Source: an optimization exercise on an open RTL-to-GDS flow (aim: small area, a short achievable clock period and few clock cycles per item). Production flows keep margins and buffers that such runs may drop.
Where RTL was checked, it was by simulation tests only, not by an equivalence proof against the original.
Some runs may be left out. An edit can pass the tests and still lose a function that they never use.
For runs 2 to 9, only the layout was checked, not whether the RTL still works.

$ cat design/flow/run.sh
#!/bin/bash
# synth_recipe.tcl (not shown) runs the flow's synth.tcl, then flattens the netlist and writes it again
# the make line also repeats each setting of config.mk as NAME=value (left out here)
make -C /OpenROAD-flow-scripts/flow DESIGN_CONFIG=/design/flow/config.mk WORK_HOME=/design/flow/orfs CLKGATE_MAP_FILE= SYNTH_SCRIPT=/design/flow/synth_recipe.tcl finish
$ cat design/flow/config.mk
export PLATFORM = sky130hd
export DESIGN_NAME = iterative_karatsuba_32_16
export DESIGN_NICKNAME = iterative_karatsuba_32_16
export VERILOG_FILES = /design/flow/design.v
export SDC_FILE = /design/flow/constraint.sdc
export NUM_CORES = 4
export LEC_CHECK = 0
export CAP_MARGIN = 20
export CORE_MARGIN = 2
export CORE_UTILIZATION = 40
export SLEW_MARGIN = 20
$ cat design/flow/constraint.sdc
create_clock -name core_clock -period 42.0 [get_ports {clk}]
set_input_delay 8.4000 -clock core_clock [delete_from_list [all_inputs] [get_ports {clk}]]
set_output_delay 8.4000 -clock core_clock [all_outputs]
set_load 0.01 [all_outputs]
$ cat design/flow/design.v
module iterative_karatsuba_32_16(clk, rst, enable, A, B, C, done);
    input clk;
    input rst;
    input enable;
    input [31:0] A;
    input [31:0] B;
    output [63:0] C;
    output done;
    reg        held;    
    reg [63:0] P_q;     
    wire [63:0] prod = {32'd0, A} * {32'd0, B};
    wire [63:0] C_n  = held ? P_q : prod;
    always @(posedge clk) begin
        if (rst)
            held <= 1'b0;
        else if (enable)
            held <= 1'b1;
        P_q <= C_n;
    end
    assign C    = C_n;
    assign done = held | enable;
endmodule
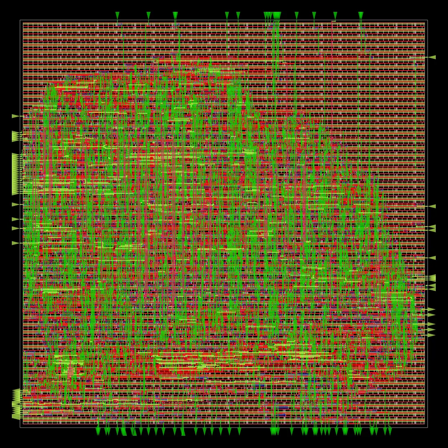
**Above:** run 1 (the routed nets).
Top Metal Used: met4
Metal-1 WL: 37700 um

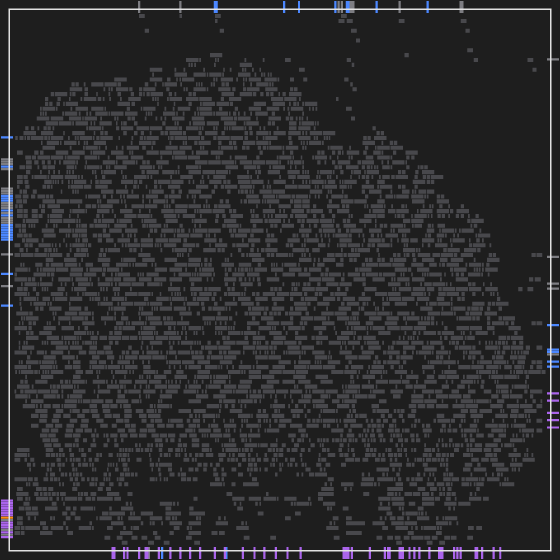
**Above:** run 1 (ports around the boundary).
Pins as bars across the die edge, other pins in gray.
- clk: orange (pins 1; direction input; edge left)
- C: purple (pins 64; direction output; edge 47 bottom, 12 left, 5 right)
- B: blue (pins 32; direction input; edge 16 left, 9 top, 5 right, 2 bottom)
- all pins by edge: 50 bottom, 48 left, 19 top, 15 right
I/O Buffers: 131
Die Y: 301 um
Die Width: 301 um

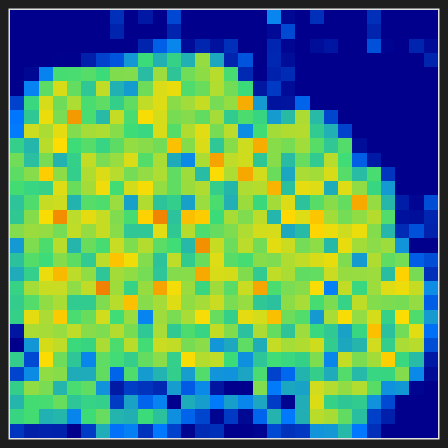
**Above:** run 1 (cell density map).
30 x 30 tiles, from dark blue (low) to red (high), 0 to 100% covered.
- tiles over 75% full: 3.3%
- mean over tiles: 40%
- emptiest ninth of the die: top right
- nearly empty tiles: 19%
Final Util: 0.431
Core Footprint: 88000 um2

==> flow_metrics.py, run 1 <==
metrics = {
    "outcome": {
        "status": "complete, no violations",
    },
    "clock_tree": {
        "ctsResizeCount": 0,
        "cts_buffer_depth": 2,
        "cts-hold-fix-buffers": 0,
        "postCtsSetupRepairBufs": 0,
        "h-tree-depth": 3,
        "cts_made_buffers": 9,
        "cts.sinks": 65,
        "clock_tree.root_cell": "clkbuf_16",
        "tritoncts": "built",
    },
    "sta": {
        "finClkSkew_ns": 0.00878,
        "finalCritPeriodShare": 0.618,
        "fin_tns_setup_ns": 0,
        "slew_headroom": 0.392,
        "setup_viol": 0,
        "period_needed_ns": 25.96,
        "max_freq_mhz": 38.5,
    },
    "die": {
        "rows": 109,
        "die_area_um2": 90700,
        "initial_utilization": 0.402,
        "ios": 132,
    },
    "detailed_routing": {
        "wire_per_inst_um": 19.8,
        "dr.pass1.iters": 6,
        "dr.first_iter.drc_count": 1241,
        "antenna_left": 0,
        "vias_per_cell": 5.08,
        "dr_total_vias": 25700,
    },
    "logic_synthesis": {
        "syn_nets": 5134,
        "ys_async_sr_fraction": 0,
        "synth-seq-cells": 65,
        "synth_area_per_cell_um2": 9.04,
        "synth_top_cell_by_area": "fa_1",
        "yosys_warnings": 1,
        "yosys_most_used_dff": "dfxtp_1",
        "synth_edf_count": 0,
        "synth_top_area_share": 0.508,
        "synth.yosys.seq_area_share": 0.0368,
        "synthCells": 3908,
    },
    "global_routing": {
        "grt_start_max_net_pins": 79,
        "grt_pass1_vias": 27800,
        "antenna_found_initial": 5,
        "grt_pass1_wl_um": 158000,
        "grt_usage": 0.229,
    },
    "cells_and_area": {
        "nNetsFinal": 5100,
        "syn2layout_area_growth_pct": 7.24,
    },
    "setup_path": {
        "path_common_cell": "fa_1",
        "path_class": "input pin to output port",
        "r2r_cells": 2,
        "r2r_start": "held",
        "cp-start-kind": "input pin",
        "cpMaxStageDelayCell": "a211oi_1",
        "endpoint_kind": "output port",
        "crit_chain": "clkdlybuf4s50_1 > buf_4 > and2_1 > fa_1 > fa_1 > inv_1 > fa_1 > fa_1 > inv_1 > fa_1 > fa_1 > fa_1 > fa_1 > ha_1 > nand2_1 > o21ai_0 > o2111ai_1 > nor3_1 > o211ai_1 > a211oi_1 > o2111ai_1 > mux2i_1 > a311oi_1 > clkdlybuf4s50_1",
    },
    "hold_path": {
        "worstHoldPathCells": 2,
        "min-delay-start": "P_q[37]",
    },
    "place": {
        "gp_congestion": 0.868,
        "dp_hpwl_um": 78100,
    },
    "job": {
        "max_cap_violations": 0,
    },
}
Testbench counts for the RTL of run 1, summed over its fixed seeds: cycles 3,208, items 3,200.
-- run 1: critical path: cells and delay by family --
family	cells	cell delay, ns
AOI/OAI and AO/OA	6	2.27
adders and majority gates	9	4.44
buffers and inverters	5	1.62
muxes	1	0.16
and+or+nand+nor	3	0.61
-- run 1: metrics by stage --
stage | instance area (um2) | utilization | hold slack [ns] | setup slack, ns | instances
3_3_place_gp | 37600 | 0.427 | 0.453 | 16.00 | 5028
5_1_grt | 37900 | 0.431 | 0.487 | 15.69 | 5046
6_report | 37900 | 0.431 | 0.469 | 16.04 | 5049
4_1_cts | 37900 | 0.431 | 0.473 | 15.82 | 5044
2_1_floorplan | 35300 | - | 0.491 | 18.53 | 3908
3_5_place_dp | 37600 | 0.427 | 0.457 | 15.86 | 5028
-- run 1: worst paths after layout --
path / endpoint / slack, ns
min reg2reg: P_q[37] / 0.47
max reg2reg: P_q[4] / 40.15
max: C[62] / 16.04
min: P_q[37] / 0.47
-- run 1: cells in the mapped netlist (3+ instances only) --
cell type / count
o21bai_1: 14
nor4_1: 4
nor3_1: 15
clkbuf_1: 227
a221o_1: 3
nor2_1: 36
o2111ai_1: 3
o21a_1: 7
o21ai_0: 84
ha_1: 263
xor2_1: 23
nand3_1: 18
o211ai_1: 5
a31oi_1: 9
buf_2: 6
and3_1: 6
a21o_1: 39
a21oi_1: 72
a211oi_1: 7
o31ai_1: 4
nor2b_1: 7
inv_1: 849
xnor2_1: 32
nand2_1: 546
fa_1: 896
mux2_2: 6
nand4_1: 17
and2_1: 596
dfxtp_1: 65
a221oi_1: 5
or3_1: 3
-- run 1: flip-flops by register name, summed over array words and instances (netlist names) --
signal,cells
P_q,64
held,1
-- run 1: metal layers --
| metal | part of all wire | global-route usage |
|---|---|---|
| met5 | 0 | 0 |
| met4 | 0.054 | 0.104 |
| met3 | 0.044 | 0.0223 |
| met2 | 0.53 | 0.416 |
| met1 | 0.38 | 0.272 |
-- run 1: kinds of logic after synthesis --
group,count (synthesis),synth area share
mux,7,0.00219
simple gates,1267,0.183
fa+ha+maj,1159,0.601
flops,65,0.0368
buf+inv,1082,0.115
compound gates,273,0.0485
xor+xnor,55,0.0136
-- run 1: cells in the final DEF, fill, tap and decap left out, drive strengths merged, types with 23 or more instances in the layout --
cell type      netlist  final
nor2                37     37
and2               597    597
a21oi               72     72
fa                 896    896
clkdlybuf4s50        0    116
buf                  6     72
xnor2               32     32
nand2              547    547
inv                849    851
o21ai               86     86
dfxtp               65     65
xor2                23     23
ha                 263    263
a21o                39     39
-- run 1: final cells by class --
class | instances | area [um2]
fillers | 8753 | 50100
repair buffers | 188 | 1660
inverters | 849 | 3190
diodes | 5 | 12.5
clock buffers | 9 | 225
multi-input cells | 2761 | 30000
flip-flops and latches | 65 | 1310
well taps | 1165 | 1460
clock inverters | 7 | 77.6
==> run 2: too many edits to list; what changed since run 1 <==
design/flow/design.v: 22 -> 4180 lines; modules unchanged: 0
  iterative_karatsuba_32_16: edited, 22 -> 4180 lines
==> design/flow/flow/run.sh (new file) <==
#!/bin/bash
# The standard layout with two changes:
#  - synthesis skips Yosys's early "abc -fast" (SYNTH_ARGS=-noabc), so the
#    multiplier's full adders reach extract_fa as written and no inverters
#    land between the adder cells;
#  - every port still gets its buffer, but a plain buf_2 rather than the
#    delay cell buffer_ports picks by default.
set -euo pipefail
export BUFFER_PORTS_ARGS="-buffer_cell sky130_fd_sc_hd__buf_2"
bash standard.sh SYNTH_ARGS=-noabc synth > synth.log 2>&1
bash standard.sh > layout.log 2>&1
==> design/flow/standard.sh (new file) <==
#!/bin/bash
# synth_recipe.tcl (not shown) runs the flow's synth.tcl, then flattens the netlist and writes it again
# the make line also repeats each setting of config.mk as NAME=value (left out here)
make -C /OpenROAD-flow-scripts/flow DESIGN_CONFIG=/design/flow/config.mk WORK_HOME=/design/flow/orfs CLKGATE_MAP_FILE= SYNTH_SCRIPT=/design/flow/synth_recipe.tcl "${@:-finish}"
--- a/design/flow/config.mk
+++ b/design/flow/config.mk
@@ -8,4 +8,5 @@
 export CAP_MARGIN = 20
 export CORE_MARGIN = 2
-export CORE_UTILIZATION = 40
+export CORE_UTILIZATION = 65
+export PLACE_DENSITY = 0.75
 export SLEW_MARGIN = 20
removed: design/flow/run.sh
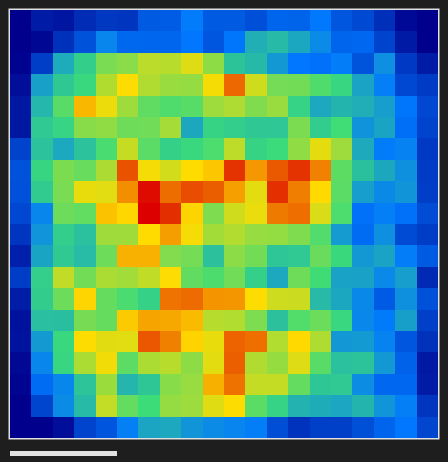
**Above:** run 2 (wiring heat map).
Scale bar: 50 um. 20 x 20 tiles, from dark blue (low) to red (high), scaled to the fullest tile. Values are wire area over tile area, all layers added.
- densest ninth of the die: middle
- emptiest ninth of the die: top right
- fullest tile: 0.89
via count: 21700
WL/cell: 29.1 um
drt total wl: 87600 um
Tot GR Track Use: 0.438

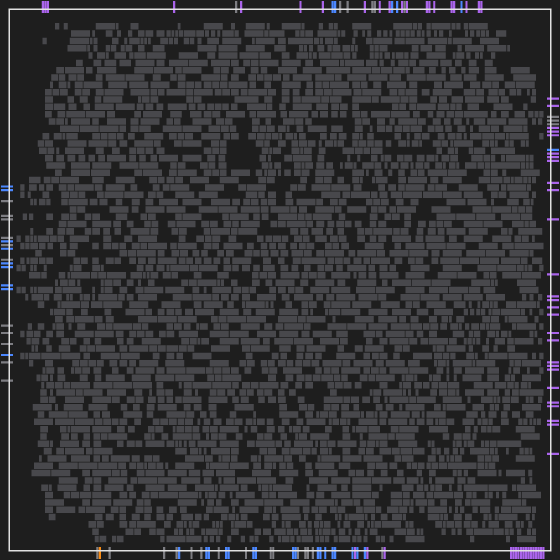
**Above:** run 2 (ports around the boundary).
Pins as bars across the die edge, other pins in gray.
Die Y: 201 um
Die Width: 201 um

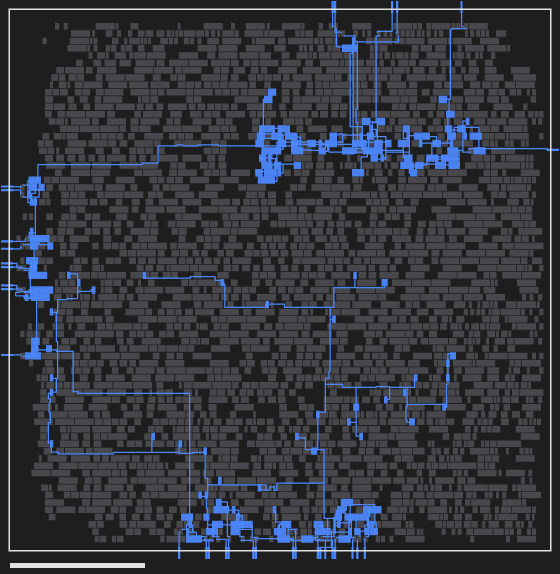
**Above:** run 2 (port wiring).
Scale bar: 50 um.
- B: blue (bits 32; direction input; edge 17 bottom, 9 left, 5 top, 1 right; end cells 199; buffers 32; wire 2410 um)

==> run 2 against run 1 <==
Still clean on timing, DRC and antenna. Sequential share of layout area rose by 1.5 points. Maximum frequency rose by 2.7%. Cell count fell by 40%. Clock skew fell by 0.0022 ns. Wire length fell by 12%. Clock-buffer cell count rose by 1. Area after synthesis fell by 29%. Flip-flop and latch count did not move. First-iteration DRC count rose to 2.8 times the previous value. Core utilization rose by 26 points. Critical endpoint unchanged.
==> flow_metrics.py, run 2 <==
metrics = {
    "outcome": {
        "status": "complete, no violations",
    },
    "sta": {
        "slew_headroom": 0.221,
        "period_needed_ns": 25.27,
        "finalCritPeriodShare": 0.602,
    },
    "setup_path": {
        "endpoint_kind": "output port",
        "crit_path_end": "C[62]",
        "r2r_start": "held",
        "cp-start-kind": "input pin",
        "r2r_cells": 5,
        "r2r_setup_slack_ns": 39.70,
    },
    "clock_tree": {
        "postCtsSetupRepairBufs": 0,
        "h-tree-depth": 3,
        "ctsResizeCount": 0,
        "cts.sinks": 65,
    },
    "cells_and_area": {
        "top_regs": "P_q (64), held (1)",
    },
    "logic_synthesis": {
        "synth_top_cell_by_area": "fa_1",
        "yosys_warnings": 1,
        "synth.yosys.seq_area_share": 0.0518,
        "yosys_most_used_dff": "dfxtp_1",
        "synth_edf_count": 0,
        "ys_async_sr_fraction": 0,
        "synth_area_per_cell_um2": 9.68,
    },
    "job": {
        "max_cap_violations": 0,
    },
    "detailed_routing": {
        "dr.pass1.iters": 7,
        "dr.first_iter.drc_count": 3440,
        "vias_per_cell": 7.21,
    },
    "die": {
        "ios": 132,
        "die_area_um2": 40200,
        "rows": 71,
    },
    "place": {
        "port_buffers": 131,
        "dp_hpwl_um": 58200,
    },
    "global_routing": {
        "antenna_found_initial": 0,
    },
}
## run 2: changes by cell type after synthesis, moves of 55 or more
cell      before  now
xnor2_1       32  518
nand2_1      546  179
clkbuf_1     227  282
fa_1         896  473
ha_1         263  132
inv_1        849   74
and2_1       596    5
a22oi_1        0  467
## run 2: worst max-delay path: cells and delay by family
| kind | cells | cell delay, ns |
|---|---|---|
| buf+inv | 4 | 1.68 |
| simple gates | 3 | 0.63 |
| fa+ha+maj | 7 | 3.25 |
| compound gates | 10 | 2.67 |
| xor+xnor | 1 | 0.19 |
## run 2: per-layer routing
metal / routed length (um) / GRT usage / vias up
met5: 0 / 0 / -
li1: - / - / 8694
met2: 36500 / 0.627 / 1943
met1: 31100 / 0.560 / 10700
met3: 15100 / 0.199 / 450
met4: 4940 / 0.220 / 0
## run 2: cell families (layout without fill, tap and decap cells)
kind of cell,after synthesis,in the layout,share of synthesized area
compound gates,686,686,0.198
xor+xnor,562,562,0.196
fa+ha+maj,605,605,0.443
buf+inv,383,293,0.0573
flops,65,65,0.0518
mux,9,9,0.00404
simple gates,284,284,0.0495
## run 2: final cells by class
cell class | instances | area [um2] | area share
multi-input cells | 2146 | 22500 | 0.858
flip-flops and latches | 65 | 1310 | 0.0499
repair buffers | 189 | 1090 | 0.0417
well taps | 511 | 639 | 0.0244
inverters | 88 | 330 | 0.0126
clock buffers | 10 | 239 | 0.00913
clock inverters | 6 | 115 | 0.00440
## run 2: worst min-delay path by stage
stage / from / depth (start not counted) / to / slack (ns)
2_1_floorplan: P_q[60] / 2 / P_q[60] / 0.49
3_3_place_gp: P_q[31] / 2 / P_q[31] / 0.44
3_5_place_dp: P_q[60] / 2 / P_q[60] / 0.44
4_1_cts: P_q[29] / 2 / P_q[29] / 0.46
5_1_grt: P_q[4] / 1 / P_q[4] / 0.48
6_report: P_q[29] / 2 / P_q[29] / 0.46
## run 2: per-stage QoR
stage                     utilization  hold WS [ns]  instances  setup WS, ns  cell area, um2
final                           0.692         0.456       3015         16.73           26200
after global routing            0.692         0.484       3015         16.14           26200
after global placement          0.682         0.436       2999         17.08           25800
after CTS                       0.692         0.457       3015         16.77           26200
after floorplan                     -         0.487       2594         18.77           25100
after detailed placement        0.682         0.443       2999         16.79           25800
**Run 2: the routed nets**

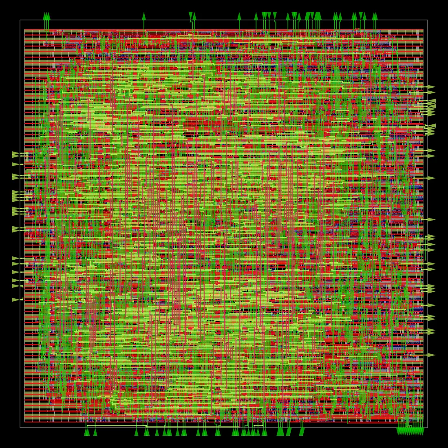

==> inputs of run 3 (changes only) <==
--- a/design/flow/config.mk
+++ b/design/flow/config.mk
@@ -8,5 +8,4 @@
 export CAP_MARGIN = 20
 export CORE_MARGIN = 2
-export CORE_UTILIZATION = 65
-export PLACE_DENSITY = 0.75
+export CORE_UTILIZATION = 40
 export SLEW_MARGIN = 20
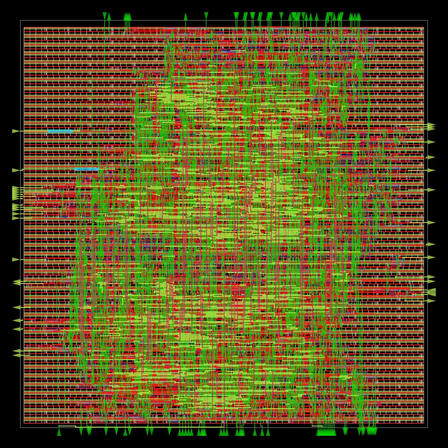
**Above:** run 3 (the routed nets).
Tot GR Track Use: 0.290
via count: 21200
Routed met2 length: 42800 um
WL/cell: 27.7 um

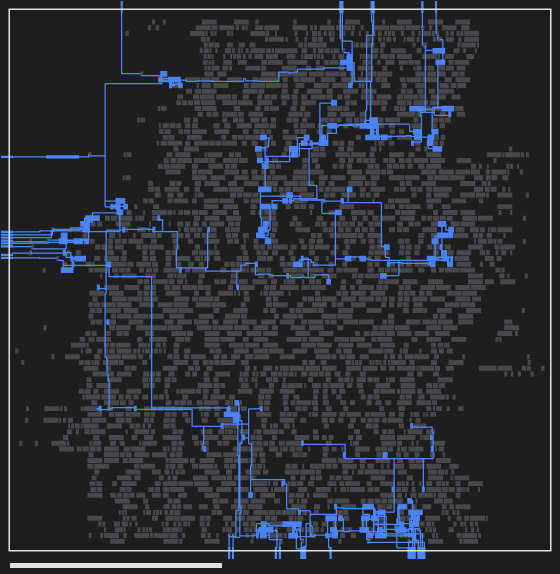
**Above:** run 3 (port wiring).
Scale bar: 100 um.
- B: blue (bits 32; direction input; edge 16 bottom, 9 left, 7 top; end cells 199; buffers 35; wire 3420 um)

==> run 3 against run 2 <==
Sequential share of layout area is 0.074 points lower. Final area increased by 1.5%. Clock-buffer cell count down 1. Flip-flop and latch count stayed put. Via count is 2.4% lower.
==> flow_metrics.py, run 3 <==
metrics = {
    "setup_path": {
        "r2r_cells": 3,
        "r2r_setup_slack_ns": 39.81,
        "r2r_start": "held",
        "cp-start-kind": "input pin",
        "endpoint_kind": "output port",
    },
    "logic_synthesis": {
        "synth.yosys.seq_area_share": 0.0518,
        "ys_async_sr_fraction": 0,
        "synth_area_per_cell_um2": 9.68,
        "yosys_most_used_dff": "dfxtp_1",
        "yosys_warnings": 1,
        "synth_edf_count": 0,
    },
    "cells_and_area": {
        "syn2layout_area_growth_pct": 5.83,
        "stdcell_count": 3350,
        "top_regs": "P_q (64), held (1)",
    },
    "clock_tree": {
        "h-tree-depth": 3,
        "ctsResizeCount": 0,
        "postCtsSetupRepairBufs": 0,
    },
    "sta": {
        "slew_headroom": 0.273,
        "fin_hold_ws_ns": 0.455,
        "period_needed_ns": 25.25,
        "finalCritPeriodShare": 0.601,
        "layout_setup_ws_ns": 16.75,
    },
    "die": {
        "die_area_um2": 64800,
        "rows": 91,
        "die_w_um": 255,
        "ios": 132,
        "initial_utilization": 0.406,
        "die_h_um": 255,
    },
    "detailed_routing": {
        "drt-total-wl_um": 92800,
        "vias_per_cell": 6.33,
        "dr.first_iter.drc_count": 2689,
        "dr.pass1.iters": 7,
    },
    "global_routing": {
        "grt_pass1_wl_um": 140000,
        "antenna_found_initial": 3,
    },
    "place": {
        "port_buffers": 131,
        "dp_slack_ns": 16.88,
        "dp_hpwl_um": 60800,
    },
    "hold_path": {
        "worstHoldPathCells": 2,
        "min_to": "P_q[61]",
        "min-delay-start": "P_q[61]",
    },
    "outcome": {
        "status": "complete, no violations",
    },
    "job": {
        "max_cap_violations": 0,
    },
}
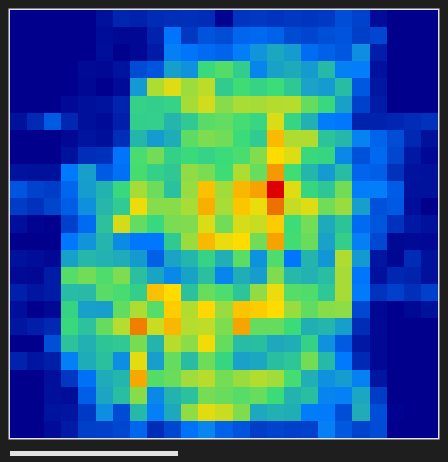
**Above:** run 3 (wiring heat map).
Scale bar: 100 um. 25 x 25 tiles, from dark blue (low) to red (high), scaled to the fullest tile. Values are wire area over tile area, all layers added.
- emptiest ninth of the die: top left
- nearly empty tiles: 18%
- mean over tiles: 0.25
- tiles over half the peak: 25%
- densest ninth of the die: middle

==> run 3: changes by cell type in the layout (fill, tap and decap cells not counted) <==
cell | previous run | this run
o21ai_4 | 4 | 1
buf_4 | 58 | 67
clkbuf_8 | 1 | 0
clkinv_4 | 2 | 0
ha_2 | 0 | 4
ha_1 | 132 | 128
diode_2 | 0 | 1
clkinv_1 | 8 | 9
clkinvlp_4 | 1 | 2
bufinv_16 | 3 | 1
o21ai_2 | 11 | 14
clkinv_2 | 0 | 3
inv_2 | 6 | 5
==> run 3: worst max path at each step <==
stage	start	to	slack, ns
floorplan	B[29]	C[62]	18.77
global placement	B[1]	C[62]	16.98
detailed placement	B[1]	C[62]	16.88
CTS	B[1]	C[62]	16.87
global route	B[1]	C[62]	16.32
finish	B[1]	C[62]	16.75
==> run 3: worst max-delay path: stages <==
cell,delay [ns]
buf_2,0.09
buf_4,0.29
ha_1,0.29
nand2b_1,0.20
inv_2,0.77
xnor2_1,0.21
fa_1,0.54
fa_1,0.58
fa_1,0.43
fa_1,0.41
fa_1,0.54
fa_1,0.41
ha_1,0.35
a21oi_1,0.17
o21ai_0,0.23
a221oi_1,0.83
or3_1,0.22
o211ai_1,0.26
nor3_1,0.43
a211oi_2,0.17
o31a_1,0.36
o21a_1,0.18
o31ai_1,0.24
buf_2,0.19
==> run 3: through the flow <==
step / util
global route: 0.430
CTS: 0.430
finish: 0.430
global placement: 0.425
detailed placement: 0.425
floorplan: -
==> run 3: metal layers <==
metal	track usage	wire [um]	vias up
met1	0.372	35000	10700
met5	0	27	-
met3	0.0660	10600	288
li1	-	-	8702
met2	0.464	42800	1500
met4	0.135	4390	4
==> run 3: kinds of logic after synthesis <==
family	after synthesis	synth area share
adder cells (fa/ha/maj)	605	0.443
flip-flops	65	0.0518
AND/OR/NAND/NOR	284	0.0495
multiplexers	9	0.00404
buffers and inverters	383	0.0573
XOR/XNOR	562	0.196
AO/OA/AOI/OAI	686	0.198
==> run 3: layout make-up <==
cell class / instances / area (um2)
Fill cell: 5963 / 35300
Multi-Input combinational cell: 2146 / 22400
Sequential cell: 65 / 1310
Timing Repair Buffer: 198 / 1160
Tap cell: 837 / 1050
Inverter: 88 / 330
Clock buffer: 9 / 225
Clock inverter: 6 / 60.1
Antenna cell: 1 / 2.50
==> inputs of run 4 (changes only) <==
--- a/design/flow/flow/run.sh
+++ b/design/flow/flow/run.sh
@@ -8,4 +8,5 @@
 set -euo pipefail
 export BUFFER_PORTS_ARGS="-buffer_cell sky130_fd_sc_hd__buf_2"
+export SETUP_SLACK_MARGIN=18
 bash standard.sh SYNTH_ARGS=-noabc synth > synth.log 2>&1
 bash standard.sh > layout.log 2>&1
==> run 4 against run 3 <==
Clock-buffer cell count is the same. Flip-flop and latch count unchanged. Worst setup slack better by 1.4 ns. Register-to-register slack is essentially flat. Die area did not move. First-iteration DRC count grew 2.5%. Cell count up 0.57%. Critical path type unchanged. Core utilization up 1.1 points. Wire length is 1.3% higher. Sequential share of layout area shrank 0.12 points. Final area increased by 2.5%. Critical endpoint is now C[39].
==> flow_metrics.py, run 4 <==
metrics = {
    "cells_and_area": {
        "syn2layout_area_growth_pct": 8.47,
        "stdcell_count": 3369,
    },
    "setup_path": {
        "cpMaxStageDelayCell": "fa_1",
        "r2r_cells": 3,
        "critPathMaxStageDelay_ns": 0.52,
        "endpoint_kind": "output port",
        "cp-start-kind": "input pin",
        "r2r_start": "held",
        "worstPathArrival_ns": 15.42,
        "r2r_setup_slack_ns": 39.81,
        "path_common_cell": "fa_1",
    },
    "detailed_routing": {
        "dr.first_iter.drc_count": 2757,
        "vias_per_cell": 6.38,
        "dr_total_vias": 21500,
    },
    "logic_synthesis": {
        "yosys_most_used_dff": "dfxtp_1",
        "synth_top_family_by_area": "adder cells",
        "synth_compound_area_frac": 0.198,
        "yosys_warnings": 1,
        "ys_async_sr_fraction": 0,
        "synth_area_per_cell_um2": 9.68,
        "synthMuxAreaShare": 0.00404,
        "synth_xor_area_frac": 0.196,
        "synth.yosys.seq_area_share": 0.0518,
        "synth_edf_count": 0,
        "synth_fa_ha_area_frac": 0.443,
    },
    "sta": {
        "slew_headroom": 0.264,
        "period_needed_ns": 23.82,
    },
    "die": {
        "initial_utilization": 0.406,
        "rows": 91,
        "die_area_um2": 64800,
        "ios": 132,
    },
    "hold_path": {
        "min-delay-start": "P_q[61]",
        "worstHoldPathCells": 2,
        "min_to": "P_q[61]",
    },
    "place": {
        "port_buffers": 131,
        "dp_hpwl_um": 60800,
    },
    "global_routing": {
        "overflow": 0,
        "antenna_found_initial": 2,
    },
    "clock_tree": {
        "h-tree-depth": 3,
    },
    "job": {
        "max_cap_violations": 0,
    },
    "outcome": {
        "status": "complete, no violations",
    },
}
[run 4: kinds of logic after synthesis]
logic type | count (synthesis)
XOR/XNOR | 562
buffers and inverters | 383
multiplexers | 9
flip-flops | 65
adder cells (fa/ha/maj) | 605
AND/OR/NAND/NOR | 284
AO/OA/AOI/OAI | 686
[run 4: final cells by class]
| class | instances | area [um2] |
|---|---|---|
| Inverter | 88 | 389 |
| Timing Repair Buffer | 218 | 1590 |
| Clock inverter | 6 | 60.1 |
| Multi-Input combinational cell | 2146 | 22600 |
| Tap cell | 837 | 1050 |
| Sequential cell | 65 | 1310 |
| Fill cell | 5930 | 34600 |
| Clock buffer | 9 | 225 |
[run 4: critical path: cells and delay by family]
family	cells	cell delay [ns]
compound gates	9	2.53
xor+xnor	1	0.30
fa+ha+maj	7	3.18
buf+inv	4	0.72
simple gates	1	0.25
[run 4: how the worst max path moves through the flow]
stage / startpoint / end / slack (ns) / depth (start not counted)
2_1_floorplan: B[29] / C[62] / 18.77 / 23
3_3_place_gp: B[1] / C[62] / 16.98 / 24
3_5_place_dp: B[1] / C[62] / 16.88 / 24
4_1_cts: B[7] / C[63] / 18.01 / 25
5_1_grt: B[1] / C[63] / 17.88 / 28
6_report: B[1] / C[39] / 18.18 / 22
[run 4: per-layer routing]
layer,part of all wire,GRT usage,up-vias
li1,-,-,8750
met4,0.047,0.134,4
met5,0.00032,0,-
met2,0.46,0.468,1512
met1,0.38,0.375,10900
met3,0.11,0.0625,327
[run 4: repair_timing]
action / CTS / global route
buffers inserted: 7 / 8
pin swaps: 2 / 6
gates cloned: 0 / 5
resized for setup: 46 / 58
endpoints found under the setup margin: 29 / 22
endpoints found under the hold margin: 0 / 0
[run 4: through the flow]
stage          utilization  hold WS (ns)  instance area (um2)  setup slack, ns
5_1_grt              0.440         0.483                27200            17.88
2_1_floorplan            -         0.487                25100            18.77
3_5_place_dp         0.425         0.443                26300            16.88
4_1_cts              0.434         0.456                26800            18.01
3_3_place_gp         0.425         0.435                26300            16.98
6_report             0.440         0.455                27200            18.18
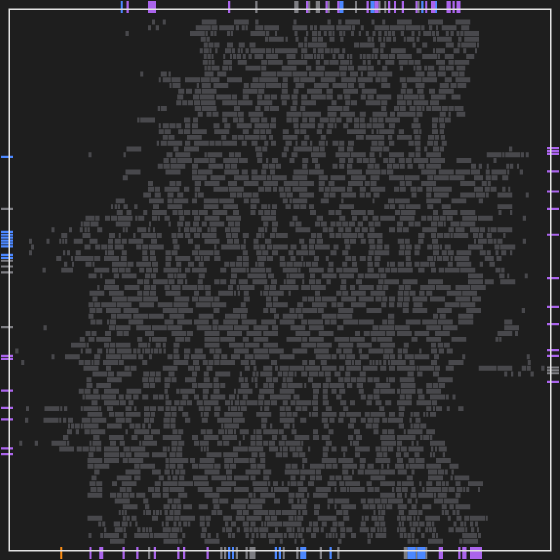
**Above:** run 4 (ports around the boundary).
Pins as bars across the die edge, other pins in gray.
Die Width: 255 um
Die Y: 255 um

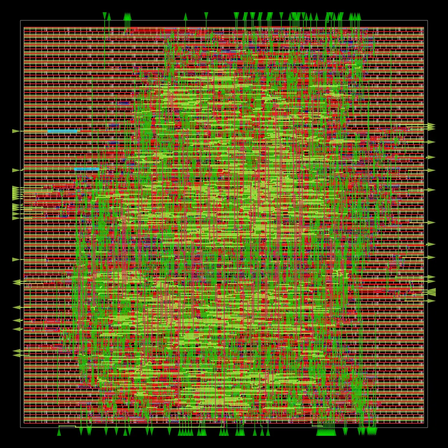
**Above:** run 4 (the routed nets).
WL/cell: 27.9 um
Tot GR Track Use: 0.291
drt total wl: 93900 um
routed wl met3: 10800 um

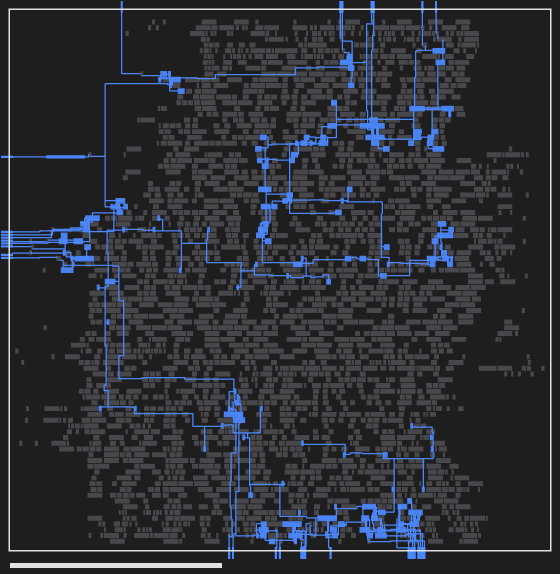
**Above:** run 4 (port wiring).
Scale bar: 100 um.
- B: blue (bits 32; direction input; edge 16 bottom, 9 left, 7 top; end cells 199; buffers 35; wire 3400 um)

**Run 4: cell density map**

25 x 25 tiles, from dark blue (low) to red (high), 0 to 100% covered.
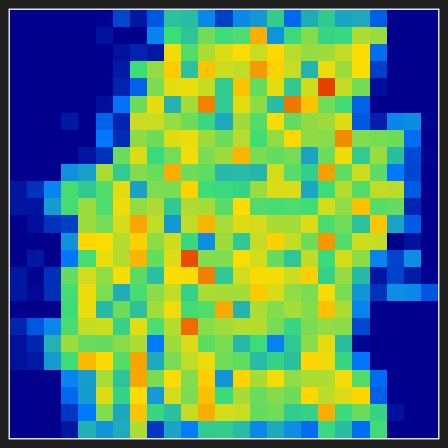

==> inputs of run 5 (changes only) <==
--- a/design/flow/flow/run.sh
+++ b/design/flow/flow/run.sh
@@ -8,5 +8,5 @@
 set -euo pipefail
 export BUFFER_PORTS_ARGS="-buffer_cell sky130_fd_sc_hd__buf_2"
-export SETUP_SLACK_MARGIN=18
+export SETUP_SLACK_MARGIN=21
 bash standard.sh SYNTH_ARGS=-noabc synth > synth.log 2>&1
 bash standard.sh > layout.log 2>&1
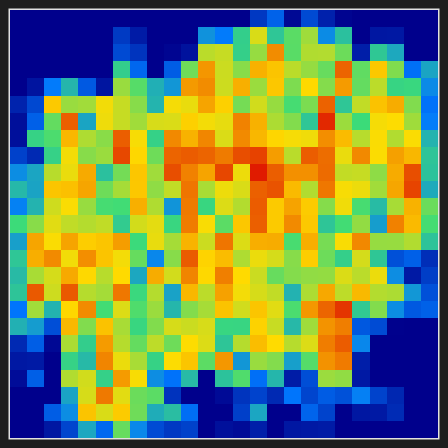
**Above:** run 5 (cell density map).
25 x 25 tiles, from dark blue (low) to red (high), 0 to 100% covered.
- mean over tiles: 48%
- tiles over 75% full: 23%
- nearly empty tiles: 15%
- fullest tile: 97%
Final Util: 0.524
initial core utilization: 0.406
Core Footprint: 61800 um2

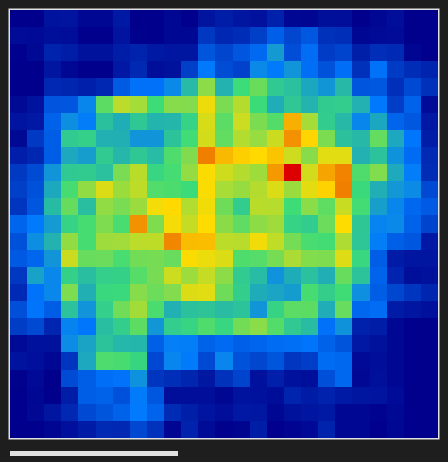
**Above:** run 5 (wiring heat map).
Scale bar: 100 um. 25 x 25 tiles, from dark blue (low) to red (high), scaled to the fullest tile. Values are wire area over tile area, all layers added.
- nearly empty tiles: 13%
- mean over tiles: 0.28
- tiles over half the peak: 26%

==> run 5 against run 4 <==
Still clean on timing, DRC and antenna. Synthesized cell count unchanged. Cell count increased by 6.6%. Area after synthesis did not move. Die area unchanged. Critical endpoint unchanged.
==> flow_metrics.py, run 5 <==
metrics = {
    "outcome": {
        "status": "complete, no violations",
    },
    "setup_path": {
        "r2r_setup_slack_ns": 40.27,
        "endpoint_kind": "output port",
        "cp-start-kind": "input pin",
        "crit_path_end": "C[39]",
        "r2r_cells": 4,
        "cp-startpoint": "B[10]",
        "r2r_start": "held",
        "worstPathArrival_ns": 14.89,
    },
    "logic_synthesis": {
        "synth_compound_area_frac": 0.198,
        "yosys_warnings": 1,
        "ys_async_sr_fraction": 0,
        "synth_edf_count": 0,
        "synth_area_per_cell_um2": 9.68,
        "synth_top_family_by_area": "adder cells",
        "synth_fa_ha_area_frac": 0.443,
    },
    "cells_and_area": {
        "fin_area_um2": 32400,
        "nFillCells": 5391,
        "syn2layout_area_growth_pct": 29.1,
    },
    "detailed_routing": {
        "dr.first_iter.drc_count": 3042,
        "vias_per_cell": 6.41,
        "wire_per_inst_um": 28.9,
    },
    "die": {
        "die_h_um": 255,
        "die_w_um": 255,
        "ios": 132,
        "rows": 91,
    },
    "clock_tree": {
        "h-tree-depth": 3,
    },
    "job": {
        "max_cap_violations": 0,
    },
    "place": {
        "place_area_um2": 27000,
        "port_buffers": 131,
        "dp_hpwl_um": 60500,
    },
    "global_routing": {
        "overflow": 0,
        "antenna_found_initial": 2,
    },
    "sta": {
        "slew_headroom": 0.423,
    },
}
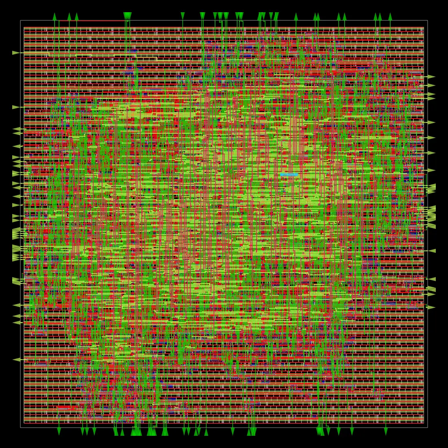
**Above:** run 5 (the routed nets).
drt total wl: 104000 um
Metal-1 WL: 36600 um
Top Metal Used: met5
Tot GR Track Use: 0.321
via count: 23000

run 5: cell counts after synthesis:
Identical to the previous run, type by type.
run 5: repair_timing:
item                                   CTS  global route
pin swaps                              184            81
setup endpoints to repair               57            55
endpoints found under the hold margin    0             0
cloned                                  23             3
buffers inserted                       188            33
resized for setup                      429           126
run 5: per-layer routing:
metal  wire length [um]  track usage
met5                  9            0
met4               7130        0.200
met3              12900        0.111
met2              47000        0.501
met1              36600        0.380
run 5: worst min path at each step:
stage                     slack, ns  startpoint  endpoint  cells past startpoint
after floorplan                0.45     P_q[60]   P_q[60]                      2
after global placement         0.43     P_q[44]   P_q[44]                      2
after detailed placement       0.43     P_q[51]   P_q[51]                      2
after CTS                      0.45     P_q[51]   P_q[51]                      2
after global routing           0.45     P_q[51]   P_q[51]                      2
final                          0.45     P_q[38]   P_q[38]                      2
run 5: critical path, cell delays in order:
cell and delay (ns):
buf_4 0.13, ha_4 0.36, buf_6 0.16, buf_4 0.11
buf_4 0.11, buf_8 0.19, a22oi_1 0.13, xnor2_1 0.19
ha_1 0.34, fa_2 0.42, fa_2 0.40, fa_1 0.60
fa_1 0.48, ha_1 0.30, inv_2 0.09, o21bai_1 0.09
a221o_2 0.46, o2111a_2 0.42, o31a_1 0.35, o21a_1 0.21
or2_4 0.26, a2111o_1 0.42, o221a_4 0.13, buf_6 0.12
run 5: kinds of logic (layout without fill, tap and decap cells):
logic type               count (synthesis)  count (layout)
AO/OA/AOI/OAI                          686             686
adder cells (fa/ha/maj)                605             605
XOR/XNOR                               562             562
buffers and inverters                  383             539
AND/OR/NAND/NOR                        284             284
flip-flops                              65              65
multiplexers                             9               9
other                                    0               3
run 5: through the flow:
stage | utilization | setup slack (ns) | std cells | hold WS [ns]
3_3_place_gp | 0.436 | 17.41 | 3324 | 0.428
6_report | 0.524 | 18.71 | 3590 | 0.445
2_1_floorplan | - | 19.45 | 2594 | 0.450
4_1_cts | 0.509 | 18.77 | 3551 | 0.447
5_1_grt | 0.524 | 18.56 | 3587 | 0.454
3_5_place_dp | 0.436 | 17.38 | 3324 | 0.431
run 5: cell type report:
class / instances / area [um2] / share of cell area
multi-input combinational: 2146 / 24700 / 0.762
timing repair buffer: 434 / 4520 / 0.140
sequential: 65 / 1310 / 0.0403
tap: 837 / 1050 / 0.0323
inverter: 88 / 470 / 0.0145
clock buffer: 11 / 254 / 0.00784
clock inverter: 5 / 85.1 / 0.00262
timing repair inverter: 1 / 8.76 / 0.000270
antenna: 3 / 7.51 / 0.000232
==> inputs of run 6 (changes only) <==
--- a/design/flow/flow/run.sh
+++ b/design/flow/flow/run.sh
@@ -8,5 +8,5 @@
 set -euo pipefail
 export BUFFER_PORTS_ARGS="-buffer_cell sky130_fd_sc_hd__buf_2"
-export SETUP_SLACK_MARGIN=21
+export SETUP_SLACK_MARGIN=19.5
 bash standard.sh SYNTH_ARGS=-noabc synth > synth.log 2>&1
 bash standard.sh > layout.log 2>&1
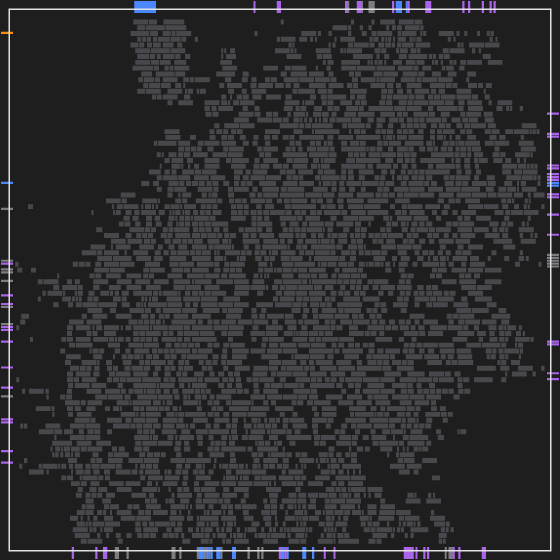
**Above:** run 6 (ports around the boundary).
Pins as bars across the die edge, other pins in gray.
- B: blue (pins 32; direction input; edge 15 top, 14 bottom, 2 right, 1 left)
- clk: orange (pins 1; direction input; edge left)
- C: purple (pins 64; direction output; edge 20 bottom, 16 right, 16 top, 12 left)
- all pins by edge: 51 bottom, 36 top, 23 right, 22 left

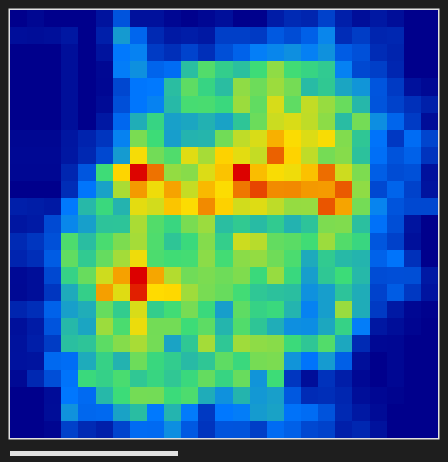
**Above:** run 6 (wiring heat map).
Scale bar: 100 um. 25 x 25 tiles, from dark blue (low) to red (high), scaled to the fullest tile. Values are wire area over tile area, all layers added.
- emptiest ninth of the die: top left
- nearly empty tiles: 15%
- mean over tiles: 0.31
- densest ninth of the die: middle

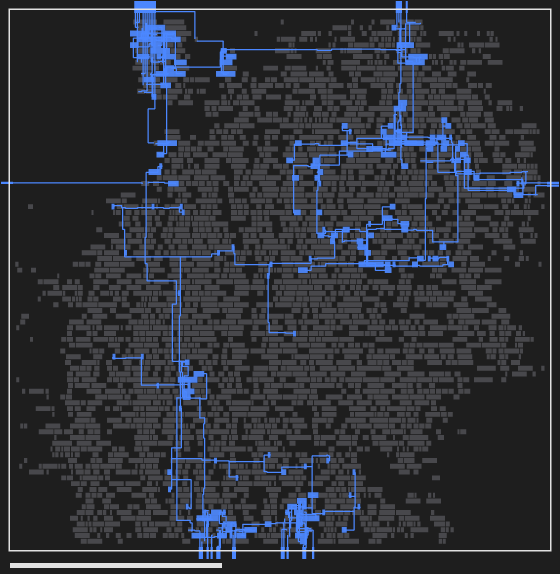
**Above:** run 6 (port wiring).
Scale bar: 100 um.
- B: blue (bits 32; direction input; edge 15 top, 14 bottom, 2 right, 1 left; end cells 201; buffers 41; wire 3740 um)
Top Ports: 132

==> run 6 against run 5 <==
Global-route usage increased by 1.4 points. Synthesized cell count unchanged. Flip-flop and latch count unchanged. Non-clock buffer count increased by 17. Maximum frequency decreased by 0.38%. Clock-buffer cell count decreased by 2. Hold slack improved by 0.0081 ns. Via count increased by 3.4%. Critical endpoint is now C[62].
==> flow_metrics.py, run 6 <==
metrics = {
    "outcome": {
        "status": "complete, no violations",
    },
    "die": {
        "initial_utilization": 0.406,
        "rows": 91,
        "die_h_um": 255,
        "coreArea_um2": 61800,
        "die_area_um2": 64800,
        "die_w_um": 255,
    },
    "detailed_routing": {
        "dr.first_iter.drc_count": 3219,
        "dr_total_vias": 23800,
        "drt-total-wl_um": 110000,
        "wire_per_inst_um": 30.4,
        "vias_per_cell": 6.60,
    },
    "clock_tree": {
        "h-tree-depth": 3,
    },
    "cells_and_area": {
        "syn2layout_area_growth_pct": 29.8,
        "post-route-util": 0.527,
        "fin_area_um2": 32600,
        "stdcell_count": 3608,
    },
    "logic_synthesis": {
        "yosys_warnings": 1,
        "synth_area_per_cell_um2": 9.68,
        "yosys_most_used_dff": "dfxtp_1",
        "ys_async_sr_fraction": 0,
    },
    "place": {
        "port_buffers": 131,
        "place_inst": 3326,
        "dp_hpwl_um": 60600,
        "place_area_um2": 26600,
        "gp_congestion": 0.885,
    },
    "global_routing": {
        "overflow": 0,
        "grt_usage": 0.336,
        "antenna_found_initial": 0,
    },
    "sta": {
        "layout_setup_ws_ns": 18.62,
        "slew_headroom": 0.373,
    },
    "setup_path": {
        "endpoint_kind": "output port",
        "worstPathArrival_ns": 14.98,
        "cp-start-kind": "input pin",
    },
    "job": {
        "max_cap_violations": 0,
    },
}
run 6: final timing paths:
kind                               from      end  slack, ns  depth (start not counted)
worst max-delay path              A[28]    C[62]      18.62                         22
worst min-delay path            P_q[58]  P_q[58]       0.45                          2
worst max register to register     held  P_q[16]      39.88                          2
worst min register to register  P_q[58]  P_q[58]       0.45                          2
run 6: repair_timing:
action	CTS	global route
buffers inserted	169	62
setup endpoints to repair	48	42
gates resized for setup	444	163
hold buffers	0	0
cloned	32	1
pin swaps	145	145
run 6: area by class of cell:
| cell class | instances | area, um2 |
|---|---|---|
| Timing Repair Buffer | 451 | 5020 |
| Clock inverter | 7 | 103 |
| Tap cell | 837 | 1050 |
| Inverter | 88 | 454 |
| Fill cell | 5295 | 29200 |
| Clock buffer | 9 | 225 |
| Multi-Input combinational cell | 2147 | 24400 |
| Antenna cell | 2 | 5.00 |
| Sequential cell | 65 | 1310 |
| Timing Repair inverter | 2 | 17.5 |
run 6: layer usage:
layer  wire length [um]  up-vias  global-route usage
li1                   -     9249                   -
met1              38100    11900               0.397
met2              48300     2017               0.512
met3              14700      646               0.122
met4               8750        0               0.224
met5                  0        -                   0
run 6: kinds of logic after synthesis:
kind of cell | share of synthesized area
AO/OA/AOI/OAI | 0.198
XOR/XNOR | 0.196
adder cells (fa/ha/maj) | 0.443
buffers and inverters | 0.0573
flip-flops | 0.0518
multiplexers | 0.00404
AND/OR/NAND/NOR | 0.0495
run 6: critical path: stages:
cell and delay (ns):
buf_2 0.07, buf_4 0.45, a22oi_1 0.23, xnor2_1 0.28
fa_2 0.50, fa_2 0.38, fa_2 0.48, fa_2 0.36
fa_1 0.53, fa_2 0.46, ha_4 0.19, a21oi_2 0.15
o21ai_2 0.08, or4_4 0.53, a31oi_4 0.28, o211ai_1 0.25
nor3_2 0.28, a211oi_2 0.17, o31a_1 0.32, o21a_1 0.22
o31ai_4 0.18, buf_2 0.17
==> inputs of run 7 (changes only) <==
--- a/design/flow/flow/run.sh
+++ b/design/flow/flow/run.sh
@@ -8,5 +8,5 @@
 set -euo pipefail
 export BUFFER_PORTS_ARGS="-buffer_cell sky130_fd_sc_hd__buf_2"
-export SETUP_SLACK_MARGIN=19.5
+export SETUP_SLACK_MARGIN=18
 bash standard.sh SYNTH_ARGS=-noabc synth > synth.log 2>&1
 bash standard.sh > layout.log 2>&1
--- a/design/flow/config.mk
+++ b/design/flow/config.mk
@@ -6,4 +6,5 @@
 export NUM_CORES = 4
 export LEC_CHECK = 0
+export ABC_AREA = 1
 export CAP_MARGIN = 20
 export CORE_MARGIN = 2
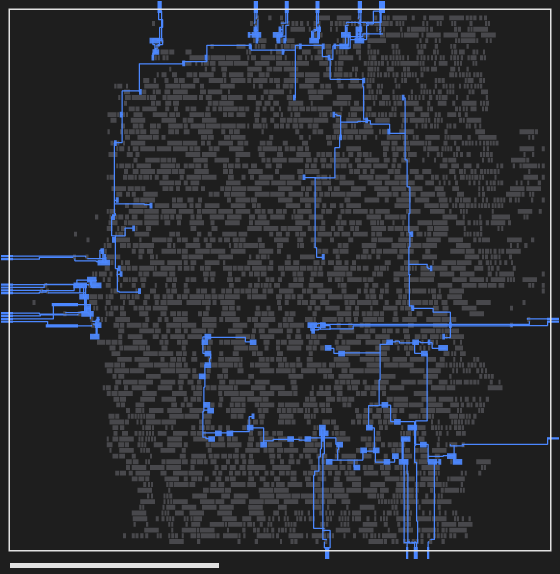
**Above:** run 7 (port wiring).
Scale bar: 100 um.
- B: blue (bits 32; direction input; edge 13 top, 10 left, 6 bottom, 3 right; end cells 133; buffers 34; wire 2630 um)

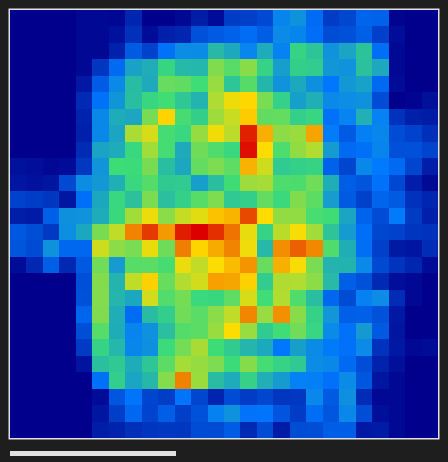
**Above:** run 7 (wiring heat map).
Scale bar: 100 um. 26 x 26 tiles, from dark blue (low) to red (high), scaled to the fullest tile. Values are wire area over tile area, all layers added.
- densest ninth of the die: middle
- emptiest ninth of the die: top left
- nearly empty tiles: 19%
- fullest tile: 0.82
- mean over tiles: 0.24
WL/cell: 24.2 um
Tot GR Track Use: 0.280
drt total wl: 93200 um
via count: 22800

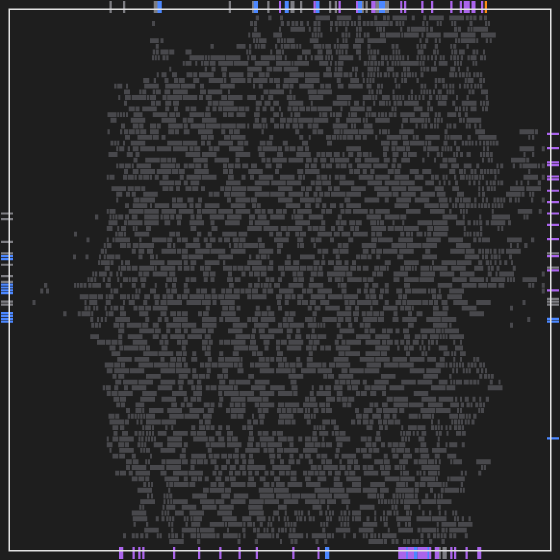
**Above:** run 7 (ports around the boundary).
Pins as bars across the die edge, other pins in gray.
- B: blue (pins 32; direction input; edge 13 top, 10 left, 6 bottom, 3 right)
- C: purple (pins 64; direction output; edge 32 bottom, 18 top, 14 right)
- clk: orange (pins 1; direction input; edge top)
- all pins by edge: 50 top, 41 bottom, 22 right, 19 left
Die Width: 258 um
Die Y: 258 um

==> run 7 against run 6 <==
Still clean on timing, DRC and antenna. Global-route usage is 5.5 points lower. Via count shrank 4.4%. Flip-flop and latch count stayed put. Final area fell by 16%. Critical endpoint is now C[33].
==> flow_metrics.py, run 7 <==
metrics = {
    "outcome": {
        "status": "complete, no violations",
    },
    "clock_tree": {
        "clock_latency_ns": 0.38,
        "cts.sinks": 65,
        "clk_pin_slew_ns": 0.06,
        "ctsResizeCount": 0,
        "cts-hold-fix-buffers": 0,
        "h-tree-depth": 3,
        "tritoncts": "built",
        "cts_buffer_depth": 2,
        "postCtsSetupRepairBufs": 0,
    },
    "place": {
        "port_buffers": 131,
        "dp_hpwl_um": 63400,
        "gp_congestion": 0.957,
    },
    "sta": {
        "fin_hold_ws_ns": 0.445,
        "fin_tns_setup_ns": 0,
        "finalCritPeriodShare": 0.556,
        "slew_headroom": 0.382,
        "max_freq_mhz": 42.8,
        "finClkSkew_ns": 0.00712,
        "period_needed_ns": 23.34,
        "layout_setup_ws_ns": 18.66,
        "drv_slew": 0,
    },
    "logic_synthesis": {
        "synthCells": 3029,
        "yosys_most_used_dff": "dfxtp_1",
        "synth_edf_count": 0,
        "yosys_warnings": 1,
        "synth.yosys.seq_area_share": 0.0504,
        "synth_common_cells": "xor2_1 (507), o22ai_1 (496), fa_1 (473)",
        "synth_area_per_cell_um2": 8.53,
        "yosysMostFrequentCell": "xor2_1",
        "ys_async_sr_fraction": 0,
    },
    "cells_and_area": {
        "n_antenna_cell": 0,
        "syn2layout_area_growth_pct": 6.35,
        "largest_register_ffs": 64,
        "nFillCells": 6294,
        "regMostFlops": "P_q",
        "final-seq-area_um2": 1310,
        "multi_input_area_um2": 22500,
        "layout_commonest_cell": "xor2_1",
    },
    "global_routing": {
        "grt_start_max_net_pins": 77,
        "grt_pass1_wl_um": 142000,
        "antenna_found_initial": 7,
        "overflow": 0,
        "grt_pass1_vias": 23200,
    },
    "setup_path": {
        "endpoint_kind": "output port",
        "path_class": "input pin to output port",
        "critical_path_required_ns": 33.60,
        "cp-start-kind": "input pin",
        "worstPathArrival_ns": 14.94,
    },
    "die": {
        "ios": 132,
        "rows": 93,
        "initial_utilization": 0.403,
        "die_area_um2": 66600,
        "coreArea_um2": 64100,
    },
    "job": {
        "max_cap_violations": 0,
    },
    "detailed_routing": {
        "vias_per_cell": 5.91,
        "dr.first_iter.drc_count": 2416,
    },
    "hold_path": {
        "hold_path_class": "register to register",
    },
}
-- run 7: changes by cell type in the layout (fill, tap and decap cells not counted), moves of 94 or more --
cell and change:
inv_1 +193, xnor2_1 -446, o22ai_1 +486, buf_4 -117
nand3_1 +94, a22oi_1 -424, nand2_1 +301, xor2_1 +463
-- run 7: final cells by class --
type | count | share of cell area
sequential | 65 | 0.0475
multi-input combinational | 2436 | 0.821
inverter | 265 | 0.0364
tap | 855 | 0.0390
clock buffer | 11 | 0.00884
timing repair buffer | 213 | 0.0464
clock inverter | 5 | 0.00114
-- run 7: logic make-up after synthesis --
kind of cell	count (synthesis)	synth area share
simple gates	701	0.113
fa+ha+maj	605	0.431
compound gates	594	0.143
xor+xnor	536	0.182
buf+inv	528	0.0811
flops	65	0.0504
-- run 7: metrics by stage --
step                      utilization  cell area, um2  cells
final                           0.428           27500   3850
after global routing            0.428           27500   3850
after CTS                       0.428           27500   3850
after detailed placement        0.424           27200   3834
after global placement          0.424           27200   3834
after floorplan                     -           25800   3029
-- run 7: routing by layer --
metal  global-route usage  routed length (um)
met5                    0                  74
met4                0.118                4010
met3               0.0916               11900
met2                0.421               40400
met1                0.371               36800
-- run 7: worst paths after layout --
kind | startpoint | depth (start not counted) | end | slack (ns)
setup / recovery | B[1] | 23 | C[33] | 18.66
setup reg to reg | held | 4 | P_q[13] | 39.81
hold reg to reg | P_q[45] | 2 | P_q[45] | 0.44
hold / removal | P_q[45] | 2 | P_q[45] | 0.44
-- run 7: worst max-delay path, stage by stage --
cell and delay [ns]:
buf_2 0.09, buf_6 0.37, ha_1 0.33, inv_1 0.06, buf_4 0.33, o22ai_1 0.15, xor2_1 0.19, fa_1 0.52
fa_1 0.54, fa_1 0.41, fa_1 0.54, fa_1 0.42, ha_1 0.31, nand2_1 0.11, nand2_1 0.09, a21oi_2 0.37
nand2_2 0.23, a21oi_2 0.22, nand2_4 0.24, fa_1 0.47, xnor2_1 0.14, o21ai_0 0.19, buf_2 0.17
==> inputs of run 8 (changes only) <==
--- a/design/flow/flow/run.sh
+++ b/design/flow/flow/run.sh
@@ -8,5 +8,4 @@
 set -euo pipefail
 export BUFFER_PORTS_ARGS="-buffer_cell sky130_fd_sc_hd__buf_2"
-export SETUP_SLACK_MARGIN=18
 bash standard.sh SYNTH_ARGS=-noabc synth > synth.log 2>&1
 bash standard.sh > layout.log 2>&1
--- a/design/flow/config.mk
+++ b/design/flow/config.mk
@@ -6,7 +6,6 @@
 export NUM_CORES = 4
 export LEC_CHECK = 0
-export ABC_AREA = 1
-export CAP_MARGIN = 20
+export CAP_MARGIN = 50
 export CORE_MARGIN = 2
 export CORE_UTILIZATION = 40
-export SLEW_MARGIN = 20
+export SLEW_MARGIN = 70
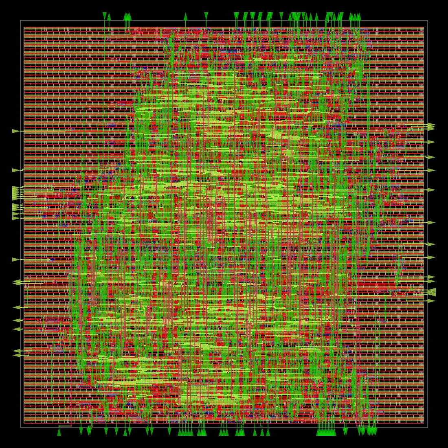
**Above:** run 8 (the routed nets).
Top Metal Used: met4
via count: 21400
drt total wl: 92800 um

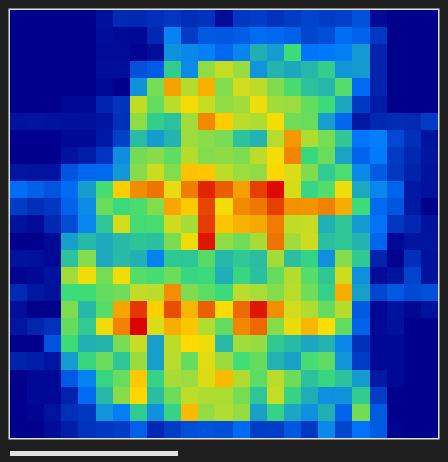
**Above:** run 8 (wiring heat map).
Scale bar: 100 um. 25 x 25 tiles, from dark blue (low) to red (high), scaled to the fullest tile. Values are wire area over tile area, all layers added.
Tot GR Track Use: 0.290
WL/cell: 27.6 um

==> run 8 against run 7 <==
Final area decreased by 0.20%. Sequential share of layout area about the same. First-iteration DRC count increased by 7.9%. Synthesized cell count decreased by 14%. Clock-buffer cell count decreased by 2.
==> flow_metrics.py, run 8 <==
metrics = {
    "clock_tree": {
        "cts_buffer_depth": 2,
        "cts-hold-fix-buffers": 0,
        "tritoncts": "built",
        "h-tree-depth": 3,
        "ctsResizeCount": 0,
        "clk_pin_slew_ns": 0.06,
        "cts.sinks": 65,
    },
    "die": {
        "coreArea_um2": 61800,
    },
    "setup_path": {
        "r2r_cells": 5,
        "path_class": "input pin to output port",
        "r2r_setup_slack_ns": 40.27,
        "cpMaxStageDelayCell": "fa_1",
        "path_common_cell": "fa_1",
        "critical_path_required_ns": 33.60,
        "cp-start-kind": "input pin",
        "worstPathArrival_ns": 16.02,
        "endpoint_kind": "output port",
        "r2r_start": "held",
    },
    "cells_and_area": {
        "fin_area_um2": 27400,
        "syn2layout_area_growth_pct": 9.17,
        "layout_commonest_cell": "xnor2_1",
        "stdcell_count": 3361,
        "multi_input_area_um2": 22700,
    },
    "logic_synthesis": {
        "synth_edf_count": 0,
        "yosysMostFrequentCell": "xnor2_1",
        "synth_common_cells": "xnor2_1 (518), fa_1 (473), a22oi_1 (467)",
        "synth.yosys.seq_area_share": 0.0518,
        "synth_area_per_cell_um2": 9.68,
    },
    "global_routing": {
        "grt_start_max_net_pins": 71,
        "grt_pass1_wl_um": 140000,
    },
    "sta": {
        "fin_tns_setup_ns": 0,
        "finClkSkew_ns": 0.0131,
        "period_needed_ns": 24.42,
        "slew_headroom": 0.688,
    },
    "place": {
        "place_inst": 3342,
        "place_area_um2": 27000,
        "gp_congestion": 0.903,
    },
    "detailed_routing": {
        "vias_per_cell": 6.38,
    },
    "outcome": {
        "status": "complete, no violations",
    },
    "job": {
        "max_cap_violations": 0,
    },
    "hold_path": {
        "hold_path_class": "register to register",
    },
}
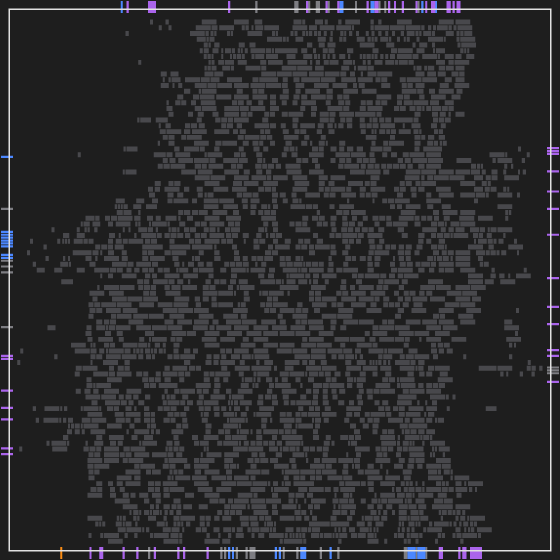
**Above:** run 8 (ports around the boundary).
Pins as bars across the die edge, other pins in gray.
- C: purple (pins 64; direction output; edge 24 top, 20 bottom, 13 right, 7 left)
- clk: orange (pins 1; direction input; edge bottom)
- B: blue (pins 32; direction input; edge 16 bottom, 9 left, 7 top)
- all pins by edge: 53 bottom, 42 top, 21 left, 16 right

## run 8: changes by cell type after synthesis, moves of 32 or more
cell,delta
inv_1,-186
xor2_1,-463
o21ai_0,+32
nor2_1,-63
clkbuf_1,+81
nand3_1,-91
a22oi_1,+467
o31ai_1,+34
buf_2,-47
xnor2_1,+489
nand2_1,-284
o22ai_1,-485
## run 8: logic make-up after synthesis
group           after synthesis  synth area share
compound gates              686             0.198
xor+xnor                    562             0.196
fa+ha+maj                   605             0.443
buf+inv                     383            0.0573
flops                        65            0.0518
mux                           9           0.00404
simple gates                284            0.0495
## run 8: final cells by class
type                       instances  share of cell area
sequential                        65              0.0476
timing repair buffer             210              0.0637
inverter                          88              0.0125
clock inverter                     6             0.00219
tap                              837              0.0382
multi-input combinational       2146               0.828
clock buffer                       9             0.00822
## run 8: per-stage QoR
step | hold WS, ns | setup slack, ns
floorplan | 0.487 | 18.77
global placement | 0.435 | 16.98
detailed placement | 0.439 | 17.52
CTS | 0.461 | 17.51
global route | 0.480 | 17.21
finish | 0.455 | 17.58
## run 8: how the worst max path moves through the flow
stage	from	to	slack (ns)
3_3_place_gp	B[1]	C[62]	16.98
2_1_floorplan	B[29]	C[62]	18.77
4_1_cts	B[15]	C[62]	17.51
5_1_grt	B[15]	C[62]	17.21
3_5_place_dp	B[15]	C[62]	17.52
6_report	B[15]	C[63]	17.58
## run 8: metal layers
metal  global-route usage  share of wire  vias to the layer above
li1                     -              -                     8733
met1                0.367           0.37                    10800
met2                0.463           0.46                     1568
met3               0.0721           0.12                      344
met4                0.142          0.054                        0
met5                    0              0                        -
## run 8: worst register-to-register path, stage by stage (launching register included)
cell and delay, ns:
dfxtp_4 0.42, buf_16 0.20, inv_1 0.22, buf_4 0.30, nor2_1 0.11, a311oi_2 0.37
==> inputs of run 9 (changes only) <==
--- a/design/flow/design.v
+++ b/design/flow/design.v
@@ -2086,6 +2086,6 @@
     wire pp_2028;
     assign bx1_0 = B[0] ^ 1'b0;
-    assign bx2_0 = (B[1] & ~B[0] & ~1'b0) | (~B[1] & B[0] & 1'b0);
-    assign bng_0 = B[1] & ~(B[0] & 1'b0);
+    assign bx2_0 = (B[1] ^ B[0]) & ~(B[0] ^ 1'b0);
+    assign bng_0 = B[1];
     assign pp1 = ((A[0] & bx1_0) | (1'b0 & bx2_0)) ^ bng_0;
     assign pp2 = ((A[1] & bx1_0) | (A[0] & bx2_0)) ^ bng_0;
@@ -2124,6 +2124,6 @@
     assign ps35 = ~bng_0;
     assign bx1_1 = B[2] ^ B[1];
-    assign bx2_1 = (B[3] & ~B[2] & ~B[1]) | (~B[3] & B[2] & B[1]);
-    assign bng_1 = B[3] & ~(B[2] & B[1]);
+    assign bx2_1 = (B[3] ^ B[2]) & ~(B[2] ^ B[1]);
+    assign bng_1 = B[3];
     assign pp36 = ((A[0] & bx1_1) | (1'b0 & bx2_1)) ^ bng_1;
     assign pp37 = ((A[1] & bx1_1) | (A[0] & bx2_1)) ^ bng_1;
@@ -2162,6 +2162,6 @@
     assign ps70 = ~bng_1;
     assign bx1_2 = B[4] ^ B[3];
-    assign bx2_2 = (B[5] & ~B[4] & ~B[3]) | (~B[5] & B[4] & B[3]);
-    assign bng_2 = B[5] & ~(B[4] & B[3]);
+    assign bx2_2 = (B[5] ^ B[4]) & ~(B[4] ^ B[3]);
+    assign bng_2 = B[5];
     assign pp71 = ((A[0] & bx1_2) | (1'b0 & bx2_2)) ^ bng_2;
     assign pp72 = ((A[1] & bx1_2) | (A[0] & bx2_2)) ^ bng_2;
@@ -2200,6 +2200,6 @@
     assign ps105 = ~bng_2;
     assign bx1_3 = B[6] ^ B[5];
-    assign bx2_3 = (B[7] & ~B[6] & ~B[5]) | (~B[7] & B[6] & B[5]);
-    assign bng_3 = B[7] & ~(B[6] & B[5]);
+    assign bx2_3 = (B[7] ^ B[6]) & ~(B[6] ^ B[5]);
+    assign bng_3 = B[7];
     assign pp106 = ((A[0] & bx1_3) | (1'b0 & bx2_3)) ^ bng_3;
     assign pp107 = ((A[1] & bx1_3) | (A[0] & bx2_3)) ^ bng_3;
@@ -2238,6 +2238,6 @@
     assign ps140 = ~bng_3;
     assign bx1_4 = B[8] ^ B[7];
-    assign bx2_4 = (B[9] & ~B[8] & ~B[7]) | (~B[9] & B[8] & B[7]);
-    assign bng_4 = B[9] & ~(B[8] & B[7]);
+    assign bx2_4 = (B[9] ^ B[8]) & ~(B[8] ^ B[7]);
+    assign bng_4 = B[9];
     assign pp141 = ((A[0] & bx1_4) | (1'b0 & bx2_4)) ^ bng_4;
     assign pp142 = ((A[1] & bx1_4) | (A[0] & bx2_4)) ^ bng_4;
@@ -2276,6 +2276,6 @@
     assign ps175 = ~bng_4;
     assign bx1_5 = B[10] ^ B[9];
-    assign bx2_5 = (B[11] & ~B[10] & ~B[9]) | (~B[11] & B[10] & B[9]);
-    assign bng_5 = B[11] & ~(B[10] & B[9]);
+    assign bx2_5 = (B[11] ^ B[10]) & ~(B[10] ^ B[9]);
+    assign bng_5 = B[11];
     assign pp176 = ((A[0] & bx1_5) | (1'b0 & bx2_5)) ^ bng_5;
     assign pp177 = ((A[1] & bx1_5) | (A[0] & bx2_5)) ^ bng_5;
@@ -2314,6 +2314,6 @@
     assign ps210 = ~bng_5;
     assign bx1_6 = B[12] ^ B[11];
-    assign bx2_6 = (B[13] & ~B[12] & ~B[11]) | (~B[13] & B[12] & B[11]);
-    assign bng_6 = B[13] & ~(B[12] & B[11]);
+    assign bx2_6 = (B[13] ^ B[12]) & ~(B[12] ^ B[11]);
+    assign bng_6 = B[13];
     assign pp211 = ((A[0] & bx1_6) | (1'b0 & bx2_6)) ^ bng_6;
     assign pp212 = ((A[1] & bx1_6) | (A[0] & bx2_6)) ^ bng_6;
@@ -2352,6 +2352,6 @@
     assign ps245 = ~bng_6;
     assign bx1_7 = B[14] ^ B[13];
-    assign bx2_7 = (B[15] & ~B[14] & ~B[13]) | (~B[15] & B[14] & B[13]);
-    assign bng_7 = B[15] & ~(B[14] & B[13]);
+    assign bx2_7 = (B[15] ^ B[14]) & ~(B[14] ^ B[13]);
+    assign bng_7 = B[15];
     assign pp246 = ((A[0] & bx1_7) | (1'b0 & bx2_7)) ^ bng_7;
     assign pp247 = ((A[1] & bx1_7) | (A[0] & bx2_7)) ^ bng_7;
@@ -2390,6 +2390,6 @@
     assign ps280 = ~bng_7;
     assign bx1_8 = B[16] ^ B[15];
-    assign bx2_8 = (B[17] & ~B[16] & ~B[15]) | (~B[17] & B[16] & B[15]);
-    assign bng_8 = B[17] & ~(B[16] & B[15]);
+    assign bx2_8 = (B[17] ^ B[16]) & ~(B[16] ^ B[15]);
+    assign bng_8 = B[17];
     assign pp281 = ((A[0] & bx1_8) | (1'b0 & bx2_8)) ^ bng_8;
     assign pp282 = ((A[1] & bx1_8) | (A[0] & bx2_8)) ^ bng_8;
@@ -2428,6 +2428,6 @@
     assign ps315 = ~bng_8;
     assign bx1_9 = B[18] ^ B[17];
-    assign bx2_9 = (B[19] & ~B[18] & ~B[17]) | (~B[19] & B[18] & B[17]);
-    assign bng_9 = B[19] & ~(B[18] & B[17]);
+    assign bx2_9 = (B[19] ^ B[18]) & ~(B[18] ^ B[17]);
+    assign bng_9 = B[19];
     assign pp316 = ((A[0] & bx1_9) | (1'b0 & bx2_9)) ^ bng_9;
     assign pp317 = ((A[1] & bx1_9) | (A[0] & bx2_9)) ^ bng_9;
@@ -2466,6 +2466,6 @@
     assign ps350 = ~bng_9;
     assign bx1_10 = B[20] ^ B[19];
-    assign bx2_10 = (B[21] & ~B[20] & ~B[19]) | (~B[21] & B[20] & B[19]);
-    assign bng_10 = B[21] & ~(B[20] & B[19]);
+    assign bx2_10 = (B[21] ^ B[20]) & ~(B[20] ^ B[19]);
+    assign bng_10 = B[21];
     assign pp351 = ((A[0] & bx1_10) | (1'b0 & bx2_10)) ^ bng_10;
     assign pp352 = ((A[1] & bx1_10) | (A[0] & bx2_10)) ^ bng_10;
@@ -2504,6 +2504,6 @@
     assign ps385 = ~bng_10;
     assign bx1_11 = B[22] ^ B[21];
-    assign bx2_11 = (B[23] & ~B[22] & ~B[21]) | (~B[23] & B[22] & B[21]);
-    assign bng_11 = B[23] & ~(B[22] & B[21]);
+    assign bx2_11 = (B[23] ^ B[22]) & ~(B[22] ^ B[21]);
+    assign bng_11 = B[23];
     assign pp386 = ((A[0] & bx1_11) | (1'b0 & bx2_11)) ^ bng_11;
     assign pp387 = ((A[1] & bx1_11) | (A[0] & bx2_11)) ^ bng_11;
@@ -2542,6 +2542,6 @@
     assign ps420 = ~bng_11;
     assign bx1_12 = B[24] ^ B[23];
-    assign bx2_12 = (B[25] & ~B[24] & ~B[23]) | (~B[25] & B[24] & B[23]);
-    assign bng_12 = B[25] & ~(B[24] & B[23]);
+    assign bx2_12 = (B[25] ^ B[24]) & ~(B[24] ^ B[23]);
+    assign bng_12 = B[25];
     assign pp421 = ((A[0] & bx1_12) | (1'b0 & bx2_12)) ^ bng_12;
     assign pp422 = ((A[1] & bx1_12) | (A[0] & bx2_12)) ^ bng_12;
@@ -2580,6 +2580,6 @@
     assign ps455 = ~bng_12;
     assign bx1_13 = B[26] ^ B[25];
-    assign bx2_13 = (B[27] & ~B[26] & ~B[25]) | (~B[27] & B[26] & B[25]);
-    assign bng_13 = B[27] & ~(B[26] & B[25]);
+    assign bx2_13 = (B[27] ^ B[26]) & ~(B[26] ^ B[25]);
+    assign bng_13 = B[27];
     assign pp456 = ((A[0] & bx1_13) | (1'b0 & bx2_13)) ^ bng_13;
     assign pp457 = ((A[1] & bx1_13) | (A[0] & bx2_13)) ^ bng_13;
@@ -2618,6 +2618,6 @@
     assign ps490 = ~bng_13;
     assign bx1_14 = B[28] ^ B[27];
-    assign bx2_14 = (B[29] & ~B[28] & ~B[27]) | (~B[29] & B[28] & B[27]);
-    assign bng_14 = B[29] & ~(B[28] & B[27]);
+    assign bx2_14 = (B[29] ^ B[28]) & ~(B[28] ^ B[27]);
+    assign bng_14 = B[29];
     assign pp491 = ((A[0] & bx1_14) | (1'b0 & bx2_14)) ^ bng_14;
     assign pp492 = ((A[1] & bx1_14) | (A[0] & bx2_14)) ^ bng_14;
@@ -2656,6 +2656,6 @@
     assign ps525 = ~bng_14;
     assign bx1_15 = B[30] ^ B[29];
-    assign bx2_15 = (B[31] & ~B[30] & ~B[29]) | (~B[31] & B[30] & B[29]);
-    assign bng_15 = B[31] & ~(B[30] & B[29]);
+    assign bx2_15 = (B[31] ^ B[30]) & ~(B[30] ^ B[29]);
+    assign bng_15 = B[31];
     assign pp526 = ((A[0] & bx1_15) | (1'b0 & bx2_15)) ^ bng_15;
     assign pp527 = ((A[1] & bx1_15) | (A[0] & bx2_15)) ^ bng_15;
--- a/design/flow/flow/run.sh
+++ b/design/flow/flow/run.sh
@@ -8,4 +8,5 @@
 set -euo pipefail
 export BUFFER_PORTS_ARGS="-buffer_cell sky130_fd_sc_hd__buf_2"
+export SETUP_SLACK_MARGIN=18
 bash standard.sh SYNTH_ARGS=-noabc synth > synth.log 2>&1
 bash standard.sh > layout.log 2>&1
--- a/design/flow/config.mk
+++ b/design/flow/config.mk
@@ -6,6 +6,7 @@
 export NUM_CORES = 4
 export LEC_CHECK = 0
-export CAP_MARGIN = 50
+export ABC_AREA = 1
+export CAP_MARGIN = 20
 export CORE_MARGIN = 2
 export CORE_UTILIZATION = 40
-export SLEW_MARGIN = 70
+export SLEW_MARGIN = 20
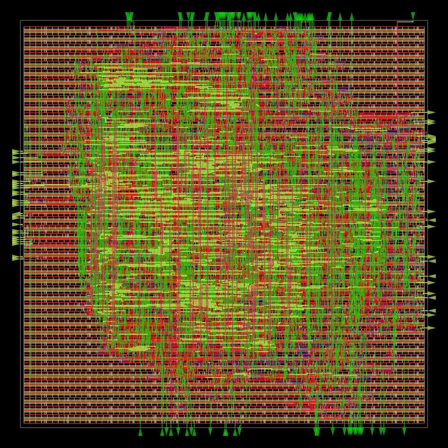
**Above:** run 9 (the routed nets).
Routed met2 length: 42100 um
drt total wl: 94000 um
via count: 22700
WL/cell: 24.7 um

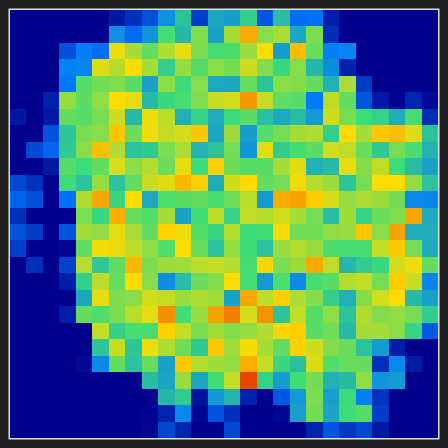
**Above:** run 9 (cell density map).
26 x 26 tiles, from dark blue (low) to red (high), 0 to 100% covered.
- emptiest ninth of the die: bottom left
- tiles over 75% full: 6.2%
- fullest tile: 92%
- mean over tiles: 40%
- nearly empty tiles: 23%

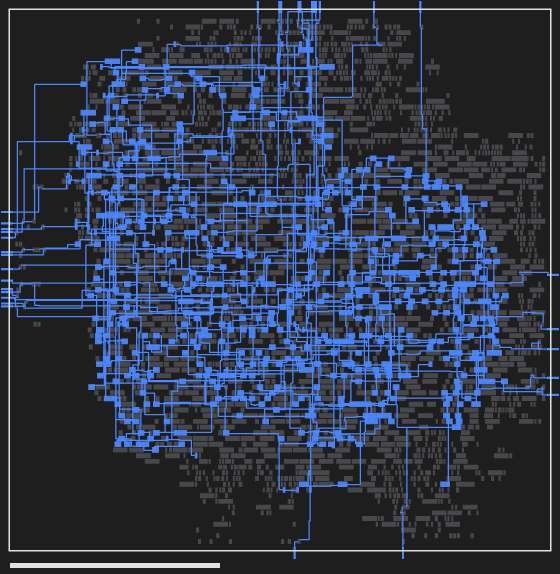
**Above:** run 9 (port wiring).
Scale bar: 100 um.
- B: blue (bits 32; direction input; edge 14 left, 11 top, 5 right, 2 bottom; end cells 608; buffers 49; wire 13700 um)

==> run 9 against run 8 <==
Final area shrank 0.31%.
==> flow_metrics.py, run 9 <==
metrics = {
    "outcome": {
        "status": "complete, no violations",
    },
    "setup_path": {
        "path_class": "input pin to output port",
        "worstPathArrival_ns": 15.38,
        "endpoint_kind": "output port",
        "cpMaxStageDelayCell": "fa_1",
        "path_common_cell": "fa_1",
        "critical_path_required_ns": 33.60,
    },
    "die": {
        "coreArea_um2": 63200,
    },
    "logic_synthesis": {
        "synth_edf_count": 0,
        "yosysMostFrequentCell": "xor2_1",
        "synth_area_per_cell_um2": 8.54,
        "synth.yosys.seq_area_share": 0.0508,
    },
    "detailed_routing": {
        "vias_per_cell": 5.97,
    },
    "hold_path": {
        "hold_path_class": "register to register",
    },
    "global_routing": {
        "grt_start_max_net_pins": 45,
        "grt_usage": 0.284,
        "grt_pass1_wl_um": 143000,
    },
    "job": {
        "max_cap_violations": 0,
    },
    "cells_and_area": {
        "fin_area_um2": 27300,
        "syn2layout_area_growth_pct": 6.76,
        "layout_commonest_cell": "xor2_1",
    },
    "clock_tree": {
        "clk_pin_slew_ns": 0.06,
    },
    "sta": {
        "slew_headroom": 0.383,
        "finClkSkew_ns": 0.0105,
        "period_needed_ns": 23.78,
        "fin_tns_setup_ns": 0,
    },
}
-- run 9: path summary, 6_finish.rpt --
| check | slack [ns] | depth (start not counted) | startpoint | end |
|---|---|---|---|---|
| min | 0.45 | 2 | P_q[7] | P_q[7] |
| min reg2reg | 0.45 | 2 | P_q[7] | P_q[7] |
| max | 18.22 | 24 | B[9] | C[33] |
| max reg2reg | 40.14 | 4 | held | P_q[39] |
-- run 9: worst max-delay path: cells and delay by family --
| kind | cells | cell delay, ns |
|---|---|---|
| AOI/OAI and AO/OA | 4 | 0.83 |
| adders and majority gates | 8 | 3.65 |
| xor gates and xnor gates | 2 | 0.50 |
| and+or+nand+nor | 5 | 1.05 |
| buffers and inverters | 5 | 0.89 |
-- run 9: through the flow --
step                      worst slack, ns  std cells   util  hold slack, ns
after global routing                17.98       3800  0.432           0.468
after floorplan                     19.39       2998      -           0.484
final                               18.22       3801  0.432           0.446
after global placement              17.54       3773  0.424           0.430
after CTS                           17.84       3790  0.429           0.449
after detailed placement            17.60       3773  0.424           0.432
-- run 9: logic make-up (layout without fill, tap and decap cells) --
kind of cell | after synthesis | in the layout | synth area share
simple gates | 653 | 653 | 0.108
flops | 65 | 65 | 0.0508
fa+ha+maj | 591 | 591 | 0.428
buf+inv | 524 | 480 | 0.0804
other cells | 0 | 1 | 0
xor+xnor | 522 | 522 | 0.179
compound gates | 643 | 643 | 0.154
-- run 9: routing by layer --
metal,vias to the layer above,share of wire,track usage
met1,11100,0.39,0.368
met4,0,0.058,0.150
met3,320,0.10,0.0631
li1,9821,-,-
met5,-,0,0
met2,1437,0.45,0.444
-- run 9: area by class of cell --
class	instances	area, um2	share of cell area
Timing Repair Buffer	218	1390	0.0509
Clock buffer	10	239	0.00875
Inverter	244	923	0.0338
Sequential cell	65	1310	0.0478
Antenna cell	1	2.50	0.0000916
Multi-Input combinational cell	2409	22300	0.818
Timing Repair inverter	2	10.0	0.000366
Tap cell	846	1060	0.0387
Clock inverter	6	43.8	0.00160
-- run 9: timing repair --
action / CTS / global route
pin swaps: 1 / 2
buffers inserted: 1 / 8
gates cloned: 0 / 2
setup endpoints to repair: 11 / 31
resized for setup: 6 / 24
## Run 10: large edit since run 9, in outline
design/flow/design.v: 4180 -> 3408 lines; modules unchanged: 0
  iterative_karatsuba_32_16: edited, 4180 -> 3408 lines
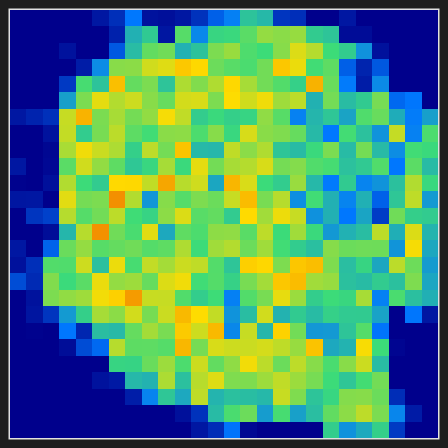
**Above:** run 10 (cell density map).
26 x 26 tiles, from dark blue (low) to red (high), 0 to 100% covered.
- nearly empty tiles: 19%
- fullest tile: 84%
- emptiest ninth of the die: bottom left
- densest ninth of the die: middle
- tiles over 75% full: 4.4%
- mean over tiles: 40%

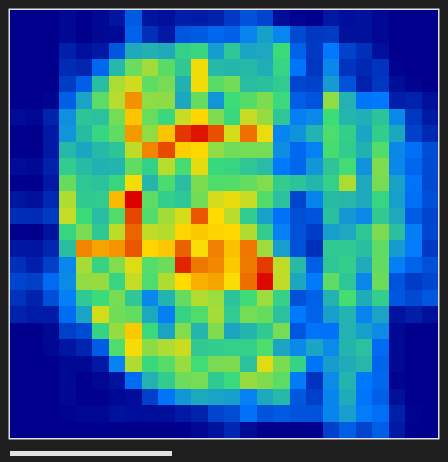
**Above:** run 10 (wiring heat map).
Scale bar: 100 um. 26 x 26 tiles, from dark blue (low) to red (high), scaled to the fullest tile. Values are wire area over tile area, all layers added.
- tiles over half the peak: 26%
- fullest tile: 0.82
- mean over tiles: 0.26
- emptiest ninth of the die: bottom left
- nearly empty tiles: 17%
drt total wl: 106000 um
via count: 24900
WL/cell: 25.5 um
Tot GR Track Use: 0.300

==> run 10 against run 9 <==
Still clean. Maximum frequency up 0.49%. Sequential share of layout area down 0.24 points. Flip-flop and latch count unchanged. First-iteration DRC count up 9.3%. Critical path depth unchanged. Worst setup slack better by 0.12 ns. Non-clock buffer count down 4. Wire length up 13%. Highest routed layer is now met5.
==> flow_metrics.py, run 10 <==
metrics = {
    "sta": {
        "fin_hold_ws_ns": 0.449,
        "slew_headroom": 0.360,
        "finClkSkew_ns": 0.0116,
        "setup_viol": 0,
        "period_needed_ns": 23.67,
        "fin_tns_setup_ns": 0,
    },
    "detailed_routing": {
        "vias_per_cell": 6.00,
    },
    "logic_synthesis": {
        "synth.yosys.seq_area_share": 0.0482,
        "synth_top_family_by_area": "adder cells",
        "yosys_warnings": 1,
        "synth_common_cells": "xor2_1 (504), o22ai_1 (495), fa_1 (468)",
        "synth_fa_ha_area_frac": 0.409,
        "syn_nets": 3978,
        "ys_async_sr_fraction": 0,
        "synth_edf_count": 0,
        "synth_area_per_cell_um2": 8.15,
        "yosysMostFrequentCell": "xor2_1",
        "synth-simple-area-share": 0.127,
        "synthMuxAreaShare": 0,
        "synth_compound_area_frac": 0.159,
        "synth_xor_area_frac": 0.175,
        "synth_top_cell_by_area": "fa_1",
    },
    "cells_and_area": {
        "syn2layout_area_growth_pct": 6.47,
        "stdcell_count": 4155,
        "layout_commonest_cell": "xor2_1",
        "nFillCells": 6867,
        "fin_area_um2": 28700,
        "nNetsFinal": 3943,
    },
    "place": {
        "place_inst": 4138,
        "gp_congestion": 0.978,
    },
    "setup_path": {
        "critical_path_required_ns": 33.60,
        "r2r_setup_slack_ns": 39.95,
        "endpoint_kind": "output port",
        "path_class": "input pin to output port",
        "r2r_cells": 5,
        "worstPathArrival_ns": 15.27,
    },
    "outcome": {
        "status": "complete, no violations",
    },
    "hold_path": {
        "worstHoldPathCells": 2,
        "hold_path_class": "register to register",
    },
    "clock_tree": {
        "postCtsSetupRepairBufs": 0,
        "ctsResizeCount": 0,
        "clk_pin_slew_ns": 0.05,
    },
    "die": {
        "initial_utilization": 0.403,
        "coreArea_um2": 66900,
    },
    "job": {
        "max_cap_violations": 0,
    },
    "global_routing": {
        "grt_pass1_wl_um": 158000,
        "grt_start_max_net_pins": 80,
    },
}
Testbench counts for the RTL of run 10, summed over its fixed seeds: cycles 3,208, items 3,200.
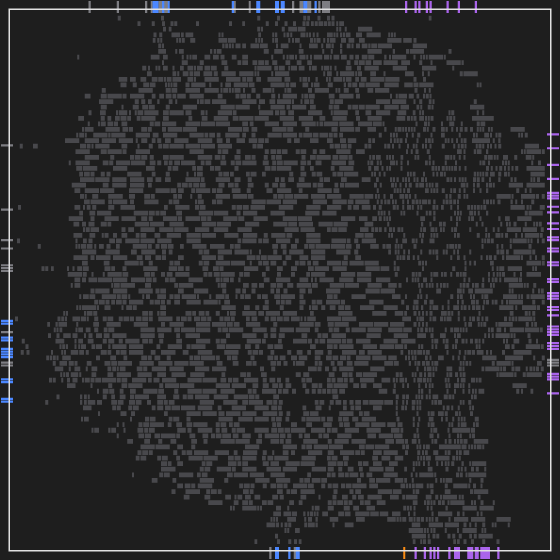
**Above:** run 10 (ports around the boundary).
Pins as bars across the die edge, other pins in gray.
- clk: orange (pins 1; direction input; edge bottom)
- B: blue (pins 32; direction input; edge 15 top, 12 left, 5 bottom)
- C: purple (pins 64; direction output; edge 36 right, 20 bottom, 8 top)
Die Y: 264 um
Die Width: 264 um

-- run 10: cell types whose count changed after synthesis, moves of 14 or more --
| cell | change |
|---|---|
| nor2_1 | +107 |
| inv_1 | +74 |
| buf_1 | -49 |
| nand2_1 | +47 |
| a21oi_1 | +37 |
| xnor2_1 | +29 |
| o21ai_0 | +22 |
| clkbuf_1 | +18 |
| nand2_2 | -17 |
| nand3_1 | +15 |
| o21ai_1 | -15 |
| ha_1 | +14 |
-- run 10: kinds of logic (layout without fill, tap and decap cells) --
| logic type | after synthesis | in the layout |
|---|---|---|
| xor+xnor | 538 | 538 |
| buf+inv | 575 | 545 |
| compound gates | 707 | 707 |
| simple gates | 826 | 826 |
| flops | 65 | 65 |
| fa+ha+maj | 600 | 600 |
| other cells | 0 | 1 |
-- run 10: through the flow --
stage	setup slack [ns]	utilization
floorplan	19.93	-
global route	18.08	0.429
CTS	18.43	0.429
detailed placement	18.45	0.424
finish	18.33	0.429
global placement	18.52	0.424
-- run 10: final timing paths --
check / from / endpoint
worst min-delay path: P_q[58] / P_q[58]
worst max-delay path: B[31] / C[58]
worst max register to register: held / P_q[35]
worst min register to register: P_q[58] / P_q[58]
-- run 10: routing by layer --
| layer | track usage | wire length, um | vias to the layer above |
|---|---|---|---|
| li1 | - | - | 10800 |
| met1 | 0.390 | 41600 | 12100 |
| met2 | 0.460 | 46400 | 1666 |
| met3 | 0.0847 | 12600 | 340 |
| met4 | 0.145 | 5440 | 2 |
| met5 | 0 | 18 | - |
-- run 10: worst max-delay path, stage by stage --
cell	delay [ns]
buf_2	0.08
buf_4	0.45
inv_1	0.14
or2_2	0.40
clkinv_1	0.19
buf_4	0.51
fa_1	0.54
fa_1	0.45
fa_1	0.45
fa_1	0.46
fa_1	0.58
fa_1	0.43
ha_1	0.36
a21oi_1	0.29
o21ai_0	0.23
o21bai_1	0.25
a21oi_1	0.32
nor2_1	0.13
nor2_1	0.14
nand2_1	0.06
nand2_1	0.05
nand3_1	0.07
nand2_1	0.10
buf_2	0.13
-- run 10: final cells by class --
class | count | area (um2) | share of cell area
Multi-Input combinational cell | 2671 | 23500 | 0.820
Timing Repair Buffer | 214 | 1280 | 0.0445
Antenna cell | 1 | 2.50 | 0.0000871
Clock inverter | 6 | 92.6 | 0.00322
Clock buffer | 10 | 229 | 0.00797
Sequential cell | 65 | 1300 | 0.0453
Inverter | 315 | 1180 | 0.0412
Tap cell | 873 | 1090 | 0.0380
==> inputs of run 11 (changes only) <==
==> design/flow/flow/run.sh (replaced) <==
#!/bin/bash
# Standard layout, except that Yosys's early "abc -fast" inside synth is
# skipped (SYNTH_ARGS=-noabc): the multiplier's full adders then reach
# extract_fa as written, so no inverters land between the adder cells.
# Everything else is standard.sh unchanged.
set -euo pipefail
bash standard.sh SYNTH_ARGS=-noabc synth > synth.log 2>&1
bash standard.sh > layout.log 2>&1
--- a/design/flow/config.mk
+++ b/design/flow/config.mk
@@ -6,5 +6,4 @@
 export NUM_CORES = 4
 export LEC_CHECK = 0
-export ABC_AREA = 1
 export CAP_MARGIN = 20
 export CORE_MARGIN = 2
==> run 11 against run 10 <==
Synthesized cell count down 14%. First-iteration DRC count rose by 13%. Critical endpoint unchanged. Still clean on timing, DRC and antenna. Highest routed layer unchanged. Critical path type unchanged.
==> flow_metrics.py, run 11 <==
metrics = {
    "cells_and_area": {
        "nNetsFinal": 3406,
        "final-seq-area_um2": 1310,
        "multi_input_area_um2": 23500,
        "post-route-util": 0.439,
        "layout_commonest_cell": "xnor2_1",
    },
    "logic_synthesis": {
        "ys_async_sr_fraction": 0,
        "synth_area_per_cell_um2": 9.27,
        "synth.yosys.seq_area_share": 0.0496,
        "yosys_warnings": 1,
        "synth_edf_count": 0,
        "synth_common_cells": "xnor2_1 (520), fa_1 (468), a22oi_1 (466)",
        "synth_top_cell_by_area": "fa_1",
    },
    "sta": {
        "finClkSkew_ns": 0.00813,
        "period_needed_ns": 25.30,
        "fin_hold_ws_ns": 0.467,
        "slew_headroom": 0.270,
        "layout_setup_ws_ns": 16.70,
        "fin_tns_setup_ns": 0,
    },
    "job": {
        "max_cap_violations": 0,
    },
    "setup_path": {
        "worstPathArrival_ns": 16.90,
        "critical_path_required_ns": 33.60,
        "path_class": "input pin to output port",
        "endpoint_kind": "output port",
    },
    "die": {
        "coreArea_um2": 64700,
        "initial_utilization": 0.406,
        "die_w_um": 260,
        "die_h_um": 260,
    },
    "clock_tree": {
        "clk_pin_slew_ns": 0.05,
        "ctsResizeCount": 0,
    },
    "outcome": {
        "status": "complete, no violations",
    },
    "detailed_routing": {
        "vias_per_cell": 6.50,
    },
    "place": {
        "place_inst": 3583,
        "dp_slack_ns": 16.76,
    },
    "hold_path": {
        "hold_path_class": "register to register",
    },
    "global_routing": {
        "grt_start_max_net_pins": 106,
        "grt_pass1_wl_um": 156000,
    },
}
==> run 11: cell count changes in the layout (fill, tap and decap cells not counted), sizes merged, moves of 133 or more <==
| cell | previous run | this run |
|---|---|---|
| o22ai | 495 | 2 |
| xnor2 | 34 | 520 |
| xor2 | 504 | 36 |
| a22oi | 0 | 466 |
| nand2 | 479 | 230 |
| inv | 306 | 86 |
| nor2 | 196 | 55 |
| buf | 214 | 81 |
==> run 11: worst max-delay path, stage by stage <==
cell	delay, ns
clkdlybuf4s50_1	0.59
ha_1	0.28
nand2b_1	0.34
clkinv_1	0.10
buf_4	0.56
xnor2_1	0.21
fa_1	0.61
fa_1	0.45
fa_1	0.42
fa_1	0.54
fa_1	0.41
ha_1	0.39
a21oi_1	0.26
o21ai_0	0.23
o311ai_0	0.71
nor2_1	0.14
a211oi_1	0.46
nor2_1	0.14
a21oi_1	0.41
o21ai_0	0.21
xnor2_1	0.15
o21ai_0	0.24
clkdlybuf4s50_1	0.59
==> run 11: layout make-up <==
cell class	instances	area share
inverter	95	0.0126
multi-input combinational	2358	0.827
tap	855	0.0377
clock inverter	5	0.00194
sequential	65	0.0459
timing repair buffer	210	0.0667
clock buffer	11	0.00855
==> run 11: cell families after synthesis <==
logic type / Yosys count / share of synthesized area
AO/OA/AOI/OAI: 795 / 0.213
XOR/XNOR: 556 / 0.186
adder cells (fa/ha/maj): 600 / 0.420
buffers and inverters: 408 / 0.0587
flip-flops: 65 / 0.0496
multiplexers: 23 / 0.00896
AND/OR/NAND/NOR: 384 / 0.0642
==> run 11: worst paths after layout <==
path                              start      end  slack (ns)  depth (start not counted)
worst min-delay path            P_q[30]  P_q[30]        0.47                          2
worst min register to register  P_q[30]  P_q[30]        0.47                          2
worst max-delay path               B[3]    C[58]       16.70                         23
worst max register to register     held   P_q[0]       40.27                          2
==> run 11: layer usage <==
metal	vias up	GRT usage	share of wire
li1	9549	-	-
met1	11700	0.406	0.39
met2	1778	0.465	0.43
met3	377	0.0920	0.13
met4	2	0.128	0.046
met5	-	0	0.000095
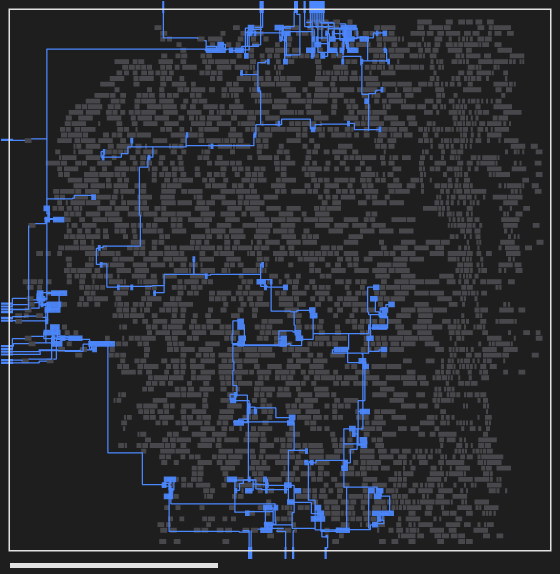
**Above:** run 11 (port wiring).
Scale bar: 100 um.
- B: blue (bits 32; direction input; edge 14 top, 13 left, 5 bottom; end cells 201; buffers 34; wire 3340 um)

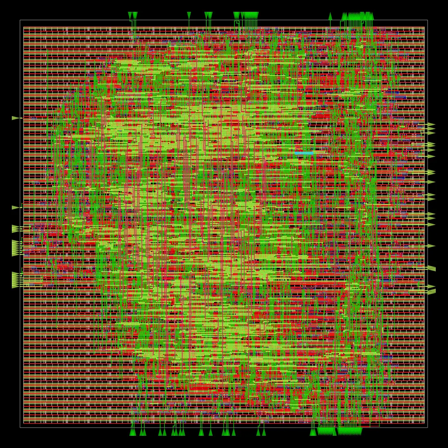
**Above:** run 11 (the routed nets).
Metal-1 WL: 40900 um
drt total wl: 105000 um
routed wl met3: 13900 um

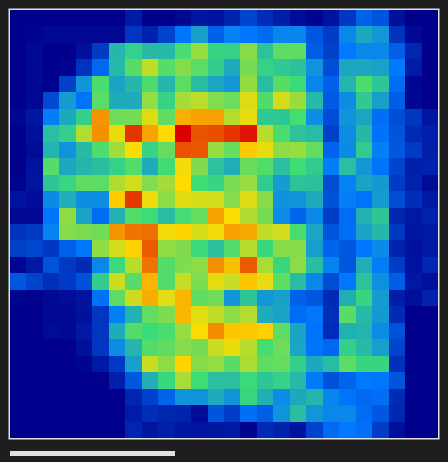
**Above:** run 11 (wiring heat map).
Scale bar: 100 um. 26 x 26 tiles, from dark blue (low) to red (high), scaled to the fullest tile. Values are wire area over tile area, all layers added.
- mean over tiles: 0.27
- emptiest ninth of the die: bottom left
- tiles over half the peak: 28%
Tot GR Track Use: 0.307
WL/cell: 29.2 um
via count: 23400

**Run 11: ports around the boundary**

Pins as bars across the die edge, other pins in gray.
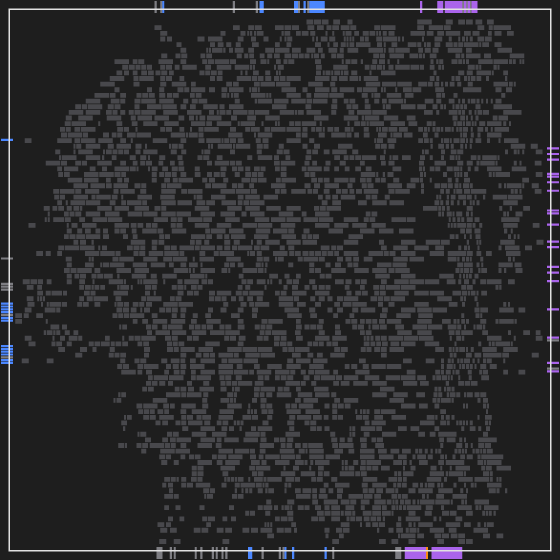

==> run 12: too many edits to list; what changed since run 11 <==
design/flow/design.v: 3408 -> 3892 lines; modules unchanged: 0
  iterative_karatsuba_32_16: edited, 3408 -> 3892 lines
==> design/flow/flow/run.sh (replaced) <==
#!/bin/bash
# The standard layout with two changes:
#  - synthesis skips Yosys's early "abc -fast" (SYNTH_ARGS=-noabc), so the
#    multiplier's full adders reach extract_fa as written and no inverters
#    land between the adder cells;
#  - every port still gets its buffer, but a plain buf_2 rather than the
#    delay cell buffer_ports picks by default.
set -euo pipefail
export BUFFER_PORTS_ARGS="-buffer_cell sky130_fd_sc_hd__buf_2"
export SETUP_SLACK_MARGIN=17.5
bash standard.sh SYNTH_ARGS=-noabc synth > synth.log 2>&1
bash standard.sh > layout.log 2>&1
--- a/design/flow/config.mk
+++ b/design/flow/config.mk
@@ -6,4 +6,5 @@
 export NUM_CORES = 4
 export LEC_CHECK = 0
+export ABC_AREA = 1
 export CAP_MARGIN = 20
 export CORE_MARGIN = 2
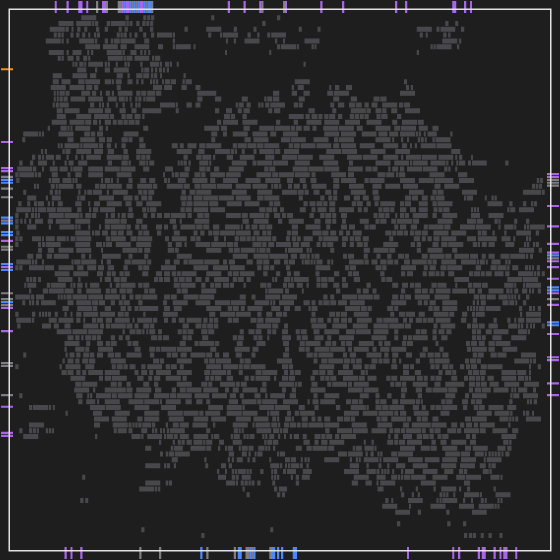
**Above:** run 12 (ports around the boundary).
Pins as bars across the die edge, other pins in gray.
- C: purple (pins 64; direction output; edge 24 top, 16 right, 14 bottom, 10 left)
- clk: orange (pins 1; direction input; edge left)
- B: blue (pins 32; direction input; edge 11 bottom, 9 left, 7 top, 5 right)
- all pins by edge: 41 top, 33 bottom, 32 left, 26 right
Die Y: 252 um
Die Width: 252 um

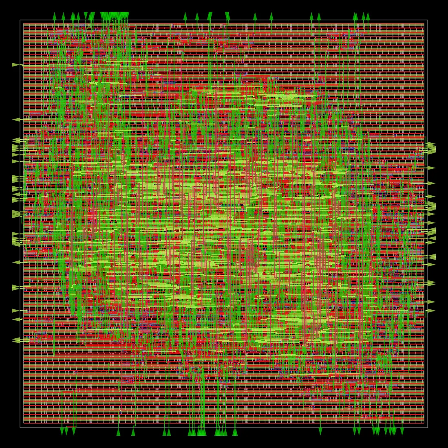
**Above:** run 12 (the routed nets).
via count: 21500
Metal-1 WL: 34200 um
drt total wl: 92300 um
Routed met2 length: 41800 um

==> run 12 against run 11 <==
Still clean. Final area fell by 7.0%. Worst setup slack better by 1.1 ns. Core utilization shrank 0.84 points. First-iteration DRC count decreased by 6.7%. Flip-flop and latch count is the same.
==> flow_metrics.py, run 12 <==
metrics = {
    "outcome": {
        "status": "complete, no violations",
    },
    "logic_synthesis": {
        "synth_area_per_cell_um2": 9.32,
        "synth_edf_count": 0,
        "synth_common_cells": "xor2_1 (506), fa_1 (499), o22ai_1 (496)",
        "yosys_warnings": 1,
        "synth-simple-area-share": 0.0648,
        "synth_top_family_by_area": "adder cells",
        "synth_top_cell_by_area": "fa_1",
    },
    "setup_path": {
        "cpMaxStageDelayCell": "fa_1",
        "cp_top_family": "adder cells",
        "critical_path_required_ns": 33.60,
        "r2r_start": "held",
        "worstPathArrival_ns": 15.80,
        "endpoint_kind": "output port",
        "r2r_cells": 2,
    },
    "cells_and_area": {
        "nNetsFinal": 3322,
    },
    "detailed_routing": {
        "vias_per_cell": 6.29,
        "wire_per_inst_um": 27.0,
    },
    "global_routing": {
        "grt_usage": 0.294,
    },
    "hold_path": {
        "min_to": "P_q[56]",
        "min-delay-start": "P_q[56]",
        "worstHoldPathCells": 2,
    },
    "job": {
        "max_cap_violations": 0,
    },
    "sta": {
        "period_needed_ns": 24.20,
    },
}
Testbench counts for the RTL of run 12, summed over its fixed seeds: cycles 3,208, items 3,200.
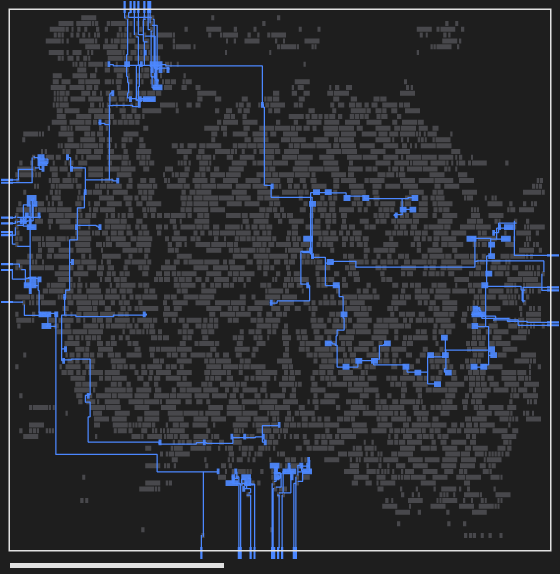
**Above:** run 12 (port wiring).
Scale bar: 100 um.

[run 12: what timing repair did]
item                                    in CTS  in global routing
endpoints found under the setup margin       2                  8
buffers inserted                             0                 10
cloned                                       1                  0
resized for setup                            2                  5
[run 12: kinds of logic after synthesis]
logic type,Yosys count
adder cells (fa/ha/maj),630
AO/OA/AOI/OAI,571
XOR/XNOR,560
buffers and inverters,438
AND/OR/NAND/NOR,385
flip-flops,65
[run 12: worst min-delay path: cells and delay by family, from the launching register on]
family,cells,cell delay [ns]
simple gates,2,0.11
flops,1,0.31
[run 12: through the flow]
step | worst slack (ns) | cells
after global routing | 17.53 | 3420
after global placement | 17.28 | 3393
final | 17.80 | 3421
after detailed placement | 17.17 | 3393
after floorplan | 19.06 | 2649
after CTS | 17.61 | 3410
[run 12: metal layers]
layer / vias to the layer above / part of all wire / track usage
met5: - / 0 / 0
met4: 0 / 0.062 / 0.164
met3: 438 / 0.11 / 0.0804
met2: 1641 / 0.45 / 0.466
met1: 10700 / 0.37 / 0.362
li1: 8766 / - / -
[run 12: final cells by class]
| class | count | area [um2] | area share |
|---|---|---|---|
| diodes | 1 | 2.50 | 0.0000947 |
| repair buffers | 223 | 1350 | 0.0511 |
| flip-flops and latches | 65 | 1310 | 0.0494 |
| clock buffers | 10 | 239 | 0.00904 |
| repair inverters | 1 | 5.00 | 0.000189 |
| inverters | 179 | 687 | 0.0260 |
| multi-input cells | 2146 | 21800 | 0.825 |
| well taps | 790 | 988 | 0.0374 |
| clock inverters | 6 | 42.5 | 0.00161 |
[run 12: how the worst max path moves through the flow]
stage,start,cells past startpoint,end
finish,B[1],30,C[47]
global route,B[1],32,C[63]
CTS,B[1],32,C[47]
detailed placement,B[1],33,C[47]
global placement,B[1],33,C[47]
floorplan,B[5],28,C[63]
==> inputs of run 13 (changes only) <==
--- a/design/flow/flow/run.sh
+++ b/design/flow/flow/run.sh
@@ -8,5 +8,5 @@
 set -euo pipefail
 export BUFFER_PORTS_ARGS="-buffer_cell sky130_fd_sc_hd__buf_2"
-export SETUP_SLACK_MARGIN=17.5
+export SETUP_SLACK_MARGIN=18.5
 bash standard.sh SYNTH_ARGS=-noabc synth > synth.log 2>&1
 bash standard.sh > layout.log 2>&1
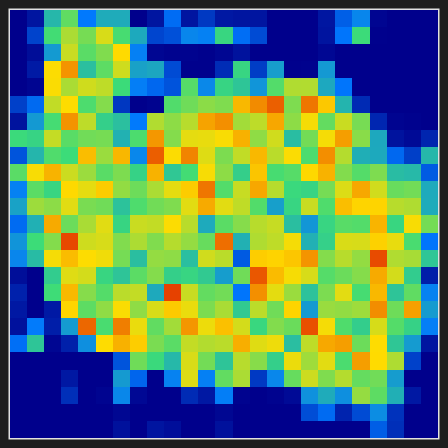
**Above:** run 13 (cell density map).
25 x 25 tiles, from dark blue (low) to red (high), 0 to 100% covered.
- densest ninth of the die: middle
- mean over tiles: 41%
- nearly empty tiles: 21%
initial core utilization: 0.402
Final Util: 0.445
Core Footprint: 61400 um2

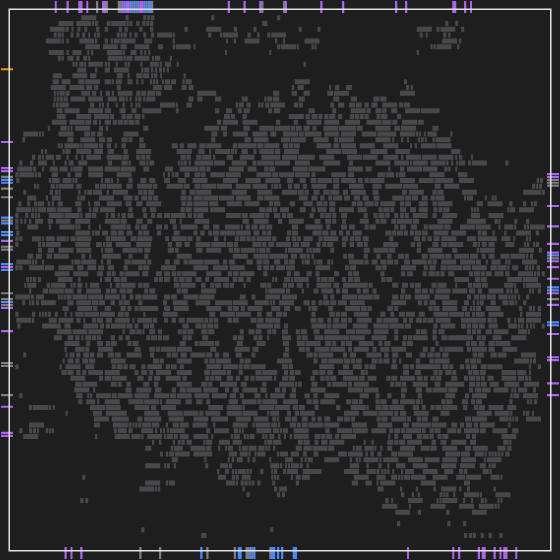
**Above:** run 13 (ports around the boundary).
Pins as bars across the die edge, other pins in gray.
- clk: orange (pins 1; direction input; edge left)
- C: purple (pins 64; direction output; edge 24 top, 16 right, 14 bottom, 10 left)
- B: blue (pins 32; direction input; edge 11 bottom, 9 left, 7 top, 5 right)
- all pins by edge: 41 top, 33 bottom, 32 left, 26 right

==> run 13 against run 12 <==
Global-route usage grew 0.29 points. Critical path type unchanged. Still clean on timing, DRC and antenna. Final area rose by 3.4%. Highest routed layer unchanged. Largest cell class unchanged.
==> flow_metrics.py, run 13 <==
metrics = {
    "sta": {
        "drv_slew": 0,
        "period_needed_ns": 23.47,
        "slew_headroom": 0.464,
        "layout_setup_ws_ns": 18.53,
    },
    "setup_path": {
        "endpoint_kind": "output port",
        "cp-startpoint": "B[3]",
        "critical_path_required_ns": 33.60,
        "crit_path_end": "C[47]",
        "cpMaxStageDelayCell": "fa_1",
        "r2r_start": "held",
        "r2r_cells": 2,
        "worstPathArrival_ns": 15.07,
        "crit_cells": 31,
        "cp_top_family": "adder cells",
    },
    "global_routing": {
        "grt_pass1_vias": 23700,
        "grt_usage": 0.297,
        "overflow": 0,
        "grt_pass1_wl_um": 143000,
    },
    "logic_synthesis": {
        "synth_common_cells": "xor2_1 (506), fa_1 (499), o22ai_1 (496)",
        "synth_edf_count": 0,
        "yosys_warnings": 1,
        "synth.cell_area_um2": 24700,
        "synth_top_cell_by_area": "fa_1",
        "synth_area_per_cell_um2": 9.32,
        "synth.yosys.seq_area_share": 0.0527,
    },
    "place": {
        "dp_slack_ns": 17.17,
        "port_buffers": 131,
    },
    "cells_and_area": {
        "largest_register_ffs": 64,
        "multi_input_area_um2": 22100,
        "nNetsFinal": 3350,
        "final-seq-area_um2": 1310,
    },
    "clock_tree": {
        "clock_tree.root_cell": "clkbuf_16",
    },
    "outcome": {
        "status": "complete, no violations",
    },
    "detailed_routing": {
        "vias_per_cell": 6.27,
        "antenna_left": 0,
        "drt-total-wl_um": 93500,
        "dr_total_vias": 21600,
        "drc": 0,
        "wire_per_inst_um": 27.1,
    },
    "die": {
        "die_w_um": 252,
        "die_h_um": 252,
    },
    "job": {
        "max_cap_violations": 0,
    },
}
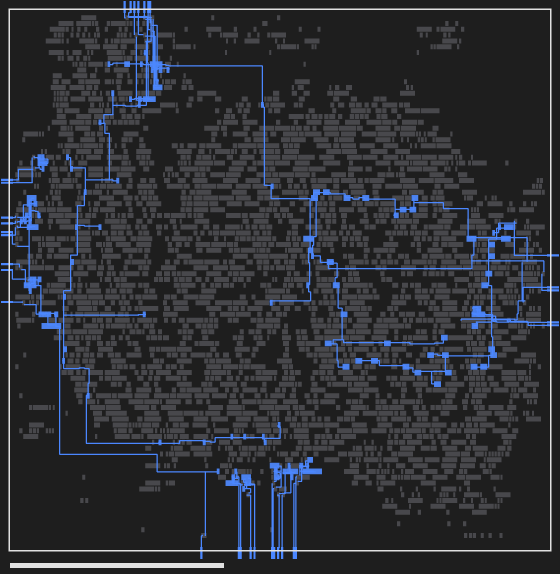
**Above:** run 13 (port wiring).
Scale bar: 100 um.
- B: blue (bits 32; direction input; edge 11 bottom, 9 left, 7 top, 5 right; end cells 136; buffers 35; wire 2770 um)

[run 13: worst min-delay path by stage]
stage	endpoint	cells after the start	slack (ns)	from
floorplan	P_q[10]	2	0.48	P_q[10]
global placement	P_q[4]	2	0.43	P_q[4]
detailed placement	P_q[46]	2	0.43	P_q[46]
CTS	P_q[4]	2	0.45	P_q[4]
global route	P_q[50]	2	0.46	P_q[50]
finish	P_q[56]	2	0.45	P_q[56]
[run 13: through the flow]
step / util / cells
2_1_floorplan: - / 2649
3_3_place_gp: 0.424 / 3393
3_5_place_dp: 0.424 / 3393
4_1_cts: 0.438 / 3432
5_1_grt: 0.445 / 3448
6_report: 0.445 / 3449
[run 13: final cells by class]
cell class	instances	share of cell area
repair buffers	250	0.0695
diodes	1	0.0000916
flip-flops and latches	65	0.0478
well taps	790	0.0362
repair inverters	2	0.000458
inverters	179	0.0260
clock buffers	10	0.00875
multi-input cells	2146	0.810
clock inverters	6	0.00156
[run 13: worst reg2reg max path, stage by stage, from the launching register on]
cell and delay [ns]:
dfxtp_4 0.64, buf_4 0.53, o21ai_0 0.35
[run 13: cell families after synthesis]
group / count (synthesis) / synth area share
adders and majority gates: 630 / 0.471
and+or+nand+nor: 385 / 0.0648
buffers and inverters: 438 / 0.0690
AOI/OAI and AO/OA: 571 / 0.144
xor gates and xnor gates: 560 / 0.199
DFF: 65 / 0.0527
[run 13: metal layers]
layer | wire, um | GRT usage | up-vias | share of wire
met5 | 0 | 0.00232 | - | 0
met2 | 42400 | 0.469 | 1642 | 0.45
met1 | 34500 | 0.365 | 10700 | 0.37
met3 | 10700 | 0.0821 | 418 | 0.11
met4 | 5940 | 0.168 | 0 | 0.064
li1 | - | - | 8837 | -
[run 13: timing repair]
item,4_1_cts,5_1_grt
cloned,7,1
endpoints found under the setup margin,40,30
gates resized for setup,79,51
pin swaps,5,35
buffers inserted,16,15
==> inputs of run 14 (changes only) <==
--- a/design/flow/flow/run.sh
+++ b/design/flow/flow/run.sh
@@ -8,5 +8,6 @@
 set -euo pipefail
 export BUFFER_PORTS_ARGS="-buffer_cell sky130_fd_sc_hd__buf_2"
-export SETUP_SLACK_MARGIN=18.5
+export SETUP_SLACK_MARGIN=18
+export RECOVER_POWER=50
 bash standard.sh SYNTH_ARGS=-noabc synth > synth.log 2>&1
 bash standard.sh > layout.log 2>&1
==> run 14 against run 13 <==
Now fails the layout checks on max-capacitance violations, max-slew violations. Hold slack about the same. Synthesized cell count did not move. Non-clock buffer count fell by 21. Sequential share of layout area increased by 0.12 points. Clock skew about the same. Critical path type unchanged. Critical endpoint unchanged.
==> flow_metrics.py, run 14 <==
metrics = {
    "logic_synthesis": {
        "synthMuxAreaShare": 0,
        "synth_top_cell_by_area": "fa_1",
        "synth-simple-area-share": 0.0648,
        "synth_area_per_cell_um2": 9.32,
        "synth_edf_count": 0,
        "yosys_warnings": 1,
    },
    "die": {
        "coreArea_um2": 61400,
    },
    "cells_and_area": {
        "largest_register_ffs": 64,
        "nNetsFinal": 3329,
    },
    "outcome": {
        "status": "complete, but fails checks",
        "violatedChecks": "max-capacitance violations, max-slew violations",
    },
    "job": {
        "max_cap_violations": 1,
    },
    "setup_path": {
        "cp-startpoint": "A[0]",
        "critical_path_required_ns": 33.60,
        "r2r_start": "held",
        "endpoint_kind": "output port",
        "r2r_cells": 2,
        "worstPathArrival_ns": 16.88,
    },
    "global_routing": {
        "overflow": 0,
        "grt_pass1_wl_um": 141000,
        "grt_pass1_vias": 23700,
        "grt_util_met1": 0.361,
        "met2_usage": 0.464,
    },
    "sta": {
        "layout_setup_ws_ns": 16.72,
        "drv_slew": 19,
        "slew_headroom": -0.118,
    },
    "clock_tree": {
        "clock_tree.root_cell": "clkbuf_16",
    },
    "detailed_routing": {
        "vias_per_cell": 6.29,
        "antenna_left": 0,
    },
    "place": {
        "dp_slack_ns": 17.17,
        "port_buffers": 131,
        "place_inst": 3393,
    },
}
[run 14: cell types whose count changed in the layout (fill, tap and decap cells not counted), moves of 4 or more]
cell / previous run / this run
buf_4: 86 / 74
nand2_2: 12 / 5
fa_2: 19 / 0
o22ai_1: 486 / 495
bufbuf_16: 5 / 0
fa_1: 480 / 499
o22ai_2: 9 / 1
ha_4: 10 / 0
nand2_4: 8 / 4
buf_12: 10 / 6
ha_1: 119 / 129
nand2_1: 285 / 296
[run 14: logic make-up after synthesis]
group,Yosys count
fa+ha+maj,630
xor+xnor,560
compound gates,571
flops,65
buf+inv,438
simple gates,385
[run 14: area by class of cell]
type | count | area, um2
fill | 5935 | 34800
inverter | 179 | 709
sequential | 65 | 1310
timing repair inverter | 2 | 12.5
tap | 790 | 988
clock buffer | 10 | 239
timing repair buffer | 229 | 1540
antenna | 1 | 2.50
clock inverter | 6 | 42.5
multi-input combinational | 2146 | 21800
[run 14: routing by layer]
layer  vias to the layer above  wire (um)
met4                         0       5980
met3                       428      10800
met2                      1676      41800
met5                         -          0
met1                     10700      34000
li1                       8790          -
[run 14: repair_timing]
action / in CTS / in global routing
setup buffers: 11 / 4
pin swaps: 0 / 1
endpoints found under the hold margin: 0 / 0
gates resized for setup: 12 / 52
cloned: 1 / 2
endpoints found under the setup margin: 28 / 12
[run 14: how the worst min path moves through the flow]
stage / start / cells past startpoint / to / slack (ns)
after global routing: P_q[50] / 2 / P_q[50] / 0.46
final: P_q[56] / 2 / P_q[56] / 0.45
after global placement: P_q[4] / 2 / P_q[4] / 0.43
after detailed placement: P_q[46] / 2 / P_q[46] / 0.43
after CTS: P_q[4] / 2 / P_q[4] / 0.45
after floorplan: P_q[10] / 2 / P_q[10] / 0.48
[run 14: per-stage QoR]
step | hold WS (ns) | util
after floorplan | 0.484 | -
after CTS | 0.453 | 0.431
after global placement | 0.430 | 0.424
after global routing | 0.459 | 0.434
final | 0.447 | 0.434
after detailed placement | 0.434 | 0.424
[run 14: critical path, stage by stage]
cell and delay, ns:
buf_2 0.08, clkbuf_1 1.20, inv_1 0.54, clkbuf_1 0.53, o22ai_1 0.30, xor2_1 0.28, fa_1 0.48, fa_1 0.46
fa_1 0.46, fa_1 0.54, fa_1 0.43, ha_1 0.34, a21o_1 0.18, nor2_1 0.11, nand2_1 0.07, a21oi_1 0.13
nand2_1 0.27, nand3_1 0.16, nand2_1 0.20, nand2_1 0.11, nand2_1 0.09, nand3_1 0.08, nand2_1 0.07, fa_1 0.37
xnor2_1 0.61, o21ai_0 0.20, buf_2 0.18
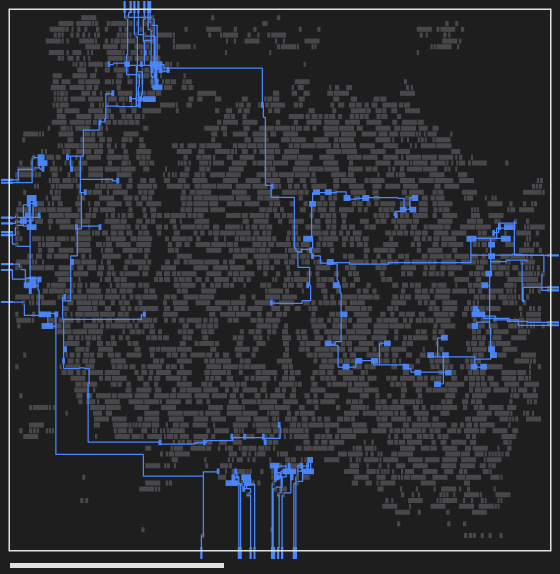
**Above:** run 14 (port wiring).
Scale bar: 100 um.
- B: blue (bits 32; direction input; edge 11 bottom, 9 left, 7 top, 5 right; end cells 136; buffers 34; wire 2650 um)

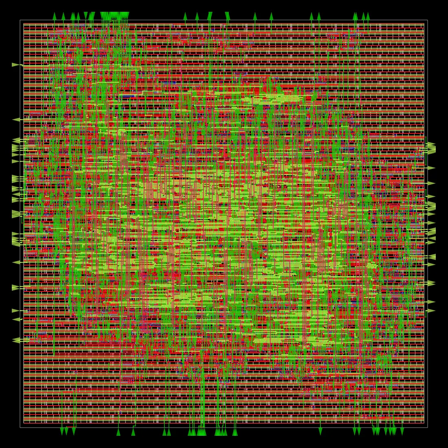
**Above:** run 14 (the routed nets).
via count: 21600
drt total wl: 92600 um
routed wl met3: 10800 um

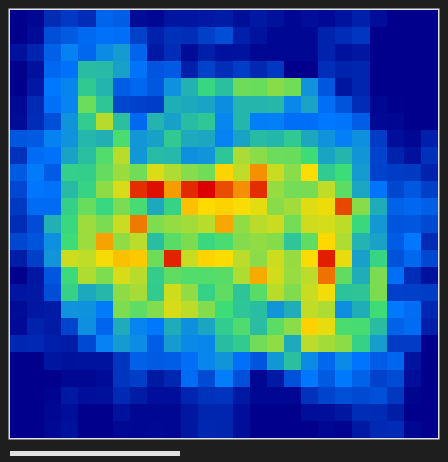
**Above:** run 14 (wiring heat map).
Scale bar: 100 um. 25 x 25 tiles, from dark blue (low) to red (high), scaled to the fullest tile. Values are wire area over tile area, all layers added.
Tot GR Track Use: 0.294
WL/cell: 27.0 um

**Run 14: ports around the boundary**

Pins as bars across the die edge, other pins in gray.
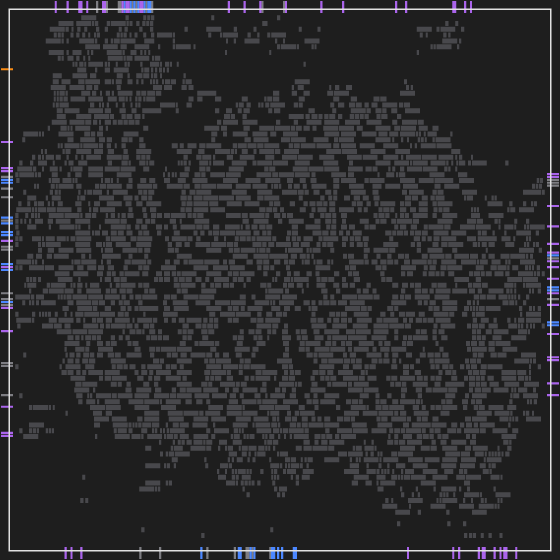

==> inputs of run 15 (changes only) <==
--- a/design/flow/flow/run.sh
+++ b/design/flow/flow/run.sh
@@ -9,5 +9,4 @@
 export BUFFER_PORTS_ARGS="-buffer_cell sky130_fd_sc_hd__buf_2"
 export SETUP_SLACK_MARGIN=18
-export RECOVER_POWER=50
 bash standard.sh SYNTH_ARGS=-noabc synth > synth.log 2>&1
 bash standard.sh > layout.log 2>&1
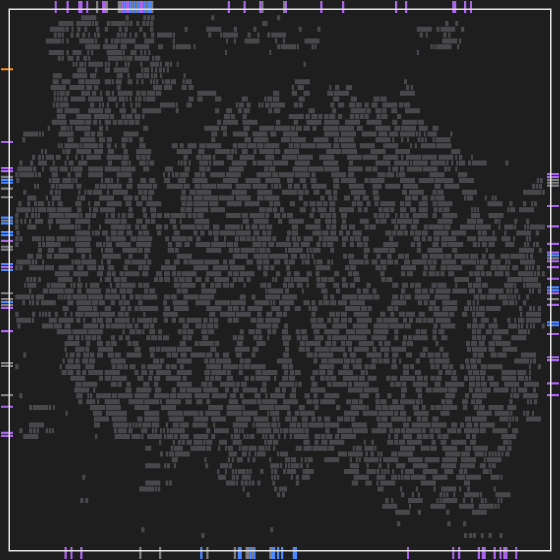
**Above:** run 15 (ports around the boundary).
Pins as bars across the die edge, other pins in gray.

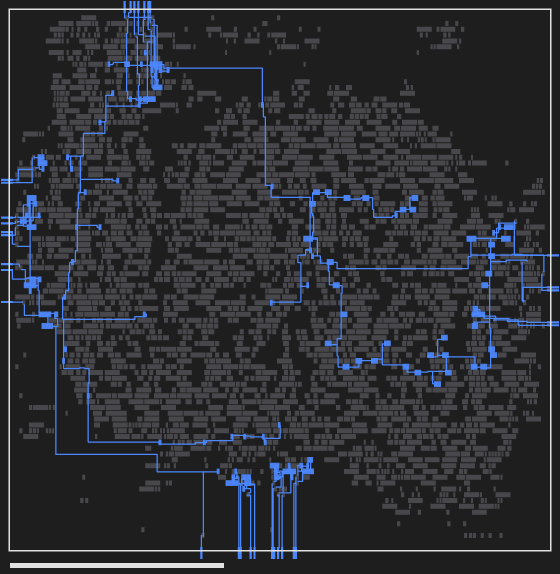
**Above:** run 15 (port wiring).
Scale bar: 100 um.

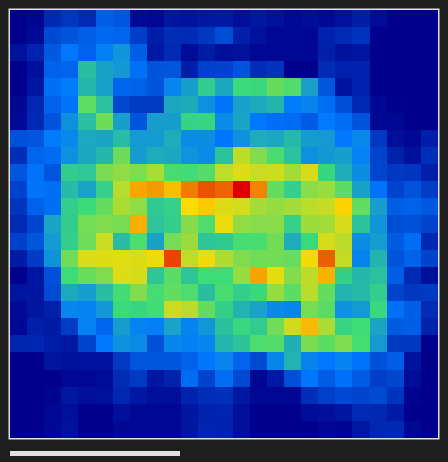
**Above:** run 15 (wiring heat map).
Scale bar: 100 um. 25 x 25 tiles, from dark blue (low) to red (high), scaled to the fullest tile. Values are wire area over tile area, all layers added.
- fullest tile: 0.94
- tiles over half the peak: 21%
- nearly empty tiles: 16%

==> run 15 against run 14 <==
The run now finishes clean. Clock skew about the same. Critical path depth increased by 4. Area after synthesis unchanged. Synthesized cell count unchanged. Via count decreased by 0.76%. Worst setup slack improved by 1.6 ns. Die area unchanged. Clock-buffer cell count unchanged.
==> flow_metrics.py, run 15 <==
metrics = {
    "job": {
        "max_cap_violations": 0,
    },
    "detailed_routing": {
        "antenna_left": 0,
        "dr_total_vias": 21400,
        "dr.first_iter.drc_count": 2743,
        "wire_per_inst_um": 26.9,
        "vias_per_cell": 6.25,
        "drc": 0,
    },
    "setup_path": {
        "worstPathArrival_ns": 15.32,
        "critical_path_required_ns": 33.60,
        "critPathMaxStageDelay_ns": 0.53,
        "r2r_start": "held",
        "r2r_cells": 2,
        "cpMaxStageDelayCell": "fa_1",
        "endpoint_kind": "output port",
        "path_common_cell": "fa_1",
    },
    "outcome": {
        "status": "complete, no violations",
    },
    "global_routing": {
        "overflow": 0,
        "grt_pass1_vias": 23700,
        "grt_pass1_wl_um": 141000,
    },
    "clock_tree": {
        "clock_tree.root_cell": "clkbuf_16",
    },
    "die": {
        "coreArea_um2": 61400,
        "rows": 91,
    },
    "hold_path": {
        "hold_path_class": "register to register",
        "min_to": "P_q[56]",
        "min-delay-start": "P_q[56]",
        "worstHoldPathCells": 2,
    },
    "sta": {
        "drv_slew": 0,
        "slew_headroom": 0.430,
        "setup_viol": 0,
    },
    "logic_synthesis": {
        "yosys_most_used_dff": "dfxtp_1",
        "synth_edf_count": 0,
        "yosys_warnings": 1,
        "synth-simple-area-share": 0.0648,
        "synth_top_cell_by_area": "fa_1",
        "synthMuxAreaShare": 0,
    },
    "cells_and_area": {
        "multi_input_area_um2": 21800,
        "final-seq-area_um2": 1310,
        "nNetsFinal": 3329,
        "largest_register_ffs": 64,
        "n_antenna_cell": 0,
        "nFillCells": 5923,
        "post-route-util": 0.435,
    },
    "place": {
        "port_buffers": 131,
    },
}
[run 15: worst max path at each step]
stage          slack [ns]  start  cells past startpoint  endpoint
6_report            18.28   B[1]                     31     C[47]
5_1_grt             18.02   B[5]                     32     C[44]
4_1_cts             18.00  B[31]                     30     C[63]
3_5_place_dp        17.17   B[1]                     33     C[47]
3_3_place_gp        17.28   B[1]                     33     C[47]
2_1_floorplan       19.06   B[5]                     28     C[63]
[run 15: metrics by stage]
step / cells / hold WS, ns / cell area, um2 / setup WS, ns
6_report: 3427 / 0.447 / 26700 / 18.28
3_5_place_dp: 3393 / 0.434 / 26000 / 17.17
3_3_place_gp: 3393 / 0.430 / 26000 / 17.28
5_1_grt: 3427 / 0.459 / 26700 / 18.02
4_1_cts: 3421 / 0.453 / 26400 / 18.00
2_1_floorplan: 2649 / 0.484 / 24700 / 19.06
[run 15: timing repair]
action | 4_1_cts | 5_1_grt
pin swaps | 0 | 1
setup buffers | 11 | 4
endpoints found under the setup margin | 28 | 12
gates resized for setup | 12 | 52
cloned | 1 | 2
[run 15: layout make-up]
cell class	count	area share
multi-input combinational	2146	0.818
clock buffer	10	0.00895
timing repair buffer	229	0.0580
timing repair inverter	2	0.000469
tap	790	0.0370
clock inverter	6	0.00159
inverter	179	0.0266
sequential	65	0.0489
[run 15: cell families after synthesis]
| group | Yosys count |
|---|---|
| adders and majority gates | 630 |
| and+or+nand+nor | 385 |
| AOI/OAI and AO/OA | 571 |
| xor gates and xnor gates | 560 |
| buffers and inverters | 438 |
| DFF | 65 |
[run 15: metal layers]
metal	vias to the layer above	track usage	share of wire
met5	-	0.00232	0
met4	0	0.170	0.065
met3	449	0.0807	0.12
met2	1601	0.464	0.45
met1	10600	0.361	0.37
li1	8797	-	-
[run 15: critical path: cells and delay by family]
family	cells	cell delay, ns
fa+ha+maj	8	3.53
simple gates	12	1.29
buf+inv	5	0.91
compound gates	4	0.64
xor+xnor	2	0.50

-- re-timing with driven ports --
The results above use ideal ports. As a check the final layouts listed here were re-extracted and re-timed, cells and wires unchanged.
Step 1, drivers: a clkbuf_16 drives clk and a buf_2 each remaining input, both assumed.
Step 2 times the ports against the registers' clock, not the clock port: input delays grow and output delays shrink by t, the midpoint of the rising clock arrivals with the driver on.
a / b / c = no drivers / after step 1 / after step 2; a / b = the first two.
| run | t, ns | slack for setup (ns) | worst register clock-pin slew, ns | cell pins on the clock port's net |
|---|---|---|---|---|
| run 1 | 0.381 | 16.039 / 16.016 / 16.016 | 0.06 / 0.06 | 1 |
| run 2 | 0.414 | 16.733 / 16.714 / 16.714 | 0.06 / 0.06 | 1 |
| run 3 | 0.447 | 16.754 / 16.731 / 16.731 | 0.07 / 0.07 | 1 |
| run 4 | 0.452 | 18.176 / 18.153 / 18.153 | 0.07 / 0.07 | 1 |
| run 5 | 0.459 | 18.709 / 18.672 / 18.672 | 0.08 / 0.08 | 1 |
| run 6 | 0.462 | 18.620 / 18.599 / 18.599 | 0.08 / 0.08 | 1 |
| run 7 | 0.429 | 18.659 / 18.612 / 18.612 | 0.06 / 0.06 | 1 |
| run 8 | 0.448 | 17.577 / 17.547 / 17.547 | 0.07 / 0.07 | 1 |
| run 9 | 0.434 | 18.217 / 18.198 / 18.198 | 0.07 / 0.07 | 1 |
| run 10 | 0.396 | 18.333 / 18.313 / 18.313 | 0.06 / 0.06 | 1 |
| run 11 | 0.389 | 16.702 / 16.680 / 16.680 | 0.06 / 0.06 | 1 |
| run 12 | 0.448 | 17.797 / 17.762 / 17.762 | 0.07 / 0.07 | 1 |
| run 13 | 0.447 | 18.529 / 18.492 / 18.492 | 0.08 / 0.08 | 1 |
| run 14 | 0.446 | 16.718 / 16.686 / 16.686 | 0.07 / 0.07 | 1 |
| run 15 | 0.444 | 18.282 / 18.247 / 18.247 | 0.07 / 0.07 | 1 |
For run 7, which loses most, drivers alone change the setup slack by -0.047 ns; drivers and shift together by -0.047 ns.
